This design comes from an exercise in tuning for small area, a short achievable clock period and few clock cycles on the open sky130 flow, not from production work.
The RTL was checked by simulation tests, not by an equivalence proof against the original design.
Not every run is shown, and edits may drop behaviour that the tests do not exercise.
Power and IR drop assume default switching activity.

run_1/met1.png
Drawn at 1 px/um.
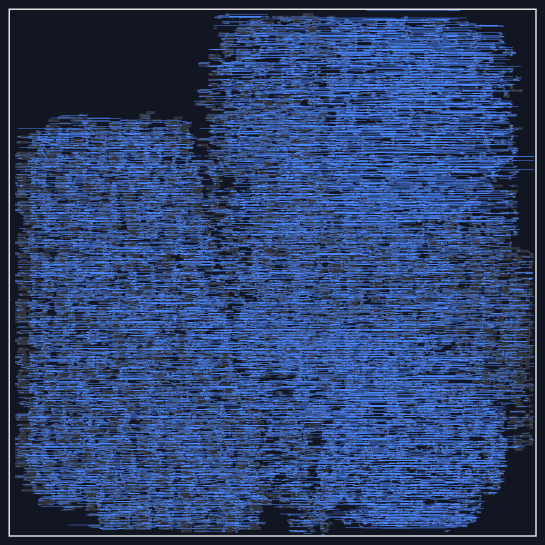
run_1/met2.png
Drawn at 1 px/um.
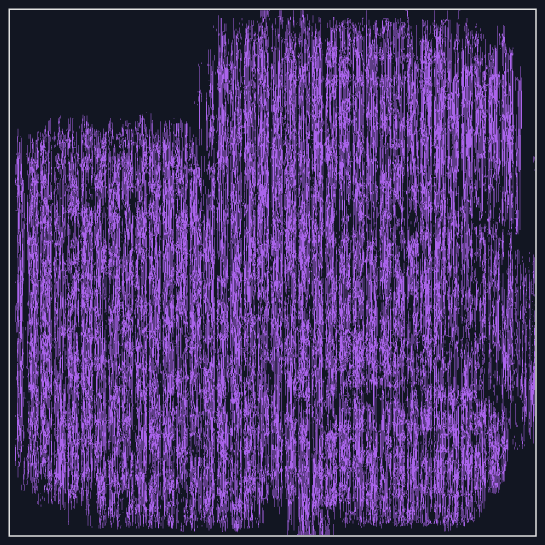
run_1/met3.png
Drawn at 1 px/um.
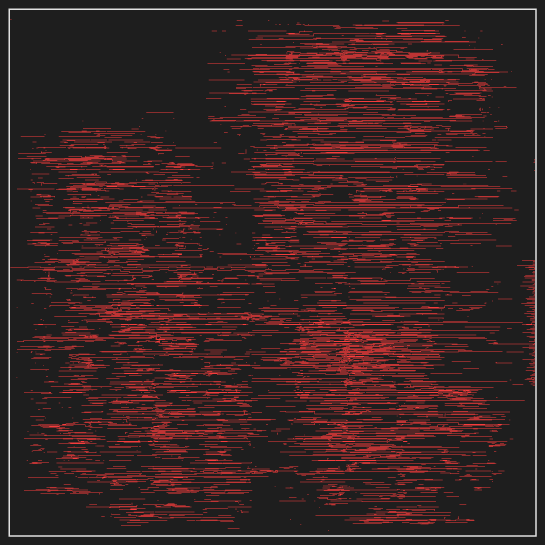
==> flow/design.v <==
`timescale 1ns / 1ps
module register 
    #(
        parameter width = 32
    )
    (
    input clk, rst, WE,
    input [width-1:0] din,
    output reg [width-1:0] dout
    );
    always @(posedge clk) begin
        if (rst)
            dout <= {width{1'b0}};
        else if (WE) begin
            dout[width-1:0] <= din[width-1:0];
        end
    end
endmodule
`timescale 1ns / 1ps
module ALU(
    input [3:0] ALUop,
    input [31:0] x, y,
    output reg [31:0] R, 
    output equal
    );
    always @(*) begin
        case (ALUop)
            4'h0: R = x << y[4:0];
            4'h1: R = $signed(x) >>> y[4:0];
            4'h2: R = x >> y[4:0];
            4'h5: R = x + y;
            4'h6: R = x - y;
            4'h7: R = x & y;
            4'h8: R = x | y;
            4'h9: R = x ^ y;
            4'ha: R = ~(x | y);
            4'hb: R = {31'b0, $signed(x) < $signed(y)};
            4'hc: R = {31'b0, x < y};
            default: R = 32'h0;
        endcase
    end
    assign equal = (x==y);
endmodule
`timescale 1ns / 1ps
module ControlUnit(
    input [5:0] op,
    input [5:0] func,
    input [4:0] rs,
    output Read_rt,Beq,Bne,Bgez,MemWrite,MemtoReg,Unsigned,ALUsrc,I_ins,Jr,Shift,
    output [3:0] ALUop,
    output Jump,Jal,RegWrite,Syscall,Sh
    );
    wire add,addu,and_,sll,srl,sra,jr,syscall,sub,or_,nor_,slt,subu,sltu;
    wire j,jal,beq,bne,addi,addiu,slti,andi,ori,sltiu,bgez,lw,sw,sh;
    assign add=(op==6'b0)&&(func==6'b100000);
    assign addu=(op==6'b0)&&(func==6'b100001);
    assign and_=(op==6'b0)&&(func==6'b100100);
    assign sll=(op==6'b0)&&(func==6'b000000);
    assign srl=(op==6'b0)&&(func==6'b000010);
    assign sra=(op==6'b0)&&(func==6'b000011);
    assign jr=(op==6'b0)&&(func==6'b001000);
    assign syscall=(op==6'b0)&&(func==6'b001100);
    assign sub=(op==6'b0)&&(func==6'b100010);
    assign or_=(op==6'b0)&&(func==6'b100101);
    assign nor_=(op==6'b0)&&(func==6'b100111);
    assign slt=(op==6'b0)&&(func==6'b101010);
    assign subu=(op==6'b0)&&(func==6'b100011);
    assign sltu=(op==6'b0)&&(func==6'b101011);
    assign j=(op==6'b000010);
    assign jal=(op==6'b000011);
    assign beq=(op==6'b000100);
    assign bne=(op==6'b000101);
    assign addi=(op==6'b001000);
    assign addiu=(op==6'b001001);
    assign slti=(op==6'b001010);
    assign andi=(op==6'b001100);  
    assign ori=(op==6'b001101);
    assign sltiu=(op==6'b001011);
    assign bgez=(op==6'b000001);
    assign lw=(op==6'b100011);
    assign sw=(op==6'b101011);
    assign sh=(op==6'b101001); 
    assign Shift=sll|srl|sra;
    assign Read_rt=Shift;
    assign Jal=jal;
    assign Jr=jr;
    assign Jump=j|jal;
    assign I_ins=addi|addiu|lw|slti|andi|ori|sltiu;
    assign Bne=bne;
    assign Beq=beq;
    assign Bgez=bgez;
    assign ALUsrc=addi|addiu|lw|sw|sh|slti|andi|ori|sltiu;
    assign MemWrite=sh|sw;
    assign MemtoReg=lw;
    assign Sh=sh;
    assign Unsigned=sltu|addiu|sltiu|addu|subu;
    assign Syscall=syscall;
    assign RegWrite=jal|lw|sltu|addu|add|and_|sub|or_|nor_|slt|addi|addiu|lw|slti|andi|ori|sll|srl|sra|subu|sltiu;
    assign ALUop=(sll?4'd0:0)|
    (add|addu|addi|sh|addiu|sw|lw?4'd5:0)|
    (sra?4'd1:0)|
    (beq|bne|sub|subu?4'd6:0)|
    (srl?4'd2:0)|
    (andi|and_?4'd7:0)|
    (nor_?4'd10:0)|
    (or_|ori?4'd8:0)|
    (sltu|sltiu?4'd12:0)|
    (slti|slt|bgez?4'd11:0);
endmodule
`timescale 1ns / 1ps
module Hazard_Unit(
    input [4:0] WR_EX,WR_MEM,R1_ID,R2_ID,
    input I_ins,Shift,LW,
    input RegWrite_EX,RegWrite_MEM,
    output Stall_ID,LOCK_ID,LOCK_IF,Forward_R1,Forward_R2,Forward_R1_2,Forward_R2_2
    );
    wire [4:0] R1_F=Shift?5'b0:R1_ID;
    wire [4:0] R2_F=I_ins?5'b0:R2_ID;
    assign Forward_R1=RegWrite_EX&(WR_EX!=5'b0)&(WR_EX==R1_F);
    assign Forward_R1_2=RegWrite_MEM&(WR_MEM!=5'b0)&(WR_MEM==R1_F);
    assign Forward_R2=RegWrite_EX&(WR_EX!=5'b0)&(WR_EX==R2_F);
    assign Forward_R2_2=RegWrite_MEM&(WR_MEM!=5'b0)&(WR_MEM==R2_F);
    assign Stall_ID=LW&(Forward_R1|Forward_R2);
    assign LOCK_ID=LW&(Forward_R1|Forward_R2);
    assign LOCK_IF=LW&(Forward_R1|Forward_R2);
endmodule
`timescale 1ns / 1ps
module RegFile(
    input CLK, WE,
    input [4:0] R1, R2, RW,
    input [31:0] Din,
    output [31:0] A,B
    );
    reg [31:0] regs[1:31];
    wire W = WE & (RW != 5'd0);
    assign A = (R1 == 5'd0) ? 32'b0 : (W && RW == R1) ? Din : regs[R1];
    assign B = (R2 == 5'd0) ? 32'b0 : (W && RW == R2) ? Din : regs[R2];
    always @(posedge CLK) begin
        if (W) begin
            regs[RW] <= Din;
        end
    end
endmodule
`timescale 1ns / 1ps
module IF_ID(
    input CLK,rst,ENABLE,CLR,
    input [31:0] PC_in,IR_in,
    input predict_IF,
    output [31:0] PC_out,IR_out,
    output predict_ID
    );
    wire predict_in_temp=CLR?1'b0:predict_IF;
    wire predict_out_temp;
    register #(.width(1)) predict(CLK, rst, ENABLE, predict_in_temp, predict_out_temp);
    assign predict_ID=predict_out_temp;
    wire [31:0] PC_in_temp=CLR?32'b0:PC_in;
    wire [31:0] PC_out_temp;
    register #(.width(32)) PC(CLK, rst, ENABLE, PC_in_temp, PC_out_temp);
    assign PC_out=PC_out_temp;
    wire [31:0] IR_in_temp=CLR?32'b0:IR_in;
    wire [31:0] IR_out_temp;
    register #(.width(32)) IR(CLK, rst, ENABLE, IR_in_temp, IR_out_temp);
    assign IR_out=IR_out_temp;
endmodule
`timescale 1ns / 1ps
module ID_EX(
    input CLK,rst,CLR,
    input [31:0] PC_in,IR_in,R1_in,R2_in,IMM_in,
    input [4:0] WR_in,
    input [12:0] EX_in,
    input [3:0] M_in,
    input [1:0] WB_in,
    input predict_ID,
    output [31:0] PC_out,IR_out,R1_out,R2_out,IMM_out,
    output [4:0] WR_out,
    output [12:0] EX_out,
    output [3:0] M_out,
    output [1:0] WB_out,
    output predict_EX
    );
    wire ENABLE=1'b1;
    wire predict_in_temp=CLR?1'b0:predict_ID;
    wire predict_out_temp;
    register #(.width(1)) predict(CLK, rst, ENABLE, predict_in_temp, predict_out_temp);
    assign predict_EX=predict_out_temp;
    wire [31:0] PC_in_temp=CLR?32'b0:PC_in;
    wire [31:0] PC_out_temp;
    register #(.width(32)) PC(CLK, rst, ENABLE, PC_in_temp, PC_out_temp);
    assign PC_out=PC_out_temp;
    wire [31:0] IR_in_temp=CLR?32'b0:IR_in;
    wire [31:0] IR_out_temp;
    register #(.width(32)) IR(CLK, rst, ENABLE, IR_in_temp, IR_out_temp);
    assign IR_out=IR_out_temp;
    wire [31:0] R1_in_temp=CLR?32'b0:R1_in;
    wire [31:0] R1_out_temp;
    register #(.width(32)) R1(CLK, rst, ENABLE, R1_in_temp, R1_out_temp);
    assign R1_out=R1_out_temp;
    wire [31:0] R2_in_temp=CLR?32'b0:R2_in;
    wire [31:0] R2_out_temp;
    register #(.width(32)) R2(CLK, rst, ENABLE, R2_in_temp, R2_out_temp);
    assign R2_out=R2_out_temp;
    wire [31:0] IMM_in_temp=CLR?32'b0:IMM_in;
    wire [31:0] IMM_out_temp;
    register #(.width(32)) IMM(CLK, rst, ENABLE, IMM_in_temp, IMM_out_temp);
    assign IMM_out=IMM_out_temp;
    wire [4:0] WR_in_temp=CLR?5'b0:WR_in;
    wire [4:0] WR_out_temp;
    register #(.width(5)) WR(CLK, rst, ENABLE, WR_in_temp, WR_out_temp);
    assign WR_out=WR_out_temp;     
    wire [12:0] EX_in_temp=CLR?13'b0:EX_in;
    wire [12:0] EX_out_temp;
    register #(.width(13)) EX(CLK, rst, ENABLE, EX_in_temp, EX_out_temp);
    assign EX_out=EX_out_temp;  
    wire [3:0] M_in_temp=CLR?4'b0:M_in;
    wire [3:0] M_out_temp;
    register #(.width(4)) M(CLK, rst, ENABLE, M_in_temp, M_out_temp);
    assign M_out=M_out_temp;  
    wire [1:0] WB_in_temp=CLR?2'b0:WB_in;
    wire [1:0] WB_out_temp;
    register #(.width(2)) WB(CLK, rst, ENABLE, WB_in_temp, WB_out_temp);
    assign WB_out=WB_out_temp;  
endmodule
`timescale 1ns / 1ps
module EX_MEM(
    input CLK,rst,
    input [31:0] PC_in,IR_in,B_in,ALUout_in,
    input [4:0] WR_in,
    input [3:0] M_in,
    input [1:0] WB_in,
    input HALT_in,
    input [31:0] Jal_data_in,
    output [31:0] PC_out,IR_out,B_out,ALUout_out,
    output [4:0] WR_out,
    output [3:0] M_out,
    output [1:0] WB_out,
    output HALT_out,
    output [31:0] Jal_data_out
    );
    wire ENABLE=1'b1;
    wire CLR=1'b0;
    wire [31:0] Jal_data_in_temp=CLR?32'b0:Jal_data_in;
    wire [31:0] Jal_data_out_temp;
    register #(.width(32)) Jal_data(CLK, rst, ENABLE, Jal_data_in_temp, Jal_data_out_temp);
    assign Jal_data_out=Jal_data_out_temp;
    wire [31:0] PC_in_temp=CLR?32'b0:PC_in;
    wire [31:0] PC_out_temp;
    register #(.width(32)) PC(CLK, rst, ENABLE, PC_in_temp, PC_out_temp);
    assign PC_out=PC_out_temp;
    wire [31:0] IR_in_temp=CLR?32'b0:IR_in;
    wire [31:0] IR_out_temp;
    register #(.width(32)) IR(CLK, rst, ENABLE, IR_in_temp, IR_out_temp);
    assign IR_out=IR_out_temp;
    wire [31:0] B_in_temp=CLR?32'b0:B_in;
    wire [31:0] B_out_temp;
    register #(.width(32)) B(CLK, rst, ENABLE, B_in_temp, B_out_temp);
    assign B_out=B_out_temp;
    wire [31:0] ALUout_in_temp=CLR?32'b0:ALUout_in;
    wire [31:0] ALUout_out_temp;
    register #(.width(32)) ALUout(CLK, rst, ENABLE, ALUout_in_temp, ALUout_out_temp);
    assign ALUout_out=ALUout_out_temp;
    wire [4:0] WR_in_temp=CLR?5'b0:WR_in;
    wire [4:0] WR_out_temp;
    register #(.width(5)) WR(CLK, rst, ENABLE, WR_in_temp, WR_out_temp);
    assign WR_out=WR_out_temp;     
    wire [3:0] M_in_temp=CLR?4'b0:M_in;
    wire [3:0] M_out_temp;
    register #(.width(4)) M(CLK, rst, ENABLE, M_in_temp, M_out_temp);
    assign M_out=M_out_temp;  
    wire [1:0] WB_in_temp=CLR?2'b0:WB_in;
    wire [1:0] WB_out_temp;
    register #(.width(2)) WB(CLK, rst, ENABLE, WB_in_temp, WB_out_temp);
    assign WB_out=WB_out_temp; 
    wire HALT_in_temp=CLR?1'b0:HALT_in;
    wire HALT_out_temp;
    register #(.width(1)) HALT(CLK, rst, ENABLE, HALT_in_temp, HALT_out_temp);
    assign HALT_out=HALT_out_temp; 
endmodule
`timescale 1ns / 1ps
module MEM_WB(
    input CLK,rst,
    input [31:0] PC_in,IR_in,WriteData_in,Display_in,
    input [4:0] WR_in,
    input [1:0] WB_in,
    input HALT_in,
    output [31:0] PC_out,IR_out,WriteData_out,Display_out,
    output [4:0] WR_out,
    output [1:0] WB_out,
    output HALT_out
    );
    wire ENABLE=1'b1;
    wire CLR=1'b0;
    wire [31:0] PC_in_temp=CLR?32'b0:PC_in;
    wire [31:0] PC_out_temp;
    register #(.width(32)) PC(CLK, rst, ENABLE, PC_in_temp, PC_out_temp);
    assign PC_out=PC_out_temp;
    wire [31:0] IR_in_temp=CLR?32'b0:IR_in;
    wire [31:0] IR_out_temp;
    register #(.width(32)) IR(CLK, rst, ENABLE, IR_in_temp, IR_out_temp);
    assign IR_out=IR_out_temp;
    wire [31:0] WriteData_in_temp=CLR?32'b0:WriteData_in;
    wire [31:0] WriteData_out_temp;
    register #(.width(32)) WriteData(CLK, rst, ENABLE, WriteData_in_temp, WriteData_out_temp);
    assign WriteData_out=WriteData_out_temp;
    wire [31:0] Display_in_temp=CLR?32'b0:Display_in;
    wire [31:0] Display_out_temp;
    register #(.width(32)) Display(CLK, rst, ENABLE, Display_in_temp, Display_out_temp);
    assign Display_out=Display_out_temp;
    wire [4:0] WR_in_temp=CLR?5'b0:WR_in;
    wire [4:0] WR_out_temp;
    register #(.width(5)) WR(CLK, rst, ENABLE, WR_in_temp, WR_out_temp);
    assign WR_out=WR_out_temp;     
    wire [1:0] WB_in_temp=CLR?2'b0:WB_in;
    wire [1:0] WB_out_temp;
    register #(.width(2)) WB(CLK, rst, ENABLE, WB_in_temp, WB_out_temp);
    assign WB_out=WB_out_temp; 
    wire HALT_in_temp=CLR?1'b0:HALT_in;
    wire HALT_out_temp;
    register #(.width(1)) HALT(CLK, rst, ENABLE, HALT_in_temp, HALT_out_temp);
    assign HALT_out=HALT_out_temp; 
endmodule
`timescale 1ns / 1ps
module predictor(
    input CLK, rst,
    input [31:0] PC_now,PC_to,PC_happen,
    input branch_jump,predict_EX,
    output [31:0] preaddr,
    output predict_IF
    );
    reg [7:0] valid;
    reg [31:0] PC [0:7];
    reg [31:0] PC_TO [0:7];
    reg [1:0] state [0:7];
    reg [2:0] count;
    wire match0=(PC[0]==PC_now)&valid[0]?1'b1:1'b0;
    wire match1=(PC[1]==PC_now)&valid[1]?1'b1:1'b0;
    wire match2=(PC[2]==PC_now)&valid[2]?1'b1:1'b0;
    wire match3=(PC[3]==PC_now)&valid[3]?1'b1:1'b0;
    wire match4=(PC[4]==PC_now)&valid[4]?1'b1:1'b0;
    wire match5=(PC[5]==PC_now)&valid[5]?1'b1:1'b0;
    wire match6=(PC[6]==PC_now)&valid[6]?1'b1:1'b0;
    wire match7=(PC[7]==PC_now)&valid[7]?1'b1:1'b0;
    wire match=match0|match1|match2|match3|match4|match5|match6|match7;
    wire [2:0] match_No=match7?3'd7:match6?3'd6:match5?3'd5:match4?3'd4:
                        match3?3'd3:match2?3'd2:match1?3'd1:match0?3'd0:3'd0;
    wire match0_EX=(PC[0]==PC_happen)&valid[0]?1'b1:1'b0;
    wire match1_EX=(PC[1]==PC_happen)&valid[1]?1'b1:1'b0;
    wire match2_EX=(PC[2]==PC_happen)&valid[2]?1'b1:1'b0;
    wire match3_EX=(PC[3]==PC_happen)&valid[3]?1'b1:1'b0;
    wire match4_EX=(PC[4]==PC_happen)&valid[4]?1'b1:1'b0;
    wire match5_EX=(PC[5]==PC_happen)&valid[5]?1'b1:1'b0;
    wire match6_EX=(PC[6]==PC_happen)&valid[6]?1'b1:1'b0;
    wire match7_EX=(PC[7]==PC_happen)&valid[7]?1'b1:1'b0;
    wire match_EX=match0_EX|match1_EX|match2_EX|match3_EX|match4_EX|match5_EX|match6_EX|match7_EX;
    wire [2:0] match_No_EX=match7_EX?3'd7:match6_EX?3'd6:match5_EX?3'd5:match4_EX?3'd4:
                        match3_EX?3'd3:match2_EX?3'd2:match1_EX?3'd1:match0_EX?3'd0:3'd0;
    wire [1:0] old_state = state[match_No_EX];
    wire [1:0] new_state = match_EX ?
                              (predict_EX ?
                                (old_state==2'b00)?2'b00:old_state-2'b1:
                                (old_state==2'b11)?2'b11:old_state+2'b1) :
                              2'b01;
    always @ (posedge CLK)
    begin
        if (rst)
        begin
            valid <= 8'b0;
            count <= 3'd0;
        end
        else if(branch_jump)
        begin
            if(match_EX)
                valid[match_No_EX] <= 1'b0;
            valid[count] <= 1'b1;
            count <= count+3'd1;
        end
    end
    always @ (posedge CLK)
    begin
        if(branch_jump)
        begin
            PC[count] <= PC_happen;
            PC_TO[count] <= PC_to;
            state[count] <= new_state;
        end
    end
    assign predict_IF=match&(state[match_No][1]==1'b1)?1'b1:1'b0;
    assign preaddr=predict_IF?PC_TO[match_No]:32'b0;
endmodule
`timescale 1ns / 1ps
module cpu(
        input clk,
        input rst,
        output [9:0] imem_addr,
        input [31:0] imem_rdata,
        output [9:0] dmem_addr,
        output [31:0] dmem_wdata,
        output [1:0] dmem_we,
        input [31:0] dmem_rdata,
        output reg [31:0] display_out,
        output reg display_valid,
        output halted
    );
    wire CLK=clk;
    wire HALT;
    wire Syscall_Display;
    wire [31:0] Display;
    always @(posedge CLK)
        begin
            if (rst) display_valid <= 1'b0;
            else display_valid <= Syscall_Display;
            if(Syscall_Display) display_out <= Display;
        end
    wire branch;
    wire [31:0] PC_jump;
    wire [31:0] PC_in_temp;
    wire [31:0] PC_out_temp;
    wire LOCK_IF;
    register #(.width(32)) PC(CLK, rst, ~LOCK_IF, PC_in_temp, PC_out_temp);
    wire [31:0] PC_IF;
    wire [31:0] IR_IF;
    wire [31:0] PC_EX,preaddr;
    wire predict_IF;
    wire predict_ID;
    wire predict_EX;
    wire branch_jump=branch^predict_EX;
    wire Jr;
    predictor predictor(CLK,rst,PC_IF,PC_in_temp,PC_EX,branch_jump&~Jr,predict_EX,preaddr,predict_IF);
    assign PC_in_temp=branch_jump?(predict_EX?PC_EX:PC_jump):predict_IF?preaddr:(PC_out_temp+32'h4);
    assign PC_IF=PC_out_temp+32'h4;
    assign imem_addr=PC_out_temp[11:2];
    assign IR_IF=imem_rdata;
    wire [31:0] PC_ID;
    wire [31:0] IR_ID;
    wire LOCK_ID;
    IF_ID IF_ID(
        CLK,rst,~LOCK_ID,branch_jump,
        PC_IF,IR_IF,predict_IF,
        PC_ID,IR_ID,predict_ID
        );
    wire [5:0] op=IR_ID[31:26];
    wire [4:0] rs=IR_ID[25:21];
    wire [4:0] rt=IR_ID[20:16];
    wire [4:0] rd=IR_ID[15:11];
    wire [5:0] func=IR_ID[5:0];
    wire Read_rt,Beq_ID,Bne_ID,Bgez_ID,MemWrite_ID,MemtoReg_ID,Unsigned,ALUsrc_ID,I_ins,Jr_ID,Shift_ID;
    wire [3:0] ALUop_ID;
    wire Jump_ID,Jal,RegWrite_ID,Syscall,Sh_ID;
    ControlUnit ControlUnit(
        op,
        func,
        rs,
        Read_rt,Beq_ID,Bne_ID,Bgez_ID,MemWrite_ID,MemtoReg_ID,Unsigned,ALUsrc_ID,I_ins,Jr_ID,Shift_ID,
        ALUop_ID,
        Jump_ID,Jal,RegWrite_ID,Syscall,Sh_ID
        );
    wire [12:0] EX_in={1'b0,Syscall,ALUop_ID,Jump_ID,Shift_ID,Jr_ID,ALUsrc_ID,Bgez_ID,Bne_ID,Beq_ID};
    wire [3:0] M_in_ID={Sh_ID,Jal,MemtoReg_ID,MemWrite_ID};
    wire [1:0] WB_in_ID={Syscall,RegWrite_ID};
    wire RegWrite;
    wire [4:0] R1_ID=Syscall?5'h2:rs;
    wire [4:0] R2_ID=Syscall?5'h4:rt;
    wire [4:0] RW;
    wire [31:0] Din;
    wire WE=RegWrite?1'b1:1'b0;
    wire [31:0] A,B;
    RegFile RegFile(
            CLK, WE,
            R1_ID, R2_ID, RW,
            Din,
            A,B
            );
    wire [31:0] R;
    wire [31:0] Fwd_EX;
    wire [31:0] WriteData_in;
    wire Forward_R1,Forward_R2,Forward_R1_2,Forward_R2_2;
    wire [31:0] IMM_in=Unsigned?
                        {{16{1'b0}}, IR_ID[15:0]}:
                        {{16{IR_ID[15]}}, IR_ID[15:0]};
    wire [4:0] WR_in_ID=Jal?5'h1f:I_ins?rt:rd;
    wire [31:0] R1_in=Forward_R1?Fwd_EX:Forward_R1_2?WriteData_in:A;
    wire [31:0] R2_in=Forward_R2?Fwd_EX:Forward_R2_2?WriteData_in:B;
    wire [31:0] IR_EX;
    wire [31:0] R1;
    wire [31:0] R2;
    wire [12:0] EX_out;
    wire [4:0] WR_out_EX;
    wire [3:0] M_out_EX;
    wire [1:0] WB_out_EX;
    wire Stall_ID;
    wire [31:0] imm;
    wire HALT_in;
    wire stop;
    ID_EX ID_EX(
         CLK,rst,branch_jump|Stall_ID|HALT_in|stop,
         PC_ID,IR_ID,R1_in,R2_in,IMM_in,
         WR_in_ID,
         EX_in,
         M_in_ID,
         WB_in_ID,
         predict_ID,
         PC_EX,IR_EX,R1,R2,imm,
         WR_out_EX,
         EX_out,
         M_out_EX,
         WB_out_EX,
         predict_EX
         );
    wire [31:0] sa={{27{1'b0}},IR_EX[10:6]};
    wire [25:0] addr=IR_EX[25:0];
    wire Beq=EX_out[0];
    wire Bne=EX_out[1];    
    wire Bgez=EX_out[2];    
    wire ALUsrc=EX_out[3];    
    assign Jr=EX_out[4];    
    wire Shift=EX_out[5];    
    wire Jump=EX_out[6];    
    wire [10:7] ALUop=EX_out[10:7]; 
    wire Syscall_EX=EX_out[11]; 
    wire [4:0] WR_EX=WR_out_EX[4:0];
    wire LW=M_out_EX[1];
    wire Jal_EX=M_out_EX[2];
    wire [31:0] X=Shift?R2:R1;
    wire [31:0] Y=Bgez?32'b0:Shift?sa:ALUsrc?imm:Syscall_EX?32'ha:R2;
    wire Equal;
    ALU ALU(
        ALUop,
        X, Y,
        R,
        Equal
        );
    assign Fwd_EX=Jal_EX?PC_EX:R;
    wire bne_beq=(Bgez&~R[0])|(Beq&Equal)|(Bne&~Equal);
    assign branch=Jr|Jump|bne_beq;
    assign PC_jump=Jr?R1:bne_beq?PC_EX+(imm<<2):Jump?{PC_EX[31:28],addr,2'b00}:PC_EX;
    assign HALT_in=Equal&Syscall_EX;
    wire [31:0] Jal_data_in=PC_EX;
    register #(.width(1)) stop_reg(CLK, rst, HALT_in, 1'b1, stop);
    wire [31:0] PC_MEM;
    wire [31:0] IR_MEM;
    wire [31:0] B_out;
    wire [31:0] ALUout_out;
    wire [4:0] WR_out_MEM;
    wire [3:0] M_out_MEM;
    wire [1:0] WB_out_MEM;
    wire HALT_out_MEM;
    wire [31:0] Jal_data_out;
    EX_MEM EX_MEM(
        CLK,rst,
        PC_jump,IR_EX,R2,R,
        WR_out_EX,
        M_out_EX,
        WB_out_EX,
        HALT_in,
        Jal_data_in,
        PC_MEM,IR_MEM,B_out,ALUout_out,
        WR_out_MEM,
        M_out_MEM,
        WB_out_MEM,
        HALT_out_MEM,
        Jal_data_out
        );
    wire MemWrite=M_out_MEM[0];
    wire MemtoReg=M_out_MEM[1];
    wire Jal_MEM=M_out_MEM[2];
    wire sh=M_out_MEM[3];
    wire [31:0] Data=dmem_rdata;
    assign dmem_addr=ALUout_out[11:2];
    assign dmem_wdata=B_out;
    assign dmem_we={MemWrite, sh?1'b0:MemWrite};
    wire [4:0] WR_MEM=WR_out_MEM;
    assign WriteData_in=Jal_MEM?Jal_data_out:MemtoReg?Data:ALUout_out;
    wire [31:0] PC_WB;
    wire [31:0] IR_WB;
    wire [31:0] WriteData_out;
    wire [31:0] Display_out;
    wire [4:0] WR_out_WB;
    wire [1:0] WB_out_WB;
    wire HALT_out_WB;
    MEM_WB MEM_WB(
        CLK,rst,
        PC_MEM,IR_MEM,WriteData_in,B_out,
        WR_out_MEM,
        WB_out_MEM,
        HALT_out_MEM,
        PC_WB,IR_WB,WriteData_out,Display_out,
        WR_out_WB,
        WB_out_WB,
        HALT_out_WB
        );
     assign RegWrite=WB_out_WB[0];
     assign Syscall_Display=WB_out_WB[1];
     assign Din=WriteData_out;
     assign Display=Display_out;
     assign RW=WR_out_WB;
     register #(.width(1)) HALT_reg(CLK, rst, HALT_out_WB, 1'b1, HALT);
     assign halted=HALT;
    Hazard_Unit Hazard_Unit( 
        WR_EX,WR_MEM,R1_ID,R2_ID,
        I_ins,Read_rt,LW,
        WB_out_EX[0],WB_out_MEM[0],
        Stall_ID,LOCK_ID,LOCK_IF,Forward_R1,Forward_R2,Forward_R1_2,Forward_R2_2
        );
endmodule
==> flow/run.sh <==
#!/bin/bash
# synth_recipe.tcl (not shown) runs the flow's synth.tcl, then flattens the netlist and writes it again
# the make line also repeats each setting of config.mk as NAME=value (left out here)
make -C /OpenROAD-flow-scripts/flow DESIGN_CONFIG=/design/flow/config.mk WORK_HOME=/design/flow/orfs CLKGATE_MAP_FILE= SYNTH_SCRIPT=/design/flow/synth_recipe.tcl finish
==> flow/config.mk <==
export PLATFORM = sky130hd
export DESIGN_NAME = cpu
export DESIGN_NICKNAME = cpu
export VERILOG_FILES = /design/flow/design.v
export SDC_FILE = /design/flow/constraint.sdc
export NUM_CORES = 4
export LEC_CHECK = 0
export CAP_MARGIN = 20
export CORE_MARGIN = 2
export CORE_UTILIZATION = 40
export SLEW_MARGIN = 20
==> flow/constraint.sdc <==
create_clock -name core_clock -period 10.0 [get_ports {clk}]
set_input_delay 2.0000 -clock core_clock [delete_from_list [all_inputs] [get_ports {clk}]]
set_output_delay 2.0000 -clock core_clock [all_outputs]
set_load 0.01 [all_outputs]
==> summary.txt, run 1 <==
Logic inverters = 190
Seq area share = 0.451
post-CTS setup buffers = 0
fin crit share = 0.918
Max stage delay on crit path = 0.96 ns
Synth Area in XOR/XNOR = 0.0505
Max Root-Sink Buffers = 4
outcome = no timing/DRC/antenna violations
first-pass GRT wire length = 731000 um
placed cells = 13856
Synth top cells by count = edfxtp_1 (1552), nand2_1 (1205), nor2_1 (804)
Synth Area in Compound Gates = 0.162
register area = 0.0554 mm2
Hold Path End = ID_EX.PC.dout[12]
Final #Nets = 10712
mux cell area share after synthesis = 0.0696
Critical Path RT = 10.50 ns
Pre-Repair DR Iteration Count = 9
multi-input gate share of total cell area = 0.408
Tapcells = 3570
final std cells w/o fill = 14280
Lkg Pwr = 43.1 nW
max reg flops = 992
Post-CTS Hold Fix Bufs = 0
Largest Register = RegFile.regs
Non-clock buffering overhead = 0.0377
main flop type after synthesis = edfxtp_1
Testbench counts for the RTL of run 1, summed over its fixed seeds: cycles 90,814.
Notes on met1.png above:
nets with wire on the layer = 10144
main direction = horizontal
wire length on this layer = 211 mm
longest straight run = 112 um
share of all routed wire = 39%
total number of vias: 96302
WL final: 538000 um

Notes on met2.png above:
longest straight run = 154 um
nets with wire on the layer = 8826
share of all routed wire = 42%
wire length on this layer = 225 mm
M2 GR Usage: 0.543

Notes on met3.png above:
wire length on this layer = 69.4 mm
main direction = horizontal
share of all routed wire = 13%
nets with wire on the layer = 1602
longest straight run = 259 um

## run 1: through the flow
step | cell area [um2] | hold slack (ns) | worst slack [ns] | total power, mW | setup TNS (ns)
2_1_floorplan | 109000 | 0.386 | -0.0469 | 11.8 | -9.26
3_3_place_gp | 115000 | 0.387 | 1.24 | 13.6 | 0
3_5_place_dp | 115000 | 0.389 | 1.14 | 13.6 | 0
4_1_cts | 123000 | 0.370 | 1.06 | 22.0 | 0
5_1_grt | 123000 | 0.406 | 0.604 | 22.7 | 0
6_report | 123000 | 0.379 | 0.820 | 22.2 | 0
## run 1: worst max path at each step
| stage | from | endpoint | slack, ns |
|---|---|---|---|
| floorplan | ID_EX.EX.dout[3] | predictor.PC[3][0] | -0.05 |
| global route | ID_EX.EX.dout[3] | predictor.PC[7][12] | 0.60 |
| finish | ID_EX.EX.dout[3] | predictor.PC[7][12] | 0.82 |
| detailed placement | ID_EX.EX.dout[3] | predictor.PC[7][12] | 1.14 |
| CTS | ID_EX.EX.dout[3] | predictor.PC[7][12] | 1.06 |
| global placement | ID_EX.EX.dout[3] | predictor.PC[7][7] | 1.24 |
## run 1: per-layer routing
layer	share of wire	wire length (um)	vias to the layer above	track usage
met5	0.00048	259	-	0
met4	0.060	32200	22	0.189
met3	0.13	69400	1405	0.104
met2	0.42	225000	7210	0.543
met1	0.39	211000	47996	0.507
li1	-	-	39669	-
## run 1: where the power goes
part | total (mW) | switching (mW) | leakage, nW | internal [mW]
clock | 8.49 | 3.57 | 3.64 | 4.92
combinational | 4.13 | 2.93 | 21.4 | 1.20
sequential | 9.57 | 0.372 | 18.0 | 9.20
## run 1: cells in the final DEF (no fill, tap or decap), types with 159 or more instances in the layout
cell type / Yosys / layout
nor2_1: 804 / 758
xor2_1: 276 / 275
nand3_1: 478 / 478
edfxtp_1: 1552 / 1552
a211oi_1: 179 / 176
buf_4: 34 / 369
nor3_1: 164 / 159
xnor2_1: 242 / 233
nand2_1: 1205 / 1196
a21oi_1: 651 / 650
inv_1: 185 / 184
dfxtp_1: 437 / 408
o21ai_0: 460 / 456
mux2i_1: 519 / 517
nor2b_1: 192 / 192
clkbuf_16: 0 / 219
mux2_2: 202 / 202
## run 1: worst max-delay path, delay by kind of cell, from the launching register on
kind,cells,cell delay [ns]
flops,1,0.96
compound gates,9,2.34
fa+ha+maj,1,0.43
mux,1,0.41
buf+inv,7,2.00
xor+xnor,1,0.15
simple gates,5,2.42
run_1/final_congestion.png
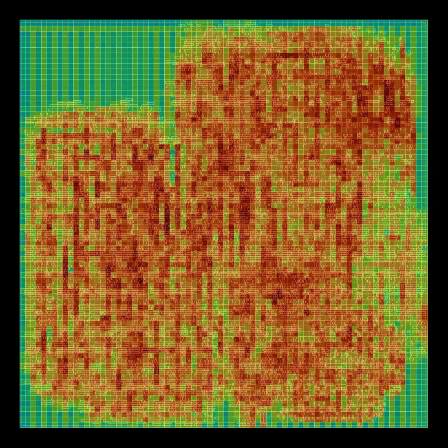

--- run 2 (changed files replaced; the others as in run 1) ---
==> flow/design.v <==
`timescale 1ns / 1ps
module ALU(
    input [9:0] op,
    input [31:0] x, y,
    input [4:0] sa,
    output [31:0] R
    );
    wire sub = op[1] | op[5] | op[6];
    wire [32:0] s = {1'b0, x} + {1'b0, sub ? ~y : y} + {32'b0, sub};
    wire ltu = ~s[32];
    wire lts = (x[31] ^ y[31]) ? x[31] : s[31];
    wire [31:0] shl = y << sa;
    wire [31:0] shr = $signed({op[9] & y[31], y}) >>> sa;
    assign R = ({32{op[0] | op[1]}} & s[31:0])
             | ({32{op[2]}} & (x & y))
             | ({32{op[3]}} & (x | y))
             | ({32{op[4]}} & ~(x | y))
             | {31'b0, (op[5] & lts) | (op[6] & ltu)}
             | ({32{op[7]}} & shl)
             | ({32{op[8] | op[9]}} & shr[31:0]);
endmodule
`timescale 1ns / 1ps
module RegFile(
    input CLK, WE,
    input [4:0] R1, R2, RW,
    input [31:0] Din,
    output [31:0] A, B,
    output [31:0] R2v, R4v, R31v
    );
    reg [31:0] regs[1:31];
    assign A = (R1 == 5'd0) ? 32'b0 : regs[R1];
    assign B = (R2 == 5'd0) ? 32'b0 : regs[R2];
    assign R2v  = regs[2];
    assign R4v  = regs[4];
    assign R31v = regs[31];
    always @(posedge CLK) begin
        if (WE && RW != 5'd0)
            regs[RW] <= Din;
    end
endmodule
`timescale 1ns / 1ps
module cpu(
        input clk,
        input rst,
        output [9:0] imem_addr,
        input [31:0] imem_rdata,
        output [9:0] dmem_addr,
        output [31:0] dmem_wdata,
        output [1:0] dmem_we,
        input [31:0] dmem_rdata,
        output reg [31:0] display_out,
        output reg display_valid,
        output halted
    );
    reg [31:0] pc;       
    reg [31:0] ir;       
    reg        valid;    
    reg        pred;     
    reg [31:0] alt;      
    reg        halt_r;
    assign halted = halt_r;
    wire [5:0] op = ir[31:26];
    wire [5:0] fn = ir[5:0];
    wire [4:0] rs = ir[25:21];
    wire [4:0] rt = ir[20:16];
    wire [4:0] rd = ir[15:11];
    wire rtype  = (op == 6'h00);
    wire e_add  = rtype & ((fn == 6'h20) | (fn == 6'h21));
    wire e_sub  = rtype & ((fn == 6'h22) | (fn == 6'h23));
    wire e_and  = rtype & (fn == 6'h24);
    wire e_or   = rtype & (fn == 6'h25);
    wire e_nor  = rtype & (fn == 6'h27);
    wire e_slt  = rtype & (fn == 6'h2a);
    wire e_sltu = rtype & (fn == 6'h2b);
    wire e_sll  = rtype & (fn == 6'h00);
    wire e_srl  = rtype & (fn == 6'h02);
    wire e_sra  = rtype & (fn == 6'h03);
    wire e_jr   = rtype & (fn == 6'h08);
    wire e_sys  = rtype & (fn == 6'h0c);
    wire e_jal  = (op == 6'h03);
    wire e_beq  = (op == 6'h04);
    wire e_bne  = (op == 6'h05);
    wire e_bgez = (op == 6'h01);
    wire e_addi = (op == 6'h08);
    wire e_addiu= (op == 6'h09);
    wire e_slti = (op == 6'h0a);
    wire e_sltiu= (op == 6'h0b);
    wire e_andi = (op == 6'h0c);
    wire e_ori  = (op == 6'h0d);
    wire e_lw   = (op == 6'h23);
    wire e_sw   = (op == 6'h2b);
    wire e_sh   = (op == 6'h29);
    wire r_alu  = e_add | e_sub | e_and | e_or | e_nor | e_slt | e_sltu | e_sll | e_srl | e_sra;
    wire i_alu  = e_addi | e_addiu | e_slti | e_sltiu | e_andi | e_ori;
    wire zext   = e_addiu | e_sltiu;
    wire [31:0] A, B, R2v, R4v, R31v;
    wire [31:0] wdata;
    wire [4:0]  wr = e_jal ? 5'd31 : rtype ? rd : rt;
    wire        we = valid & (r_alu | i_alu | e_lw | e_jal);
    RegFile RegFile(
        .CLK(clk), .WE(we),
        .R1(rs), .R2(rt), .RW(wr),
        .Din(wdata),
        .A(A), .B(B),
        .R2v(R2v), .R4v(R4v), .R31v(R31v)
    );
    wire [31:0] imm = {{16{ir[15] & ~zext}}, ir[15:0]};
    wire [31:0] y = i_alu ? imm : B;
    wire [9:0] aluop = {e_sra, e_srl, e_sll, e_sltu | e_sltiu, e_slt | e_slti,
                        e_nor, e_or | e_ori, e_and | e_andi, e_sub, e_add | e_addi | e_addiu};
    wire [31:0] R;
    ALU ALU(.op(aluop), .x(A), .y(y), .sa(ir[10:6]), .R(R));
    assign wdata = e_lw ? dmem_rdata : e_jal ? alt : R;
    wire [11:0] ea = A[11:0] + ir[11:0];
    assign dmem_addr  = ea[11:2];
    assign dmem_wdata = B;
    assign dmem_we    = {2{valid & (e_sw | e_sh)}} & {1'b1, ~e_sh};
    wire taken    = (e_beq & (A == B)) | (e_bne & (A != B)) | (e_bgez & ~A[31]);
    wire br_miss  = (e_beq | e_bne | e_bgez) & (taken ^ pred);
    wire jr_miss  = e_jr & (A != pc);
    wire redirect = valid & (br_miss | jr_miss);
    wire [31:0] rtgt = e_jr ? A : alt;
    wire sys      = valid & e_sys;
    wire halt_now = sys & (R2v == 32'd10);
    assign imem_addr = pc[11:2];
    wire [31:0] inst = imem_rdata;
    wire [31:0] pc4  = pc + 32'd4;
    wire [31:0] btgt = pc4 + {{14{inst[15]}}, inst[15:0], 2'b00};
    wire [31:0] jtgt = {pc4[31:28], inst[25:0], 2'b00};
    wire f_j   = (inst[31:27] == 5'b00001);
    wire f_br  = ((inst[31:26] == 6'h04) | (inst[31:26] == 6'h05) | (inst[31:26] == 6'h01)) & inst[15];
    wire f_jr  = (inst[31:26] == 6'h00) & (inst[5:0] == 6'h08);
    wire f_taken = f_j | f_br | f_jr;
    wire [31:0] f_next = f_j ? jtgt : f_br ? btgt : f_jr ? R31v : pc4;
    always @(posedge clk) begin
        if (rst) begin
            pc            <= 32'd0;
            valid         <= 1'b0;
            halt_r        <= 1'b0;
            display_valid <= 1'b0;
        end else begin
            pc            <= redirect ? rtgt : f_next;
            valid         <= ~(redirect | halt_now | halt_r);
            if (halt_now) halt_r <= 1'b1;
            display_valid <= sys;
        end
        if (sys) display_out <= R4v;
        ir   <= inst;
        pred <= f_taken;
        alt  <= f_taken ? pc4 : btgt;
    end
endmodule
run_2/final_congestion.png
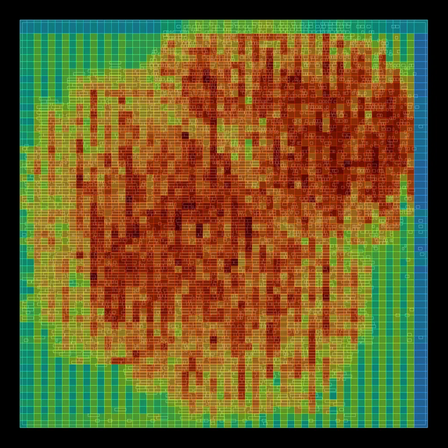
Post-Route Utilization: 0.458
M2 GR Usage: 0.505
GRT Total Usage: 0.345
met1 Use GR: 0.454
DR WL/cell: 40.2 um

run_2/met3.png
Drawn at 1 px/um.
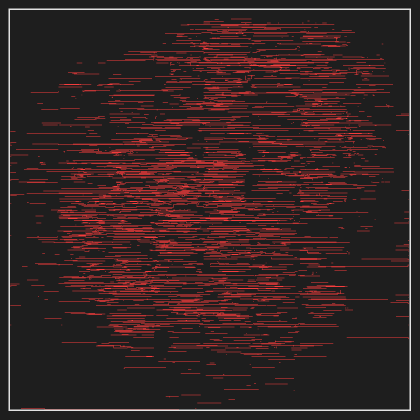
share of all routed wire = 12%
main direction = horizontal
nets with wire on the layer = 840
met3 GRT Util: 0.0817
total number of vias: 48243
WL final: 279000 um

==> run 2 against run 1 <==
Compared with the run above: combinational power fell by 48%; sequential cell count is 865 lower; die area fell by 42%; synthesized cell count is 57% lower; count of clock-buffer cells in the layout is 147 lower; first-iteration DRC count down 53%; clock skew is 0.055 ns lower; critical path depth decreased by 1; non-clock buffer count is 149 lower; worst hold slack better by 0.022 ns; critical endpoint is now RegFile.regs[29][0]; largest cell class unchanged; largest power group unchanged.
==> summary.txt, run 2 <==
die span in x = 400 um
Critical Path RT = 10.45 ns (-0.05 ns)
area leader, netlist = edfxtp_1
Max stage delay on crit path = 1.04 ns (+0.08 ns)
die height = 400 um
Worst-Skew Late Latency = 0.80 ns
max reg flops = 992 (unchanged)
main flop type after synthesis = edfxtp_1
Synth top cells by count = edfxtp_1 (1024), mux4_2 (413), nand2_1 (313)
Post-CTS Hold Fix Bufs = 0 (unchanged)
row cnt = 145
placed cells = 6719 (-52%)
Largest Register = RegFile.regs
most frequent cell after synthesis = edfxtp_1
Core ar. = 0.156 mm2
Sink Count = 1124
Pre-Repair DR Iteration Count = 8 (-1)
top sig layer = met5
routed wl met2 = 120000 um (-47%)
routed metal-1 wire length = 103000 um (-51%)
post-CTS setup buffers = 0 (unchanged)
outcome = no timing/DRC/antenna violations
first-pass GRT wire length = 380000 um (-48%)
leading cell type in the layout, fill and taps excluded = edfxtp_1
worst hold slack = 0.402 ns (+0.0224 ns)
most frequent cells in the layout = edfxtp_1 (1024), mux4_2 (413), nand2_1 (312)
met3 wire length = 33900 um (-51%)
R2R setup slack = 1.52 ns
Final #Nets = 4921 (-54%)
Syn Nets = 4755
final setup TNS = 0 ns (unchanged)
Lkg Pwr = 24.4 nW (-43%)
Max Root-Sink Buffers = 3 (-1)
final std cells w/o fill = 6942 (-51%)
Testbench counts for the RTL of run 2, summed over its fixed seeds: cycles 78,813.
run_2/met4.png
Drawn at 2 px/um.
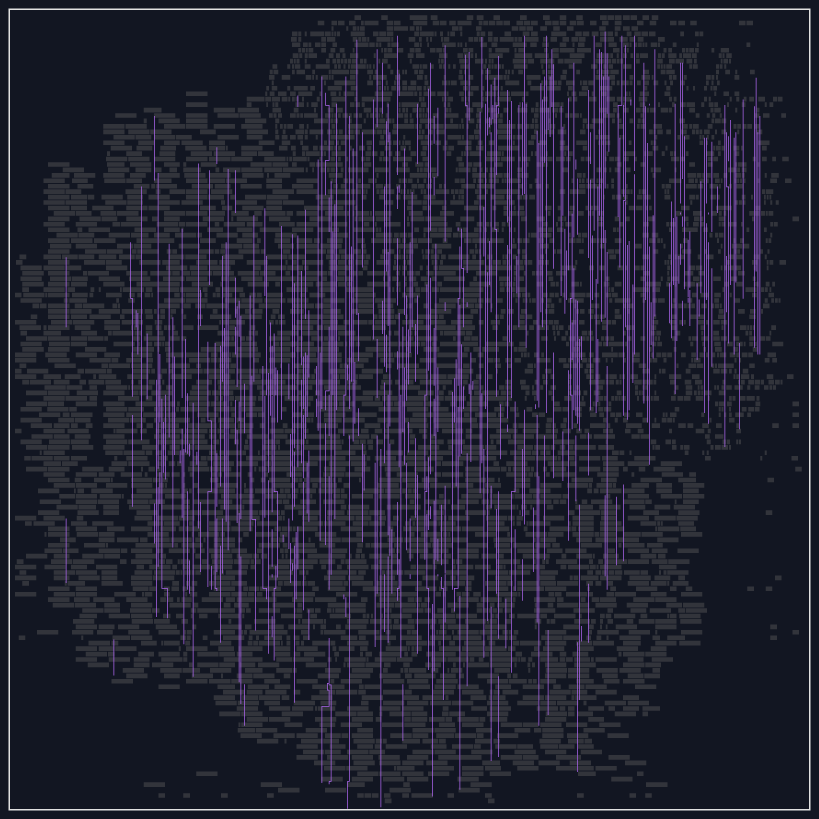
main direction = vertical
nets with wire on the layer = 267

run_2/met2.png
Drawn at 1.5 px/um.
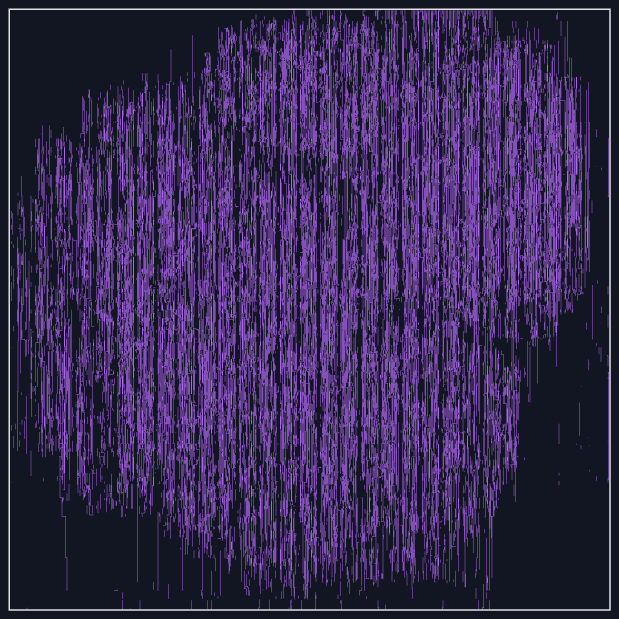
nets with wire on the layer = 4329
share of all routed wire = 43%
longest straight run = 145 um

-- run 2: cell type report --
| class | instances | area [um2] | area share |
|---|---|---|---|
| clock buffer | 131 | 2960 | 0.0414 |
| antenna | 2 | 5.00 | 0.0000701 |
| multi-input combinational | 3082 | 28200 | 0.395 |
| inverter | 66 | 248 | 0.00347 |
| clock inverter | 89 | 1160 | 0.0162 |
| timing repair buffer | 390 | 3490 | 0.0489 |
| sequential | 1124 | 32800 | 0.459 |
| tap | 2058 | 2570 | 0.0361 |
-- run 2: stage by stage --
| step | setup WS (ns) | total power [mW] | instance area, um2 |
|---|---|---|---|
| 6_report | 1.52 | 12.1 | 71400 |
| 5_1_grt | 1.32 | 12.4 | 71400 |
| 4_1_cts | 1.60 | 12.1 | 71400 |
| 3_5_place_dp | 1.89 | 7.43 | 67200 |
| 3_3_place_gp | 1.78 | 7.44 | 67200 |
| 2_1_floorplan | 3.63 | 6.51 | 62600 |
-- run 2: worst max-delay path: cells and delay by family, from the launching register on --
family                   cells  cell delay, ns
AO/OA/AOI/OAI               12            4.13
XOR/XNOR                     1            0.19
adder cells (fa/ha/maj)      1            0.38
buffers and inverters        2            0.55
flip-flops                   1            0.85
AND/OR/NAND/NOR              7            1.99
-- run 2: path summary, 6_finish.rpt --
| check | endpoint | depth (start not counted) | start |
|---|---|---|---|
| min | alt[0] | 0 | pc[0] |
| min reg2reg | alt[0] | 0 | pc[0] |
| max | RegFile.regs[29][0] | 23 | ir[16] |
| max reg2reg | RegFile.regs[29][0] | 23 | ir[16] |
-- run 2: logic make-up (layout without fill, tap and decap cells) --
logic type / count (synthesis) / after routing / share of synthesized area
AOI/OAI and AO/OA: 1108 / 1108 / 0.122
muxes: 781 / 781 / 0.210
other: 0 / 2 / 0
DFF: 1124 / 1124 / 0.523
adders and majority gates: 75 / 75 / 0.0152
and+or+nand+nor: 944 / 944 / 0.0707
buffers and inverters: 408 / 676 / 0.0342
xor gates and xnor gates: 174 / 174 / 0.0244
-- run 2: power by group --
part	internal (mW)	switching (mW)	leakage, nW
sequential	5.17	0.0906	10.3
combinational	0.756	1.41	12.1
clock	2.72	2.00	1.98
total	8.64	3.50	24.4
-- run 2: layer usage --
metal | vias to the layer above | global-route usage
met2 | 3656 | 0.505
li1 | 18930 | -
met1 | 24774 | 0.454
met5 | - | 0
met3 | 865 | 0.0817
met4 | 18 | 0.236
run_2/met1.png
Drawn at 1.5 px/um.
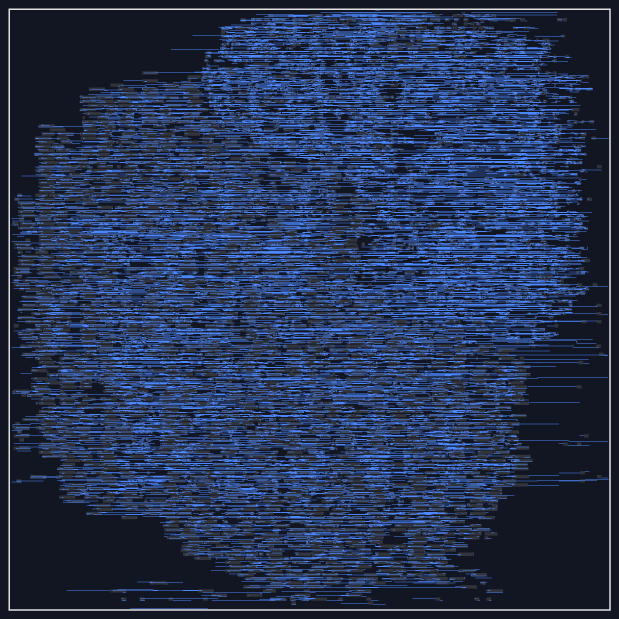

--- run 3 (changed files replaced; the others as in run 2) ---
removed: flow/run.sh
==> flow/design.v <==
`timescale 1ns / 1ps
module addp #(parameter N = 32, parameter L = 5) (
    input  [N-1:0] a, b,
    input          cin,
    output [N-1:0] s,
    output         cout
    );
    wire [N-1:0] p = a ^ b;
    wire [N-1:0] g0 = a & b;
    wire [N-1:0] G [0:L];
    wire [N-1:0] P [0:L];
    assign G[0] = {g0[N-1:1], g0[0] | (p[0] & cin)};
    assign P[0] = p;
    genvar l, i;
    generate
        for (l = 0; l < L; l = l + 1) begin : lv
            for (i = 0; i < N; i = i + 1) begin : bt
                if ((i >> l) & 1) begin : cmb
                    localparam integer J = ((i >> l) << l) - 1;
                    assign G[l+1][i] = G[l][i] | (P[l][i] & G[l][J]);
                    assign P[l+1][i] = P[l][i] & P[l][J];
                end else begin : pass
                    assign G[l+1][i] = G[l][i];
                    assign P[l+1][i] = P[l][i];
                end
            end
        end
    endgenerate
    wire [N:0] c = {G[L], cin};
    assign s = p ^ c[N-1:0];
    assign cout = c[N];
endmodule
module ALU(
    input [9:0] op,
    input [31:0] x, y,
    input [4:0] sa,
    output [31:0] Sa, Sd,
    output lts, ltu,
    output [31:0] Re
    );
    wire ca, cd;
    addp #(32, 5) add(.a(x), .b(y),  .cin(1'b0), .s(Sa), .cout(ca));
    addp #(32, 5) dif(.a(x), .b(~y), .cin(1'b1), .s(Sd), .cout(cd));
    assign ltu = ~cd;
    assign lts = (x[31] ^ y[31]) ? x[31] : Sd[31];
    wire [31:0] shl = y << sa;
    wire [31:0] shr = $signed({op[9] & y[31], y}) >>> sa;
    assign Re = ({32{op[2]}} & (x & y))
              | ({32{op[3]}} & (x | y))
              | ({32{op[4]}} & ~(x | y))
              | ({32{op[7]}} & shl)
              | ({32{op[8] | op[9]}} & shr[31:0]);
endmodule
`timescale 1ns / 1ps
module RegFile(
    input CLK, WE,
    input [31:1] R1H,
    input [4:0] R2, RW,
    input [31:0] Din,
    output reg [31:0] A, B,
    output [31:0] R31v
    );
    reg [31:0] regs[1:31];
    integer k;
    always @(*) begin
        A = 32'b0;
        B = 32'b0;
        for (k = 1; k < 32; k = k + 1) begin
            A = A | ({32{R1H[k]}} & regs[k]);
            B = B | ({32{R2 == k}} & regs[k]);
        end
    end
    assign R31v = regs[31];
    always @(posedge CLK) begin
        if (WE && RW != 5'd0)
            regs[RW] <= Din;
    end
endmodule
`timescale 1ns / 1ps
module cpu(
        input clk,
        input rst,
        output [9:0] imem_addr,
        input [31:0] imem_rdata,
        output [9:0] dmem_addr,
        output [31:0] dmem_wdata,
        output [1:0] dmem_we,
        input [31:0] dmem_rdata,
        output reg [31:0] display_out,
        output reg display_valid,
        output halted
    );
    reg [31:0] pc;       
    reg        halt_r;
    assign halted = halt_r;
    assign imem_addr = pc[11:2];
    wire [31:0] inst = imem_rdata;
    wire [5:0]  f_op = inst[31:26];
    wire [5:0]  f_fn = inst[5:0];
    wire f_rtype  = (f_op == 6'h00);
    wire f_add    = f_rtype & ((f_fn == 6'h20) | (f_fn == 6'h21));
    wire f_sub    = f_rtype & ((f_fn == 6'h22) | (f_fn == 6'h23));
    wire f_and    = f_rtype & (f_fn == 6'h24);
    wire f_or     = f_rtype & (f_fn == 6'h25);
    wire f_nor    = f_rtype & (f_fn == 6'h27);
    wire f_slt    = f_rtype & (f_fn == 6'h2a);
    wire f_sltu   = f_rtype & (f_fn == 6'h2b);
    wire f_sll    = f_rtype & (f_fn == 6'h00);
    wire f_srl    = f_rtype & (f_fn == 6'h02);
    wire f_sra    = f_rtype & (f_fn == 6'h03);
    wire f_jr     = f_rtype & (f_fn == 6'h08);
    wire f_sys    = f_rtype & (f_fn == 6'h0c);
    wire f_j      = (f_op == 6'h02);
    wire f_jal    = (f_op == 6'h03);
    wire f_beq    = (f_op == 6'h04);
    wire f_bne    = (f_op == 6'h05);
    wire f_bgez   = (f_op == 6'h01);
    wire f_addi   = (f_op == 6'h08);
    wire f_addiu  = (f_op == 6'h09);
    wire f_slti   = (f_op == 6'h0a);
    wire f_sltiu  = (f_op == 6'h0b);
    wire f_andi   = (f_op == 6'h0c);
    wire f_ori    = (f_op == 6'h0d);
    wire f_lw     = (f_op == 6'h23);
    wire f_sw     = (f_op == 6'h2b);
    wire f_sh     = (f_op == 6'h29);
    wire f_ralu   = f_add | f_sub | f_and | f_or | f_nor | f_slt | f_sltu | f_sll | f_srl | f_sra;
    wire f_ialu   = f_addi | f_addiu | f_slti | f_sltiu | f_andi | f_ori;
    wire [9:0] f_aluop = {f_sra, f_srl, f_sll, f_sltu | f_sltiu, f_slt | f_slti,
                          f_nor, f_or | f_ori, f_and | f_andi, f_sub, f_add | f_addi | f_addiu};
    wire [4:0] f_wr   = f_jal ? 5'd31 : f_rtype ? inst[15:11] : inst[20:16];
    wire [4:0] f_rs   = f_sys ? 5'd2 : inst[25:21];
    reg  [31:1] f_rsh;
    integer h;
    always @(*) for (h = 1; h < 32; h = h + 1) f_rsh[h] = (f_rs == h);
    wire       f_we   = (f_ralu | f_ialu | f_lw | f_jal) & (f_wr != 5'd0);
    wire [31:0] pc4  = pc + 32'd4;
    wire [29:0] btgt_w;
    wire        btgt_co;
    addp #(30, 5) badd(.a(pc[31:2]), .b({{14{inst[15]}}, inst[15:0]}), .cin(1'b1), .s(btgt_w), .cout(btgt_co));
    wire [31:0] btgt = {btgt_w, pc[1:0]};
    wire [31:0] jtgt = {pc4[31:28], inst[25:0], 2'b00};
    wire [31:0] R31v;
    wire f_jump  = f_j | f_jal;
    wire f_bpred = f_bne | f_bgez | (f_beq & (inst[15] | (inst[25:21] == inst[20:16])));
    wire f_taken = f_jump | f_bpred | f_jr;
    wire [31:0] f_next = f_jump ? jtgt : f_bpred ? btgt : f_jr ? R31v : pc4;
    wire [31:0] f_alt  = f_jr ? R31v : f_taken ? pc4 : btgt;
    reg        d_valid, d_pred;
    reg [25:0] d_ir;
    reg [31:1] d_rsh;    
    reg [31:0] d_alt;
    reg [9:0]  d_aluop;
    reg [4:0]  d_wr;
    reg d_ialu, d_sext, d_we, d_lw, d_jal, d_st, d_sh, d_beq, d_bne, d_bgez, d_jr, d_sys;
    wire [4:0] d_rs = d_ir[25:21];
    wire [4:0] d_rt = d_ir[20:16];
    reg        e_valid, e_pred;
    reg [31:0] e_A, e_Y, e_alt;     
    reg [4:0]  e_sa;
    reg [9:0]  e_ea;     
    reg [9:0]  aluop;
    reg [4:0]  e_wr;
    reg e_we, e_lw, e_jal, e_st, e_sh, e_beq, e_bne, e_bgez, e_jr, e_sys;
    wire [31:0] rA, rB;
    wire [31:0] wdata;
    wire        e_wen = e_valid & e_we;
    reg        w_we;
    reg [4:0]  w_wr;
    reg [31:0] w_data;
    RegFile RegFile(
        .CLK(clk), .WE(w_we),
        .R1H(d_rsh), .R2(d_rt), .RW(w_wr),
        .Din(w_data),
        .A(rA), .B(rB),
        .R31v(R31v)
    );
    wire fwdA  = e_wen & (e_wr == d_rs);
    wire fwdB  = e_wen & (e_wr == d_rt);
    wire wfwdA = w_we & (w_wr == d_rs);
    wire wfwdB = w_we & (w_wr == d_rt);
    wire [31:0] d_rA = wfwdA ? w_data : rA;
    wire [31:0] d_rB = wfwdB ? w_data : rB;
    wire [31:0] d_A = ({32{fwdA & aluop[0]}} & Sa) | ({32{fwdA & aluop[1]}} & Sd)
                    | ({32{fwdA}} & (wd_cmp | wd_early)) | ({32{~fwdA}} & d_rA);
    wire [31:0] d_B = ({32{fwdB & aluop[0]}} & Sa) | ({32{fwdB & aluop[1]}} & Sd)
                    | ({32{fwdB}} & (wd_cmp | wd_early)) | ({32{~fwdB}} & d_rB);
    wire [31:0] d_Y = d_ialu ? {{16{d_ir[15] & d_sext}}, d_ir[15:0]} : d_B;
    wire [11:0] d_ea;
    wire        d_ea_co;
    addp #(12, 4) eadd(.a(d_rA[11:0]), .b(d_ir[11:0]), .cin(1'b0), .s(d_ea), .cout(d_ea_co));
    wire [31:0] Sa, Sd, Re;
    wire        lts, ltu;
    ALU ALU(.op(aluop), .x(e_A), .y(e_Y), .sa(e_sa), .Sa(Sa), .Sd(Sd), .lts(lts), .ltu(ltu), .Re(Re));
    wire [31:0] wd_early = e_lw ? dmem_rdata : e_jal ? e_alt : Re;
    wire [31:0] wd_cmp   = {31'b0, (aluop[5] & lts) | (aluop[6] & ltu)};
    assign wdata = ({32{aluop[0]}} & Sa) | ({32{aluop[1]}} & Sd) | wd_cmp | wd_early;
    assign dmem_addr  = e_ea;
    assign dmem_wdata = e_Y;
    assign dmem_we    = {2{e_valid & e_st}} & {1'b1, ~e_sh};
    wire taken    = (e_beq & (e_A == e_Y)) | (e_bne & (e_A != e_Y)) | (e_bgez & ~e_A[31]);
    wire br_miss  = (e_beq | e_bne | e_bgez) & (taken ^ e_pred);
    wire jr_miss  = e_jr & (e_A != e_alt);
    wire redirect = e_valid & (br_miss | jr_miss);
    wire [31:0] rtgt = e_jr ? e_A : e_alt;
    wire sys      = e_valid & e_sys;
    wire halt_now = sys & (e_A == 32'd10);
    wire kill     = redirect | halt_now | halt_r;
    wire f_mem    = f_lw | f_sw | f_sh;
    wire stall    = f_mem & d_valid & d_we & (d_wr == inst[25:21]);
    always @(posedge clk) begin
        if (rst) begin
            pc            <= 32'd0;
            d_valid       <= 1'b0;
            e_valid       <= 1'b0;
            halt_r        <= 1'b0;
            display_valid <= 1'b0;
            w_we          <= 1'b0;
        end else begin
            w_we          <= e_wen;
            if (redirect | ~stall) pc <= redirect ? rtgt : f_next;
            d_valid       <= ~(kill | stall);
            e_valid       <= d_valid & ~kill;
            if (halt_now) halt_r <= 1'b1;
            display_valid <= sys;
        end
        if (sys) display_out <= e_Y;
        w_wr   <= e_wr;
        w_data <= wdata;
        d_ir    <= {f_rs, f_sys ? 5'd4 : inst[20:16], inst[15:0]};
        d_rsh   <= f_rsh;
        d_pred  <= f_taken;
        d_alt   <= f_alt;
        d_aluop <= f_aluop;
        d_ialu  <= f_ialu;
        d_sext  <= ~(f_addiu | f_sltiu);
        d_we    <= f_we;
        d_wr    <= f_wr;
        d_lw    <= f_lw;
        d_jal   <= f_jal;
        d_st    <= f_sw | f_sh;
        d_sh    <= f_sh;
        d_beq   <= f_beq;
        d_bne   <= f_bne;
        d_bgez  <= f_bgez;
        d_jr    <= f_jr;
        d_sys   <= f_sys;
        e_A     <= d_A;
        e_Y     <= d_Y;
        e_sa    <= d_ir[10:6];
        e_ea    <= d_ea[11:2];
        e_pred  <= d_pred;
        e_alt   <= d_alt;
        aluop   <= d_aluop;
        e_we    <= d_we;
        e_wr    <= d_wr;
        e_lw    <= d_lw;
        e_jal   <= d_jal;
        e_st    <= d_st;
        e_sh    <= d_sh;
        e_beq   <= d_beq;
        e_bne   <= d_bne;
        e_bgez  <= d_bgez;
        e_jr    <= d_jr;
        e_sys   <= d_sys;
    end
endmodule
==> flow/flow/run.sh <==
#!/bin/bash
# The standard layout, with timing repair aiming at 6 ns of setup slack
# (a 4 ns period) instead of 0 at the design's 10 ns clock.
set -euo pipefail
bash standard.sh SETUP_SLACK_MARGIN=6 finish > standard_flow.log 2>&1
==> flow/standard.sh <==
#!/bin/bash
# synth_recipe.tcl (not shown) runs the flow's synth.tcl, then flattens the netlist and writes it again
# the make line also repeats each setting of config.mk as NAME=value (left out here)
make -C /OpenROAD-flow-scripts/flow DESIGN_CONFIG=/design/flow/config.mk WORK_HOME=/design/flow/orfs CLKGATE_MAP_FILE= SYNTH_SCRIPT=/design/flow/synth_recipe.tcl "${@:-finish}"
==> flow/config.mk <==
export PLATFORM = sky130hd
export DESIGN_NAME = cpu
export DESIGN_NICKNAME = cpu
export VERILOG_FILES = /design/flow/design.v
export SDC_FILE = /design/flow/constraint.sdc
export NUM_CORES = 4
export LEC_CHECK = 0
export CAP_MARGIN = 20
export CORE_MARGIN = 2
export CORE_UTILIZATION = 50
export CTS_BUF_LIST = sky130_fd_sc_hd__clkbuf_8
export CTS_CLUSTER_DIAMETER = 50
export CTS_CLUSTER_SIZE = 15
export SLEW_MARGIN = 20
run_3/met1.png
Drawn at 2 px/um.
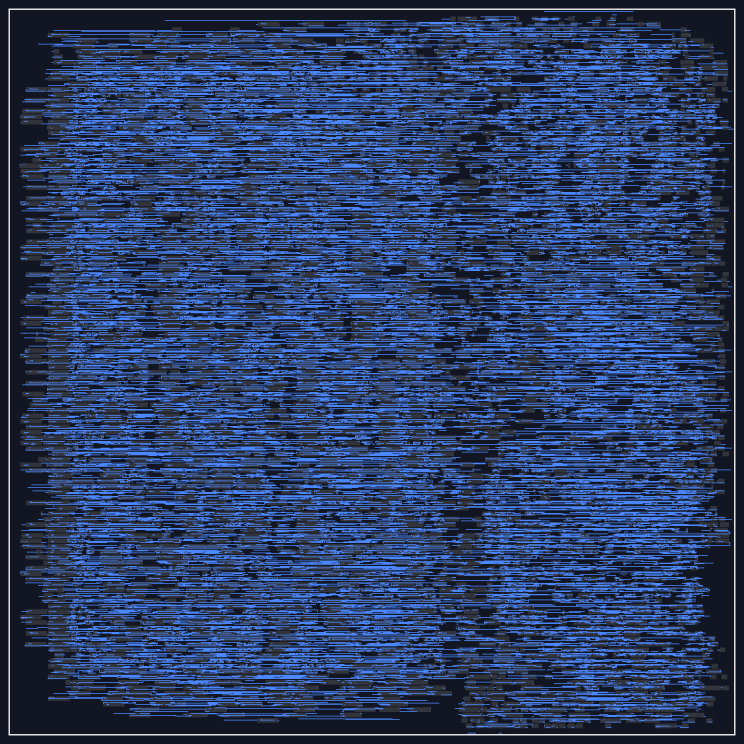
main direction = horizontal
nets with wire on the layer = 5330
met1 Use GR: 0.582
total number of vias: 56545
WL final: 323000 um

run_3/met3.png
Drawn at 1 px/um.
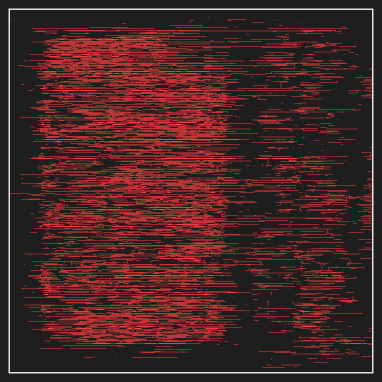
nets with wire on the layer = 1045
share of all routed wire = 16%
main direction = horizontal
longest straight run = 188 um
met3 GRT Util: 0.195

==> run 3 against run 2 <==
Compared with the run above: non-clock buffer count increased by 11; sequential share of layout area increased by 5.5 points; critical endpoint is now e_Y[22]; core utilization increased by 11 points.
==> summary.txt, run 3 <==
outcome = no timing/DRC/antenna violations
die span in x = 362 um (-9.4%)
R2R Path End = e_Y[22]
Worst-Skew Late Latency = 0.94 ns (+0.14 ns)
R2R setup slack = 5.86 ns (+4.34 ns)
Largest Register = RegFile.regs
Critical Path RT = 10.83 ns (+0.38 ns)
most frequent cell after synthesis = edfxtp_1
Lkg Pwr = 25.3 nW (+4.1%)
final setup TNS = 0 ns (unchanged)
first-pass GRT wire length = 431000 um (+13%)
layout cells sized above 1 = 0.168
Overall Power = 12.6 mW (+4.0%)
area leader, netlist = edfxtp_1
power per cell area = 173 mW/mm2
die height = 362 um (-9.4%)
Sink Count = 1352 (+20%)
worst setup margin = 5.86 ns (+4.34 ns)
Syn Nets = 5490 (+15%)
pre-CTS setup slack = 4.17 ns (+2.29 ns)
main flop type after synthesis = edfxtp_1
most frequent cells in the layout = edfxtp_1 (1024), a22oi_1 (618), nand2_1 (317)
Core ar. = 0.127 mm2 (-18%)
DR WL/cell = 44.7 um (+11%)
Hold Path Class = reg -> reg
Max Root-Sink Buffers = 3 (unchanged)
FF-to-FF path depth = 9 (-61%)
max reg flops = 992 (unchanged)
Synth top cells by count = edfxtp_1 (1024), a22oi_1 (618), dfxtp_1 (328)
Hold Crit Depth = 0 (unchanged)
leading cell type in the layout, fill and taps excluded = edfxtp_1
Final #Nets = 5652 (+15%)
Pre-Repair DR Iteration Count = 9 (+1)
min-delay src = d_st
r2r startpoint = d_ir[20]
Testbench counts for the RTL of run 3, summed over its fixed seeds: cycles 80,205.
run_3/met4.png
Drawn at 2 px/um.
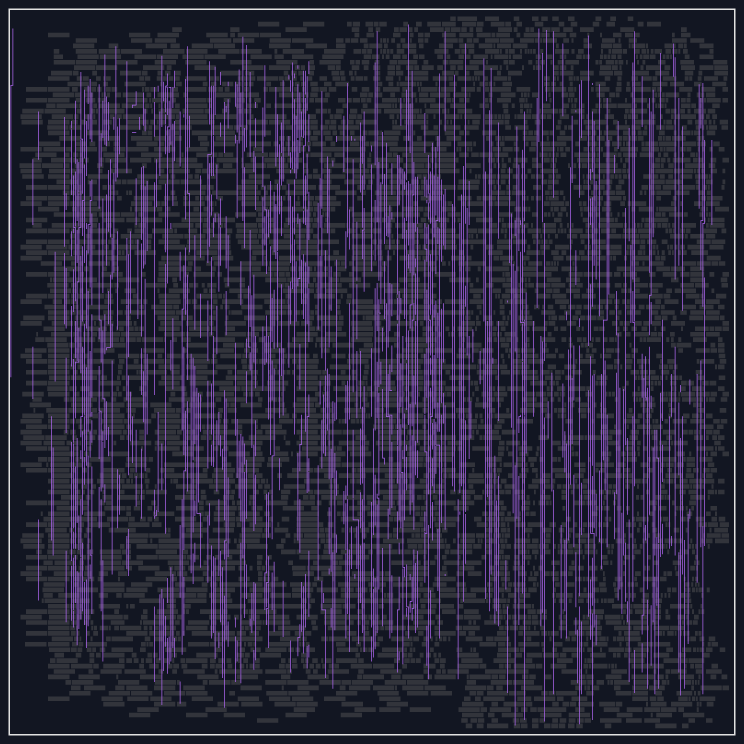
wire length on this layer = 32.8 mm
longest straight run = 253 um
main direction = vertical
nets with wire on the layer = 321
share of all routed wire = 10%

run_3/final_congestion.png
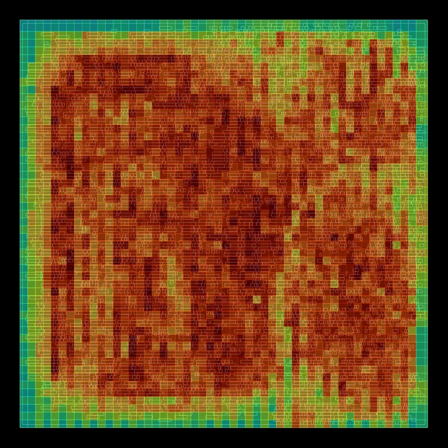
Post-Route Utilization: 0.573
M2 GR Usage: 0.682

## run 3: report_power, final
part | total, mW | internal [mW] | switching [mW]
Clock | 3.91 | 1.65 | 2.26
Combinational | 2.10 | 0.801 | 1.30
Sequential | 6.61 | 6.26 | 0.349
Total | 12.6 | 8.71 | 3.91
## run 3: layer usage
metal,vias to the layer above,track usage,share of wire
li1,21333,-,-
met1,27277,0.582,0.33
met2,6050,0.682,0.41
met3,1861,0.195,0.16
met4,24,0.356,0.10
met5,-,0.00518,0.00088
## run 3: worst max path at each step
stage,startpoint,slack [ns],to,cells past startpoint
after floorplan,imem_rdata[0],5.59,pc[19],16
after global placement,imem_rdata[25],4.25,pc[23],12
after detailed placement,imem_rdata[23],4.17,pc[23],12
after CTS,e_A[7],5.91,pc[25],13
after global routing,e_Y[1],5.85,e_Y[31],17
final,d_ir[20],5.86,e_Y[22],9
## run 3: cell families (layout without fill, tap and decap cells)
| family | after synthesis | after routing | share of synthesized area |
|---|---|---|---|
| AO/OA/AOI/OAI | 1721 | 1721 | 0.199 |
| flip-flops | 1352 | 1352 | 0.582 |
| AND/OR/NAND/NOR | 1158 | 1159 | 0.0862 |
| buffers and inverters | 539 | 817 | 0.0348 |
| multiplexers | 201 | 201 | 0.0455 |
| adder cells (fa/ha/maj) | 153 | 153 | 0.0321 |
| XOR/XNOR | 147 | 147 | 0.0201 |
| other | 0 | 11 | 0 |
## run 3: what timing repair did
item,CTS,global route
gates resized for setup,236,111
cloned,4,3
pin swaps,24,26
hold buffers,0,0
setup buffers,49,39
endpoints found under the setup margin,208,97
## run 3: stage by stage
stage          instance area [um2]  std cells  hold slack, ns
5_1_grt                      73000       7214           0.337
2_1_floorplan                64300       5271           0.310
3_5_place_dp                 68000       6856           0.312
4_1_cts                      72200       7170           0.329
6_report                     73000       7223           0.327
3_3_place_gp                 68000       6856           0.310
## run 3: final cells by class
type / count / area [um2]
fillers: 10517 / 54400
flip-flops and latches: 1352 / 37600
multi-input cells: 3381 / 25800
repair buffers: 401 / 3870
well taps: 1662 / 2080
clock buffers: 151 / 2080
clock inverters: 110 / 920
inverters: 155 / 618
diodes: 11 / 27.5
## run 3: critical path: stages, from the launching register on
cell and delay (ns):
dfxtp_1 0.68, or3b_2 0.64, nor2_4 0.48, buf_4 0.72, a22oi_1 0.20, nand2_1 0.12
nor3_1 0.06, a31oi_1 0.76, a21oi_1 0.26, o21ai_0 0.13
run_3/met2.png
Drawn at 1.5 px/um.
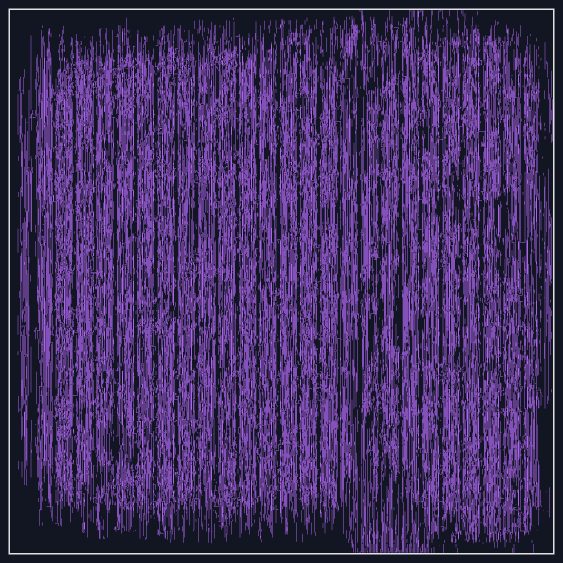

--- run 4 (diff from run 3) ---
--- a/flow/design.v
+++ b/flow/design.v
@@ -87,6 +87,6 @@
         output [1:0] dmem_we,
         input [31:0] dmem_rdata,
-        output reg [31:0] display_out,
-        output reg display_valid,
+        output [31:0] display_out,
+        output display_valid,
         output halted
     );
@@ -206,4 +206,6 @@
     wire sys      = e_valid & e_sys;
     wire halt_now = sys & (e_A == 32'd10);
+    assign display_valid = sys;
+    assign display_out   = e_Y;
     wire kill     = redirect | halt_now | halt_r;
     wire f_mem    = f_lw | f_sw | f_sh;
@@ -215,5 +217,4 @@
             e_valid       <= 1'b0;
             halt_r        <= 1'b0;
-            display_valid <= 1'b0;
             w_we          <= 1'b0;
         end else begin
@@ -223,7 +224,5 @@
             e_valid       <= d_valid & ~kill;
             if (halt_now) halt_r <= 1'b1;
-            display_valid <= sys;
         end
-        if (sys) display_out <= e_Y;
         w_wr   <= e_wr;
         w_data <= wdata;
run_4/met2.png
Drawn at 1.5 px/um.
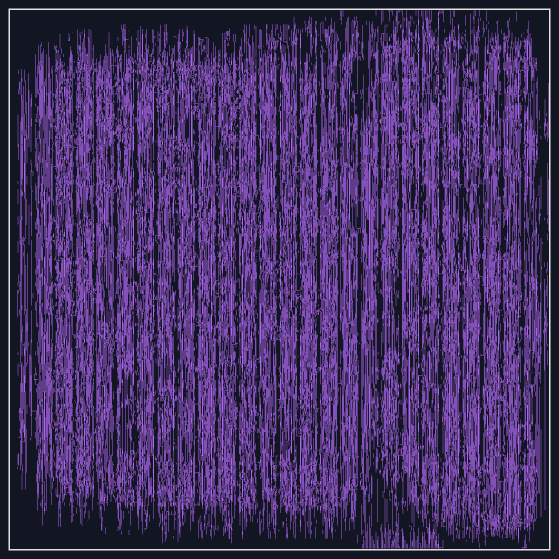
wire length on this layer = 133 mm
main direction = vertical
share of all routed wire = 41%
nets with wire on the layer = 4838
longest straight run = 156 um
total number of vias: 56416
WL final: 324000 um
M2 GR Usage: 0.697

run_4/met1.png
Drawn at 2 px/um.
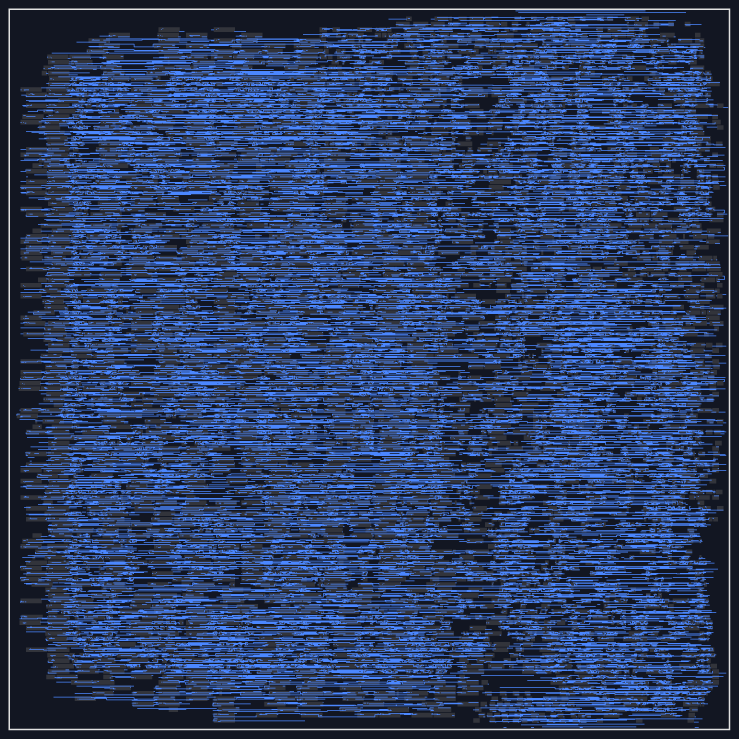
main direction = horizontal
nets with wire on the layer = 5378
share of all routed wire = 32%

run_4/final_congestion.png
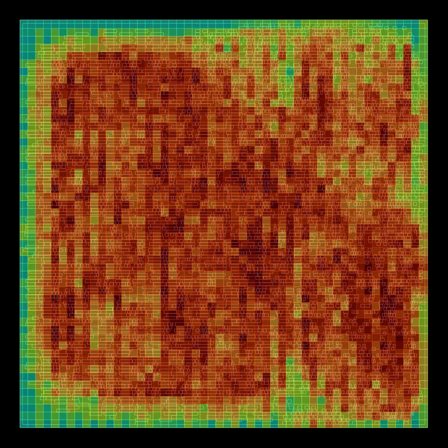
GRT Total Usage: 0.484
gr busiest metal: met2
Post-Route Utilization: 0.574
DR WL/cell: 44.8 um

run_4/met4.png
Drawn at 2 px/um.
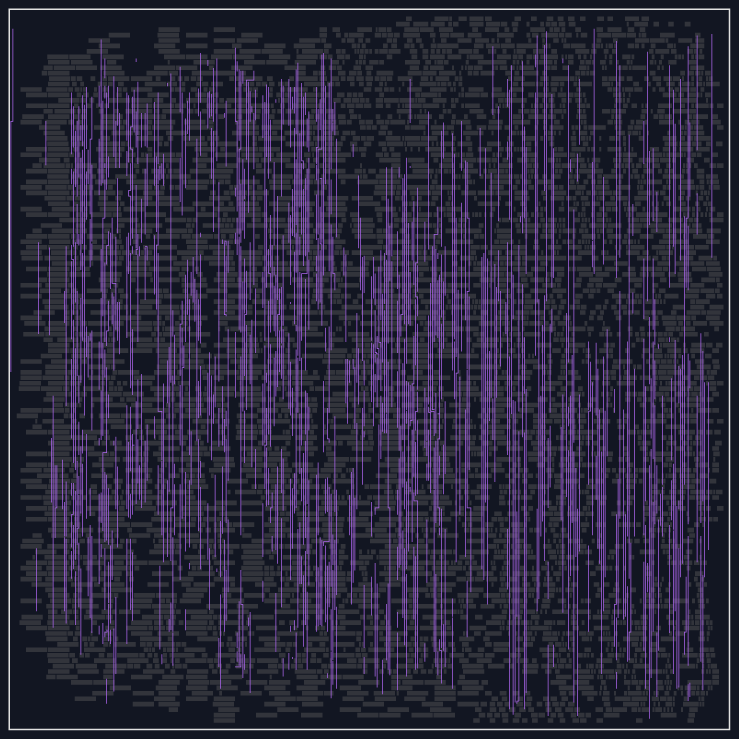
share of all routed wire = 10%
main direction = vertical

==> run 4 against run 3 <==
Compared with the run above: still clean on timing, DRC and antenna; global-route usage up 0.52 points; routed wire length up 0.34%; sequential share of layout area down 0.58 points; fmax down 2.7%; worst hold slack worse by 0.011 ns; core utilization up 0.081 points; critical endpoint is now e_Y[14].
==> summary.txt, run 4 <==
outcome = no timing/DRC/antenna violations
layout cells sized above 1 = 0.166 (-0.00153)
fin crit share = 0.425
Worst-Skew Late Latency = 0.98 ns (+0.04 ns)
Lkg Pwr = 25.1 nW (-0.78%)
min-delay src = d_aluop[3]
Core ar. = 0.125 mm2 (-1.5%)
worst setup margin = 5.75 ns (-0.113 ns)
Largest Register = RegFile.regs
Pint = 8.63 mW (-0.93%)
Pre-Repair DR Iteration Count = 12 (+3)
Overall Power = 12.4 mW (-1.6%)
Logic pwr share = 0.174 (+0.007)
Peak Freq = 235 MHz
Max Root-Sink Buffers = 3 (unchanged)
sequential power share = 0.518 (-0.005)
Synth top cells by count = edfxtp_1 (992), a22oi_1 (619), nor2_1 (358)
final std cells w/o fill = 7241 (+0.25%)
final setup TNS = 0 ns (unchanged)
Critical Path RT = 10.87 ns (+0.04 ns)
main flop type after synthesis = edfxtp_1
power per cell area = 173 mW/mm2 (-0.19%)
Peak VDD IR = 0.146 mV
pre-CTS setup slack = 4.12 ns (-0.0546 ns)
Hold Path Class = reg -> reg
R2R setup slack = 5.75 ns (-0.11 ns)
r2r startpoint = d_ir[19]
R2R Path End = e_Y[14]
Sink Count = 1319 (-2.4%)
clock share of power = 0.308 (-0.002)
Clock group = 3.82 mW (-2%)
die span in x = 359 um (-0.75%)
die height = 359 um (-0.75%)
FF-to-FF path depth = 9 (unchanged)
Final #Nets = 5707 (+0.97%)
area leader, netlist = edfxtp_1
IO Count = 154
Syn Nets = 5561 (+1.3%)
port bufs = 153
first-pass GRT wire length = 430000 um (-0.15%)
sw frac = 0.305 (-0.00452)
leading cell type in the layout, fill and taps excluded = edfxtp_1
most frequent cells in the layout = edfxtp_1 (992), a22oi_1 (618), nand2_1 (301)
placed cells = 6892 (+0.53%)
DP Area = 0.0669 mm2 (-1.6%)
Top Consumer = registers
net load switching power = 3.80 mW (-3.0%)
most frequent cell after synthesis = edfxtp_1
Finished Cell Area = 0.0720 mm2 (-1.4%)
sequential power = 6.44 mW (-3%)
Comb. pwr = 2.16 mW (+3%)
max reg flops = 992 (unchanged)
worst hold slack = 0.315 ns (-0.0114 ns)
vias in the first global route = 51748
Hold Crit Depth = 0 (unchanged)
Post-CTS Hold Fix Bufs = 0 (unchanged)
Testbench counts for the RTL of run 4, summed over its fixed seeds: cycles 80,205.
## run 4: cell count changes in the layout (fill, tap and decap cells not counted), sizes merged, moves of 21 or more
cell | previous run | this run
mux4 | 69 | 39
clkdlybuf4s50 | 121 | 95
dlygate4sd2 | 16 | 45
edfxtp | 1024 | 992
buf | 244 | 275
nor3 | 92 | 114
mux2 | 33 | 54
inv | 208 | 182
nor2 | 316 | 358
## run 4: timing repair
item / 4_1_cts / 5_1_grt
pin swaps: 31 / 35
cloned: 3 / 3
gates resized for setup: 335 / 108
setup buffers: 72 / 34
endpoints found under the setup margin: 251 / 97
## run 4: how the worst max path moves through the flow
stage | startpoint | endpoint | slack [ns] | depth (start not counted)
floorplan | imem_rdata[0] | pc[30] | 5.43 | 14
global placement | imem_rdata[15] | pc[30] | 4.14 | 11
detailed placement | imem_rdata[15] | pc[30] | 4.12 | 11
CTS | e_A[10] | e_Y[0] | 5.82 | 17
global route | imem_rdata[0] | pc[30] | 5.82 | 15
finish | d_ir[19] | e_Y[14] | 5.75 | 9
## run 4: per-layer routing
metal  vias up  global-route usage  wire length, um  part of all wire
met4        18               0.357            32600              0.10
met5         -              0.0107              346            0.0011
li1      21439                   -                -                 -
met3      1819               0.208            53000              0.16
met2      5912               0.697           133000              0.41
met1     27228               0.574           105000              0.32
## run 4: kinds of logic (layout without fill, tap and decap cells)
family | Yosys count | in the layout | synth area share
DFF | 1319 | 1319 | 0.576
buffers and inverters | 571 | 809 | 0.0370
adders and majority gates | 153 | 153 | 0.0326
other | 0 | 8 | 0
AOI/OAI and AO/OA | 1738 | 1738 | 0.203
muxes | 196 | 196 | 0.0399
xor gates and xnor gates | 148 | 148 | 0.0205
and+or+nand+nor | 1217 | 1220 | 0.0910
## run 4: worst max-delay path, cell delays in order, from the launching register on
cell and delay [ns]:
dfxtp_1 0.66, nand3_1 0.48, nor2_4 0.94, buf_4 0.64, a222oi_1 0.20, nand3_1 0.13, nor2_1 0.05, a31oi_1 0.63
mux2i_1 0.19, o21ai_0 0.19
## run 4: final cells by class
cell class | instances | area (um2)
fill | 10439 | 53400
timing repair inverter | 2 | 17.5
timing repair buffer | 427 | 3940
clock inverter | 92 | 980
clock buffer | 137 | 1890
multi-input combinational | 3455 | 25800
antenna | 8 | 20.0
tap | 1650 | 2060
inverter | 151 | 626
sequential | 1319 | 36600
run_4/met3.png
Drawn at 1 px/um.
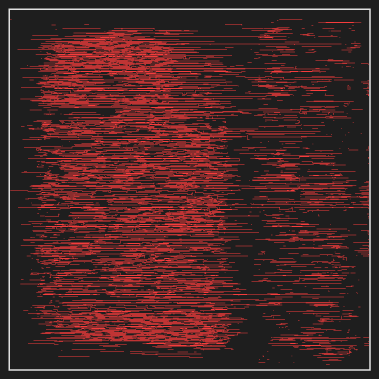

--- run 5 (diff from run 4) ---
==> flow/flow/run.sh (replaced) <==
#!/bin/bash
# The standard layout, with timing repair aiming at 6.15 ns of setup slack
# (a 3.85 ns period) instead of 0 at the design's 10 ns clock.
set -euo pipefail
bash standard.sh SETUP_SLACK_MARGIN=6.15 finish > standard_flow.log 2>&1
run_5/met3.png
Drawn at 1 px/um.
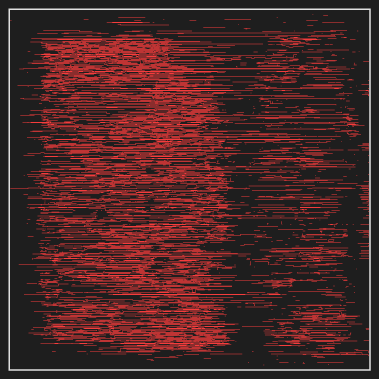
share of all routed wire = 17%
wire length on this layer = 54.8 mm
main direction = horizontal
longest straight run = 208 um

run_5/met4.png
Drawn at 2 px/um.
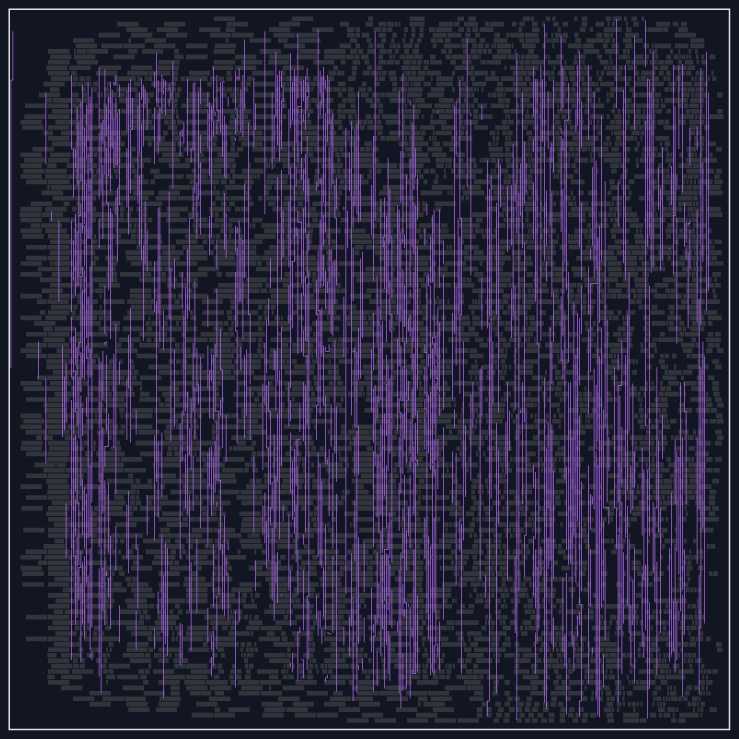
wire length on this layer = 34.6 mm
share of all routed wire = 11%

==> run 5 against run 4 <==
Compared with the run above: register-to-register slack better by 0.16 ns; die area unchanged; cell count rose by 0.70%; fmax rose by 4.0%; sequential cell count did not move; synthesized area unchanged; final area grew 1.2%; setup slack gained 0.16 ns; via count is 0.97% higher; count of clock-buffer cells in the layout grew 3; synthesized cell count is the same; critical path type unchanged; critical endpoint is now e_Y[31]; largest cell class unchanged.
==> summary.txt, run 5 <==
net load switching power = 3.81 mW (+0.45%)
Max Root-Sink Buffers = 3 (unchanged)
Post-CTS Hold Fix Bufs = 0 (unchanged)
drt drc = 0
Lkg Pwr = 25.6 nW (+1.9%)
vias in the first global route = 52232 (+0.94%)
R2R setup slack = 5.91 ns (+0.16 ns)
area leader, netlist = edfxtp_1
met1 Use GR = 0.585 (+0.0109)
clock share of power = 0.302 (-0.006)
Pre-Repair DR Iteration Count = 12 (unchanged)
crit-path cells = buf_6 -> clkinvlp_4 -> ha_4 -> or3_4 -> or3_4 -> o2111ai_4 -> a311oi_4 -> o21ai_2 -> nand2_1 -> a21oi_2 -> nor2_2 -> fa_2 -> o21ai_2 -> a21oi_2 -> o211ai_1 -> a221o_1
gr busiest metal = met2
Syn Nets = 5561 (unchanged)
port bufs = 153 (unchanged)
Largest Register = RegFile.regs
final std cells w/o fill = 7292 (+0.70%)
Synth top cells by count = edfxtp_1 (992), a22oi_1 (619), nor2_1 (358)
Peak Freq = 245 MHz (+4.0%)
max reg flops = 992 (unchanged)
main flop type after synthesis = edfxtp_1
Hold Path Class = reg -> reg
Worst-Skew Late Latency = 0.96 ns (-0.02 ns)
initial core utilization = 0.503
leading cell type in the layout, fill and taps excluded = edfxtp_1
worst hold slack = 0.326 ns (+0.0106 ns)
outcome = no timing/DRC/antenna violations
Overall Power = 12.4 mW (about the same)
sw frac = 0.307 (+0.00157)
IO Count = 154 (unchanged)
Critical Path RT = 10.83 ns (-0.04 ns)
power per cell area = 170 mW/mm2 (-1.3%)
Pint = 8.60 mW (-0.29%)
most frequent cell after synthesis = edfxtp_1
placed cells = 6883 (-0.13%)
final setup TNS = 0 ns (unchanged)
slowest stage cell, crit path = fa_2
fin crit share = 0.409 (-0.0164)
HPWL Detailed = 187000 um
sequential power share = 0.518 (about the same)
layout cells sized above 1 = 0.187 (+0.0204)
most frequent cells in the layout = edfxtp_1 (992), a22oi_1 (618), nand2_1 (302)
die height = 359 um (unchanged)
Final #Nets = 5752 (+0.79%)
Sink Count = 1319 (unchanged)
die span in x = 359 um (unchanged)
top area cells in the synthesized netlist = edfxtp_1 (47%), dfxtp_1 (10%), a22oi_1 (7.4%), ha_1 (2.7%), a221oi_1 (2.4%)
met3 GRT Util = 0.212 (+0.00388)
Max stage delay on crit path = 0.56 ns (-0.38 ns)
run_5/final_congestion.png
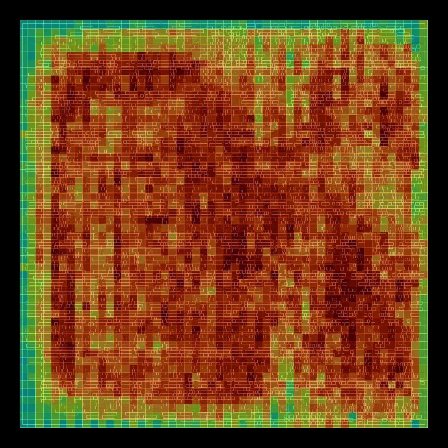
M2 GR Usage: 0.693
GRT Total Usage: 0.489
DR WL/cell: 45.0 um

run_5/met2.png
Drawn at 1.5 px/um.
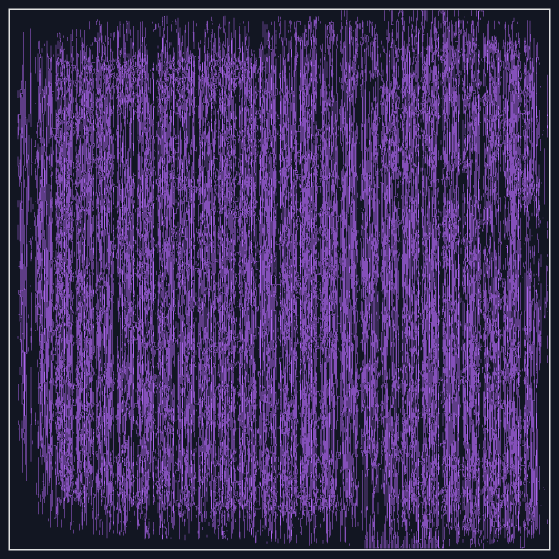
wire length on this layer = 132 mm
nets with wire on the layer = 4898
share of all routed wire = 40%
main direction = vertical
WL final: 328000 um
total number of vias: 56961

[run 5: cell counts after synthesis]
Identical to the previous run, type by type.
[run 5: metal layers]
metal	wire (um)	share of wire
met5	371	0.0011
met2	132000	0.40
met4	34600	0.11
met1	106000	0.32
met3	54800	0.17
[run 5: cells by family after synthesis]
kind of cell / count (synthesis) / share of synthesized area
AO/OA/AOI/OAI: 1738 / 0.203
XOR/XNOR: 148 / 0.0205
adder cells (fa/ha/maj): 153 / 0.0326
buffers and inverters: 571 / 0.0370
flip-flops: 1319 / 0.576
multiplexers: 196 / 0.0399
AND/OR/NAND/NOR: 1217 / 0.0910
[run 5: worst paths after layout]
check | from | to | depth (start not counted)
worst max register to register | e_Y[15] | e_Y[31] | 16
worst min register to register | d_sys | e_sys | 0
worst max-delay path | e_Y[15] | e_Y[31] | 16
worst min-delay path | d_sys | e_sys | 0
[run 5: area by class of cell]
type / instances / area (um2) / area share
multi-input cells: 3455 / 26200 / 0.360
diodes: 11 / 27.5 / 0.000378
flip-flops and latches: 1319 / 36700 / 0.503
clock inverters: 94 / 886 / 0.0122
repair buffers: 471 / 4400 / 0.0604
inverters: 151 / 636 / 0.00872
repair inverters: 1 / 8.76 / 0.000120
clock buffers: 140 / 1930 / 0.0264
well taps: 1650 / 2060 / 0.0283
[run 5: worst max-delay path, delay by kind of cell (launching register included)]
family | cells | cell delay (ns)
compound gates | 8 | 1.53
flops | 1 | 0.42
buf+inv | 2 | 0.29
simple gates | 4 | 0.89
fa+ha+maj | 2 | 0.83
[run 5: what timing repair did]
item                                   in CTS  in global routing
setup endpoints to repair                 261                105
resized for setup                         406                215
setup buffers                              94                 61
cloned                                      5                  4
endpoints found under the hold margin       0                  0
pin swaps                                  41                 73
[run 5: power groups by stage]
stage / combinational (mW) / clock [mW] / sequential [mW]
after floorplan: 1.13 / 0 / 6.39
after global placement: 1.81 / 0 / 6.59
after detailed placement: 1.81 / 0 / 6.59
after CTS: 2.01 / 3.73 / 6.42
after global routing: 2.30 / 3.93 / 6.44
final: 2.23 / 3.75 / 6.43
[run 5: through the flow]
stage / util / cell area (um2) / setup WS (ns)
after floorplan: - / 63500 / 5.43
after global placement: 0.534 / 66900 / 4.20
after detailed placement: 0.534 / 66900 / 4.17
after CTS: 0.569 / 71300 / 5.90
after global routing: 0.581 / 72800 / 5.84
final: 0.581 / 72800 / 5.91
run_5/met1.png
Drawn at 2 px/um.
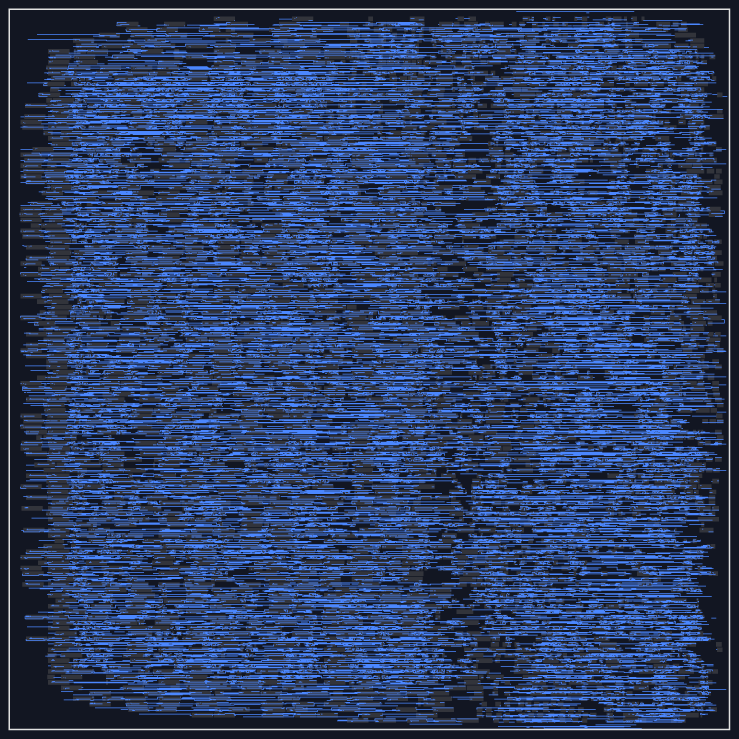

--- run 6 (diff from run 5) ---
--- a/flow/design.v
+++ b/flow/design.v
@@ -87,6 +87,6 @@
         output [1:0] dmem_we,
         input [31:0] dmem_rdata,
-        output [31:0] display_out,
-        output display_valid,
+        output reg [31:0] display_out,
+        output reg display_valid,
         output halted
     );
@@ -206,6 +206,4 @@
     wire sys      = e_valid & e_sys;
     wire halt_now = sys & (e_A == 32'd10);
-    assign display_valid = sys;
-    assign display_out   = e_Y;
     wire kill     = redirect | halt_now | halt_r;
     wire f_mem    = f_lw | f_sw | f_sh;
@@ -217,4 +215,5 @@
             e_valid       <= 1'b0;
             halt_r        <= 1'b0;
+            display_valid <= 1'b0;
             w_we          <= 1'b0;
         end else begin
@@ -224,5 +223,7 @@
             e_valid       <= d_valid & ~kill;
             if (halt_now) halt_r <= 1'b1;
+            display_valid <= sys;
         end
+        if (sys) display_out <= e_Y;
         w_wr   <= e_wr;
         w_data <= wdata;
run_6/met1.png
Drawn at 2 px/um.
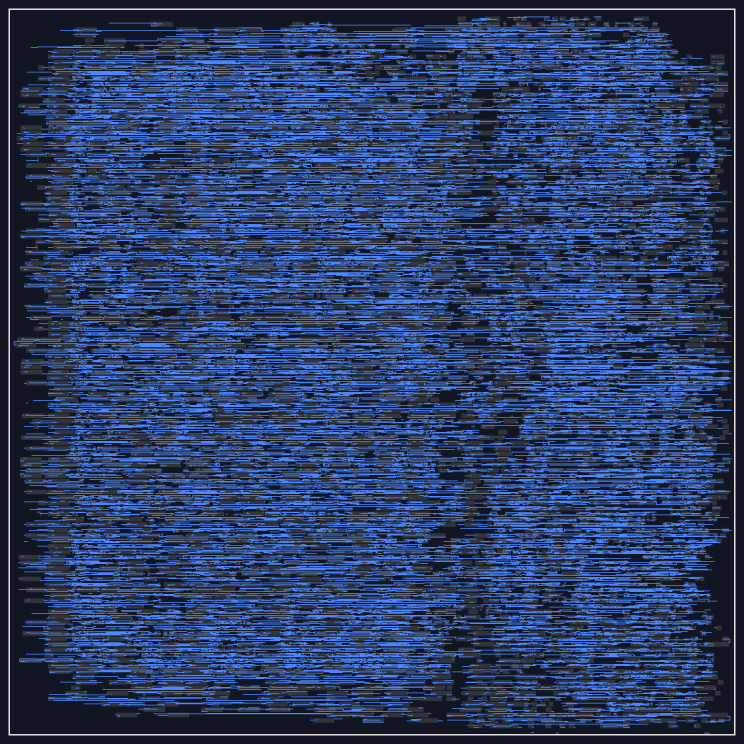
nets with wire on the layer = 5411
main direction = horizontal
wire length on this layer = 106 mm
share of all routed wire = 32%
longest straight run = 92.9 um
total number of vias: 57232
WL final: 330000 um

run_6/met3.png
Drawn at 1 px/um.
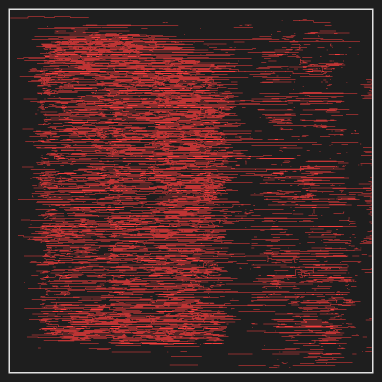
share of all routed wire = 17%
nets with wire on the layer = 1069
wire length on this layer = 55.1 mm
main direction = horizontal
longest straight run = 214 um
met3 GRT Util: 0.223

run_6/met2.png
Drawn at 1.5 px/um.
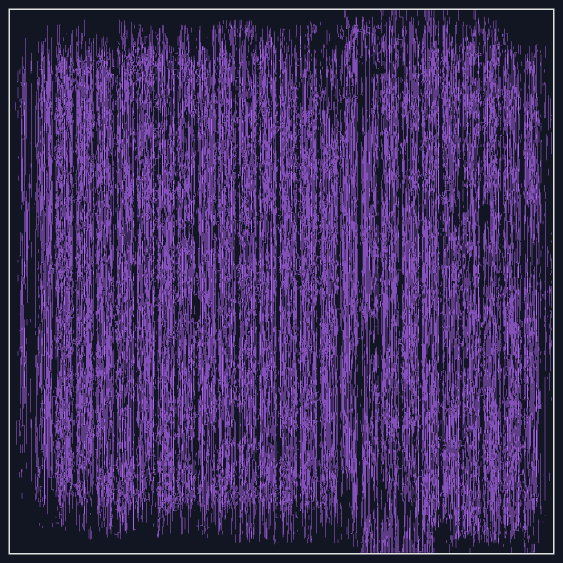
main direction = vertical
nets with wire on the layer = 4890

run_6/final_congestion.png
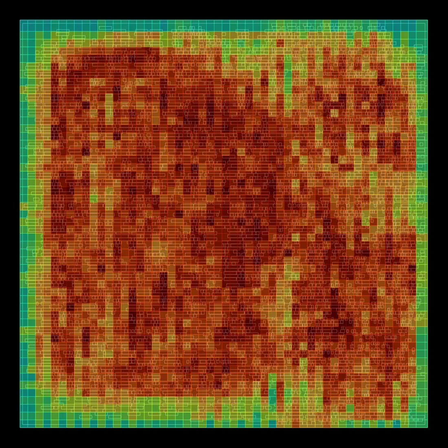
Post-Route Utilization: 0.585
M2 GR Usage: 0.684
DR WL/cell: 45.1 um
met1 Use GR: 0.576
GRT Total Usage: 0.489

==> run 6 against run 5 <==
Compared with the run above: core utilization is 0.44 points higher; non-clock buffer count up 12; register-to-register slack improved by 0.09 ns; synthesized area is 1.5% higher; clock power increased by 6.9%; still clean on timing, DRC and antenna; sequential power grew 2%; worst hold slack better by 0.0040 ns.
==> summary.txt, run 6 <==
outcome = no timing/DRC/antenna violations
Final #Nets = 5734 (-0.31%)
most frequent cells in the layout = edfxtp_1 (1024), a22oi_1 (617), nand2_1 (317)
Syn Nets = 5490 (-1.3%)
routed wl met2 = 132000 um (-0.28%)
first-pass GRT wire length = 438000 um
placed cells = 6870 (-0.19%)
port bufs = 153 (unchanged)
Synth top cells by count = edfxtp_1 (1024), a22oi_1 (618), dfxtp_1 (328)
initial core utilization = 0.503 (about the same)
DP Area = 0.0681 mm2 (+1.8%)
die area = 0.131 mm2
leading cell type in the layout, fill and taps excluded = edfxtp_1
Worst-Skew Late Latency = 0.95 ns (about the same)
gr busiest metal = met2
main flop type after synthesis = edfxtp_1
Sink Count = 1352 (+2.5%)
R2R Path End = e_Y[27]
met3 wire length = 55100 um (+0.69%)
Lkg Pwr = 26.2 nW (+2.2%)
Pre-Repair DR Iteration Count = 10 (-2)
die height = 362 um (+0.75%)
R2R setup slack = 6.00 ns (+0.09 ns)
final std cells w/o fill = 7307 (+0.21%)
IO Count = 154 (unchanged)
final setup TNS = 0 ns (unchanged)
Hold Path Class = reg -> reg
top sig layer = met5
most frequent cell after synthesis = edfxtp_1
Post-CTS Hold Fix Bufs = 0 (unchanged)
power per cell area = 172 mW/mm2 (+1.1%)
fin crit share = 0.400 (-0.00923)
Critical Path RT = 10.86 ns (+0.03 ns)
Detail Route Antenna Nets = 0
FF-to-FF path depth = 9 (-7)
Hold Path End = e_alt[4]
r2r startpoint = d_ir[19]
Max Root-Sink Buffers = 3 (unchanged)
vias in the first global route = 52697 (+0.89%)
Largest Register = RegFile.regs
initial DRC count = 11760
fin crit period = 4.00 ns
min-delay src = d_alt[4]
area leader, netlist = edfxtp_1
Peak Freq = 250 MHz (+2.3%)
top area cells in the synthesized netlist = edfxtp_1 (48%), dfxtp_1 (10%), a22oi_1 (7.2%), ha_1 (2.6%), mux4_2 (2.4%)
final max-slew violation count = 0
max reg flops = 992 (unchanged)
Finished Cell Area = 0.0745 mm2 (+2.3%)
worst hold slack = 0.330 ns (+0.00403 ns)
drt drc = 0 (unchanged)
Hold Crit Depth = 0 (unchanged)
HPWL Detailed = 188000 um (+0.43%)
pin count of the biggest net entering global routing = 77
max cap viols = 0
layout cells sized above 1 = 0.193 (+0.00656)
routed metal-1 wire length = 106000 um (-0.19%)
die span in x = 362 um (+0.75%)
Testbench counts for the RTL of run 6, summed over its fixed seeds: cycles 80,205.
## run 6: power by group
| part | internal [mW] | total [mW] | switching (mW) | leakage [nW] |
|---|---|---|---|---|
| clock | 1.74 | 4.01 | 2.27 | 1.62 |
| combinational | 0.879 | 2.27 | 1.39 | 12.3 |
| sequential | 6.26 | 6.57 | 0.316 | 12.2 |
## run 6: through the flow
stage,setup slack (ns),power [mW]
floorplan,5.59,7.67
global placement,4.30,8.55
detailed placement,4.20,8.55
CTS,5.94,12.6
global route,5.92,13.1
finish,6.00,12.8
## run 6: cells by family (layout without fill, tap and decap cells)
logic type	count (synthesis)	count (layout)	synth area share
AO/OA/AOI/OAI	1721	1721	0.199
flip-flops	1352	1352	0.582
AND/OR/NAND/NOR	1158	1160	0.0862
buffers and inverters	539	892	0.0348
multiplexers	201	201	0.0455
adder cells (fa/ha/maj)	153	153	0.0321
XOR/XNOR	147	147	0.0201
other	0	19	0
## run 6: final cells by class
type,instances,area [um2],area share
flip-flops and latches,1352,37600,0.505
clock inverters,101,960,0.0129
diodes,19,47.5,0.000638
multi-input cells,3382,26300,0.353
clock buffers,153,2110,0.0282
well taps,1662,2080,0.0279
inverters,155,626,0.00839
repair buffers,483,4770,0.0639
## run 6: how the worst max path moves through the flow
stage | from | endpoint | slack (ns) | cells after the start
3_5_place_dp | imem_rdata[23] | pc[23] | 4.20 | 13
2_1_floorplan | imem_rdata[0] | pc[19] | 5.59 | 16
6_report | d_ir[19] | e_Y[27] | 6.00 | 9
5_1_grt | imem_rdata[0] | pc[24] | 5.92 | 15
4_1_cts | imem_rdata[9] | pc[25] | 5.94 | 11
3_3_place_gp | imem_rdata[23] | pc[23] | 4.30 | 13
## run 6: critical path, cell delays in order (launching register included)
cell	delay, ns
dfxtp_1	0.69
nand3b_1	0.45
nor2_4	0.70
buf_6	0.54
a22oi_1	0.15
nand4_1	0.13
nor3_1	0.05
a31oi_1	0.79
a21oi_1	0.21
o21ai_0	0.11
## run 6: timing repair
| action | CTS | global route |
|---|---|---|
| gates resized for setup | 381 | 206 |
| gates cloned | 9 | 4 |
| setup endpoints to repair | 263 | 96 |
| pin swaps | 34 | 88 |
| buffers inserted | 82 | 69 |
run_6/met4.png
Drawn at 2 px/um.
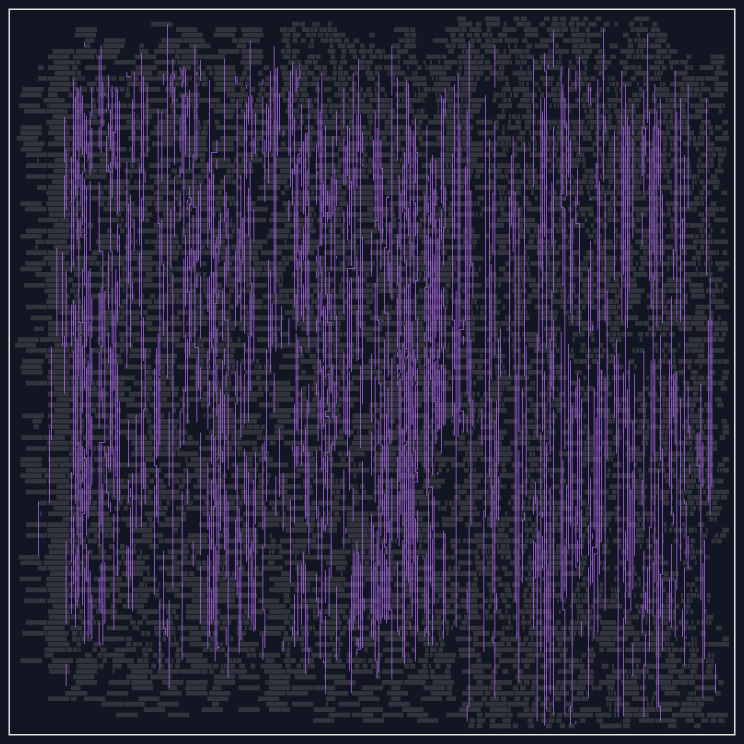

--- run 7 (diff from run 6) ---
--- a/flow/design.v
+++ b/flow/design.v
@@ -55,6 +55,6 @@
 module RegFile(
     input CLK, WE,
-    input [31:1] R1H,
-    input [4:0] R2, RW,
+    input [31:1] R1H, R2H,
+    input [4:0] RW,
     input [31:0] Din,
     output reg [31:0] A, B,
@@ -68,5 +68,5 @@
         for (k = 1; k < 32; k = k + 1) begin
             A = A | ({32{R1H[k]}} & regs[k]);
-            B = B | ({32{R2 == k}} & regs[k]);
+            B = B | ({32{R2H[k]}} & regs[k]);
         end
     end
@@ -87,6 +87,6 @@
         output [1:0] dmem_we,
         input [31:0] dmem_rdata,
-        output reg [31:0] display_out,
-        output reg display_valid,
+        output [31:0] display_out,
+        output display_valid,
         output halted
     );
@@ -131,7 +131,12 @@
     wire [4:0] f_wr   = f_jal ? 5'd31 : f_rtype ? inst[15:11] : inst[20:16];
     wire [4:0] f_rs   = f_sys ? 5'd2 : inst[25:21];
-    reg  [31:1] f_rsh;
+    wire [4:0] f_rt   = f_sys ? 5'd4 : inst[20:16];
+    reg  [31:1] f_rsh, f_rth;
     integer h;
-    always @(*) for (h = 1; h < 32; h = h + 1) f_rsh[h] = (f_rs == h);
+    always @(*)
+        for (h = 1; h < 32; h = h + 1) begin
+            f_rsh[h] = (f_rs == h);
+            f_rth[h] = (f_rt == h);
+        end
     wire       f_we   = (f_ralu | f_ialu | f_lw | f_jal) & (f_wr != 5'd0);
     wire [31:0] pc4  = pc + 32'd4;
@@ -150,4 +155,5 @@
     reg [25:0] d_ir;
     reg [31:1] d_rsh;    
+    reg [31:1] d_rth;    
     reg [31:0] d_alt;
     reg [9:0]  d_aluop;
@@ -171,5 +177,5 @@
     RegFile RegFile(
         .CLK(clk), .WE(w_we),
-        .R1H(d_rsh), .R2(d_rt), .RW(w_wr),
+        .R1H(d_rsh), .R2H(d_rth), .RW(w_wr),
         .Din(w_data),
         .A(rA), .B(rB),
@@ -206,4 +212,6 @@
     wire sys      = e_valid & e_sys;
     wire halt_now = sys & (e_A == 32'd10);
+    assign display_valid = sys;
+    assign display_out   = e_Y;
     wire kill     = redirect | halt_now | halt_r;
     wire f_mem    = f_lw | f_sw | f_sh;
@@ -215,5 +223,4 @@
             e_valid       <= 1'b0;
             halt_r        <= 1'b0;
-            display_valid <= 1'b0;
             w_we          <= 1'b0;
         end else begin
@@ -223,11 +230,10 @@
             e_valid       <= d_valid & ~kill;
             if (halt_now) halt_r <= 1'b1;
-            display_valid <= sys;
-        end
-        if (sys) display_out <= e_Y;
+        end
         w_wr   <= e_wr;
         w_data <= wdata;
-        d_ir    <= {f_rs, f_sys ? 5'd4 : inst[20:16], inst[15:0]};
+        d_ir    <= {f_rs, f_rt, inst[15:0]};
         d_rsh   <= f_rsh;
+        d_rth   <= f_rth;
         d_pred  <= f_taken;
         d_alt   <= f_alt;
==> flow/flow/run.sh (replaced) <==
#!/bin/bash
# The standard layout, with timing repair aiming at 6 ns of setup slack
# (a 4 ns period) instead of 0 at the design's 10 ns clock.
set -euo pipefail
bash standard.sh SETUP_SLACK_MARGIN=6 finish > standard_flow.log 2>&1
run_7/met4.png
Drawn at 2 px/um.
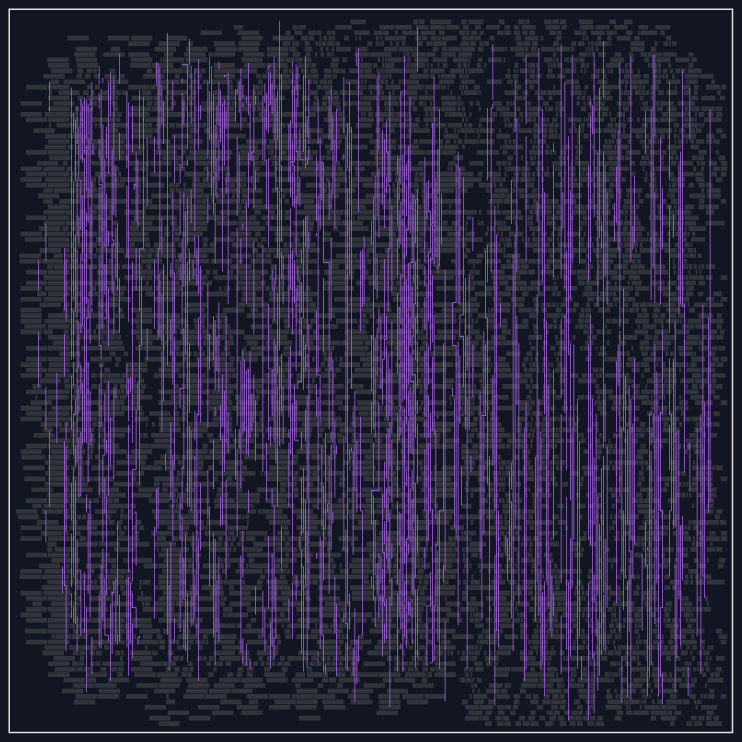
nets with wire on the layer = 349
wire length on this layer = 35.1 mm

run_7/final_congestion.png
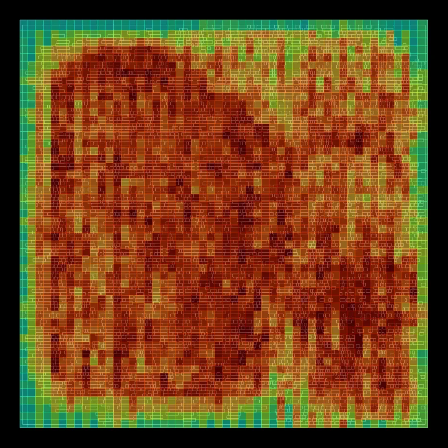
Post-Route Utilization: 0.574
DR WL/cell: 45.4 um
GRT Total Usage: 0.488
met3 GRT Util: 0.222
M2 GR Usage: 0.686

run_7/met3.png
Drawn at 1 px/um.
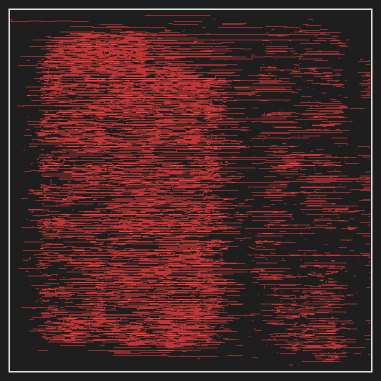
share of all routed wire = 17%
nets with wire on the layer = 999
main direction = horizontal
WL final: 326000 um
total number of vias: 56765

run_7/met2.png
Drawn at 1.5 px/um.
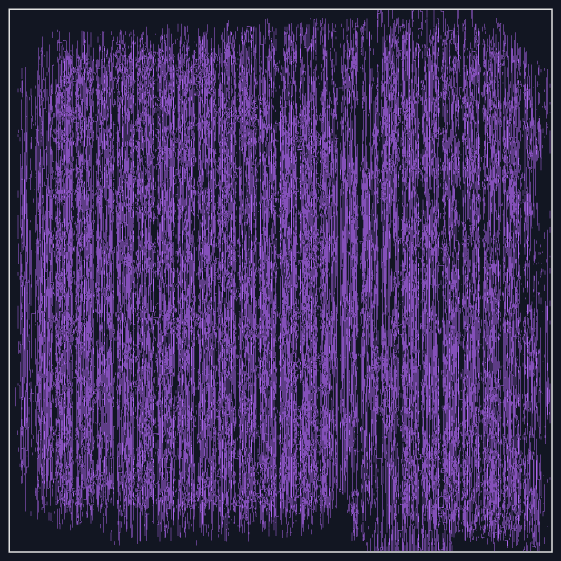
share of all routed wire = 40%
nets with wire on the layer = 4815
longest straight run = 166 um
main direction = vertical

==> run 7 against run 6 <==
Compared with the run above: power fell by 1.4%; clock power fell by 4%; cell count fell by 1.6%; largest cell class unchanged.
==> summary.txt, run 7 <==
largest family of logic cells by synthesized area = compound AO/OA/AOI/OAI gates
worst setup margin = 5.76 ns (-0.241 ns)
first-pass GRT wire length = 436000 um (-0.59%)
sequential power share = 0.523 (+0.011)
die area = 0.130 mm2 (-0.63%)
simple-gate share of the synthesized area = 0.0817 (-0.00456)
leading cell type in the layout, fill and taps excluded = edfxtp_1
main flop type after synthesis = edfxtp_1
FF-to-FF path depth = 18 (+9)
Lkg Pwr = 25.4 nW (-3.0%)
outcome = no timing/DRC/antenna violations
HPWL Detailed = 188000 um (+0.13%)
Worst-Skew Late Latency = 0.99 ns (+0.04 ns)
most frequent cells in the layout = edfxtp_1 (992), a22oi_1 (346), a221oi_1 (311)
max cap viols = 0 (unchanged)
Largest Register = RegFile.regs
most frequent cell after synthesis = edfxtp_1
pin count of the biggest net entering global routing = 79 (+2.6%)
R2R Path End = e_Y[31]
placed cells = 6806 (-0.93%)
Worst Setup EP = e_Y[31]
mux cell area share after synthesis = 0.0423 (-0.00324)
die span in x = 361 um (-0.31%)
max reg flops = 992 (unchanged)
Hold Path Class = reg -> reg
Synth Area in Compound Gates = 0.206 (+0.00680)
Testbench counts for the RTL of run 7, summed over its fixed seeds: cycles 80,205.
-- run 7: metal layers --
layer  up-vias  wire length, um  global-route usage  part of all wire
met1     27330           105000               0.575              0.32
li1      21371                -                   -                 -
met2      6035           131000               0.686              0.40
met4        36            35100               0.386              0.11
met5         -              390             0.00814            0.0012
met3      1993            54900               0.222              0.17
-- run 7: kinds of logic after synthesis --
family                   count (synthesis)
buffers and inverters                  582
AO/OA/AOI/OAI                         1728
AND/OR/NAND/NOR                       1098
XOR/XNOR                               148
adder cells (fa/ha/maj)                153
flip-flops                            1350
multiplexers                           194
-- run 7: worst min-delay path by stage --
stage	start	to	slack (ns)	cells past startpoint
2_1_floorplan	d_aluop[0]	aluop[0]	0.31	0
6_report	d_st	e_st	0.33	0
5_1_grt	d_lw	e_lw	0.34	0
4_1_cts	d_alt[12]	e_alt[12]	0.33	0
3_3_place_gp	d_st	e_st	0.31	0
3_5_place_dp	d_lw	e_lw	0.31	0
-- run 7: repair_timing --
item                                    in CTS  in global routing
gates cloned                                 6                  0
pin swaps                                   23                 16
endpoints found under the setup margin     300                142
resized for setup                          300                117
setup buffers                               93                 21
-- run 7: layout make-up --
type,count,area [um2],area share
clock buffer,141,1940,0.0268
antenna,17,42.5,0.000588
sequential,1350,37300,0.515
tap,1650,2060,0.0285
inverter,168,672,0.00928
multi-input combinational,3324,25500,0.353
timing repair inverter,1,5.00,0.0000691
clock inverter,106,947,0.0131
timing repair buffer,433,3930,0.0543
-- run 7: power groups by stage --
stage               Sequential (mW)  Combinational [mW]  Clock (mW)
floorplan                      6.56                1.12           0
global placement               6.75                1.82           0
detailed placement             6.75                1.83           0
CTS                            6.60                2.03        3.80
global route                   6.62                2.28        4.03
finish                         6.62                2.21        3.84
-- run 7: critical path: stages (launching register included) --
cell and delay (ns):
dfxtp_2 0.35, buf_8 0.15, clkinvlp_4 0.19, ha_4 0.28, or4_4 0.56, nor3_4 0.20
a211o_1 0.21, a21o_1 0.20, a21oi_4 0.08, nor2_2 0.12, nor2_1 0.07, o21ai_2 0.14
a21oi_2 0.09, fa_1 0.56, o21ai_2 0.07, a21oi_1 0.14, o21a_1 0.17, o311ai_4 0.15
a221o_1 0.36

re-timing with driven ports:
The flow's constraints put no driver on any port. The routed layouts listed below were extracted and timed again, unchanged, in two steps.
Step 1 (the two cells are an assumption about what drives the block):
set clk [get_ports {clk}]
set_driving_cell -lib_cell sky130_fd_sc_hd__clkbuf_16 $clk
set_driving_cell -lib_cell sky130_fd_sc_hd__buf_2 [delete_from_list [all_inputs] $clk]
Step 2 times the ports against the registers' clock, not the clock port: input delays grow and output delays shrink by t, the midpoint of the rising clock arrivals with the driver on.
Slacks: ideal ports / drivers / drivers and shift; pairs: ideal ports / drivers.
run | t, ns | setup WS [ns] | slew at the worst register clock pin (ns)
run 1 | 0.999 | 0.820 / 0.820 / 0.820 | 0.08 / 0.08
run 2 | 0.845 | 1.517 / 1.482 / 1.517 | 0.07 / 0.07
run 3 | 0.986 | 5.861 / 5.839 / 5.126 | 0.10 / 0.10
run 4 | 1.004 | 5.748 / 5.748 / 4.982 | 0.10 / 0.10
run 5 | 1.000 | 5.912 / 5.912 / 5.048 | 0.10 / 0.10
run 6 | 1.007 | 6.005 / 6.005 / 5.071 | 0.11 / 0.11
run 7 | 1.048 | 5.763 / 5.763 / 5.038 | 0.11 / 0.11
After both steps setup and hold are still met in every run listed. For run 6, which loses most, drivers alone change the setup slack by 0.000 ns; drivers and shift together by -0.934 ns.
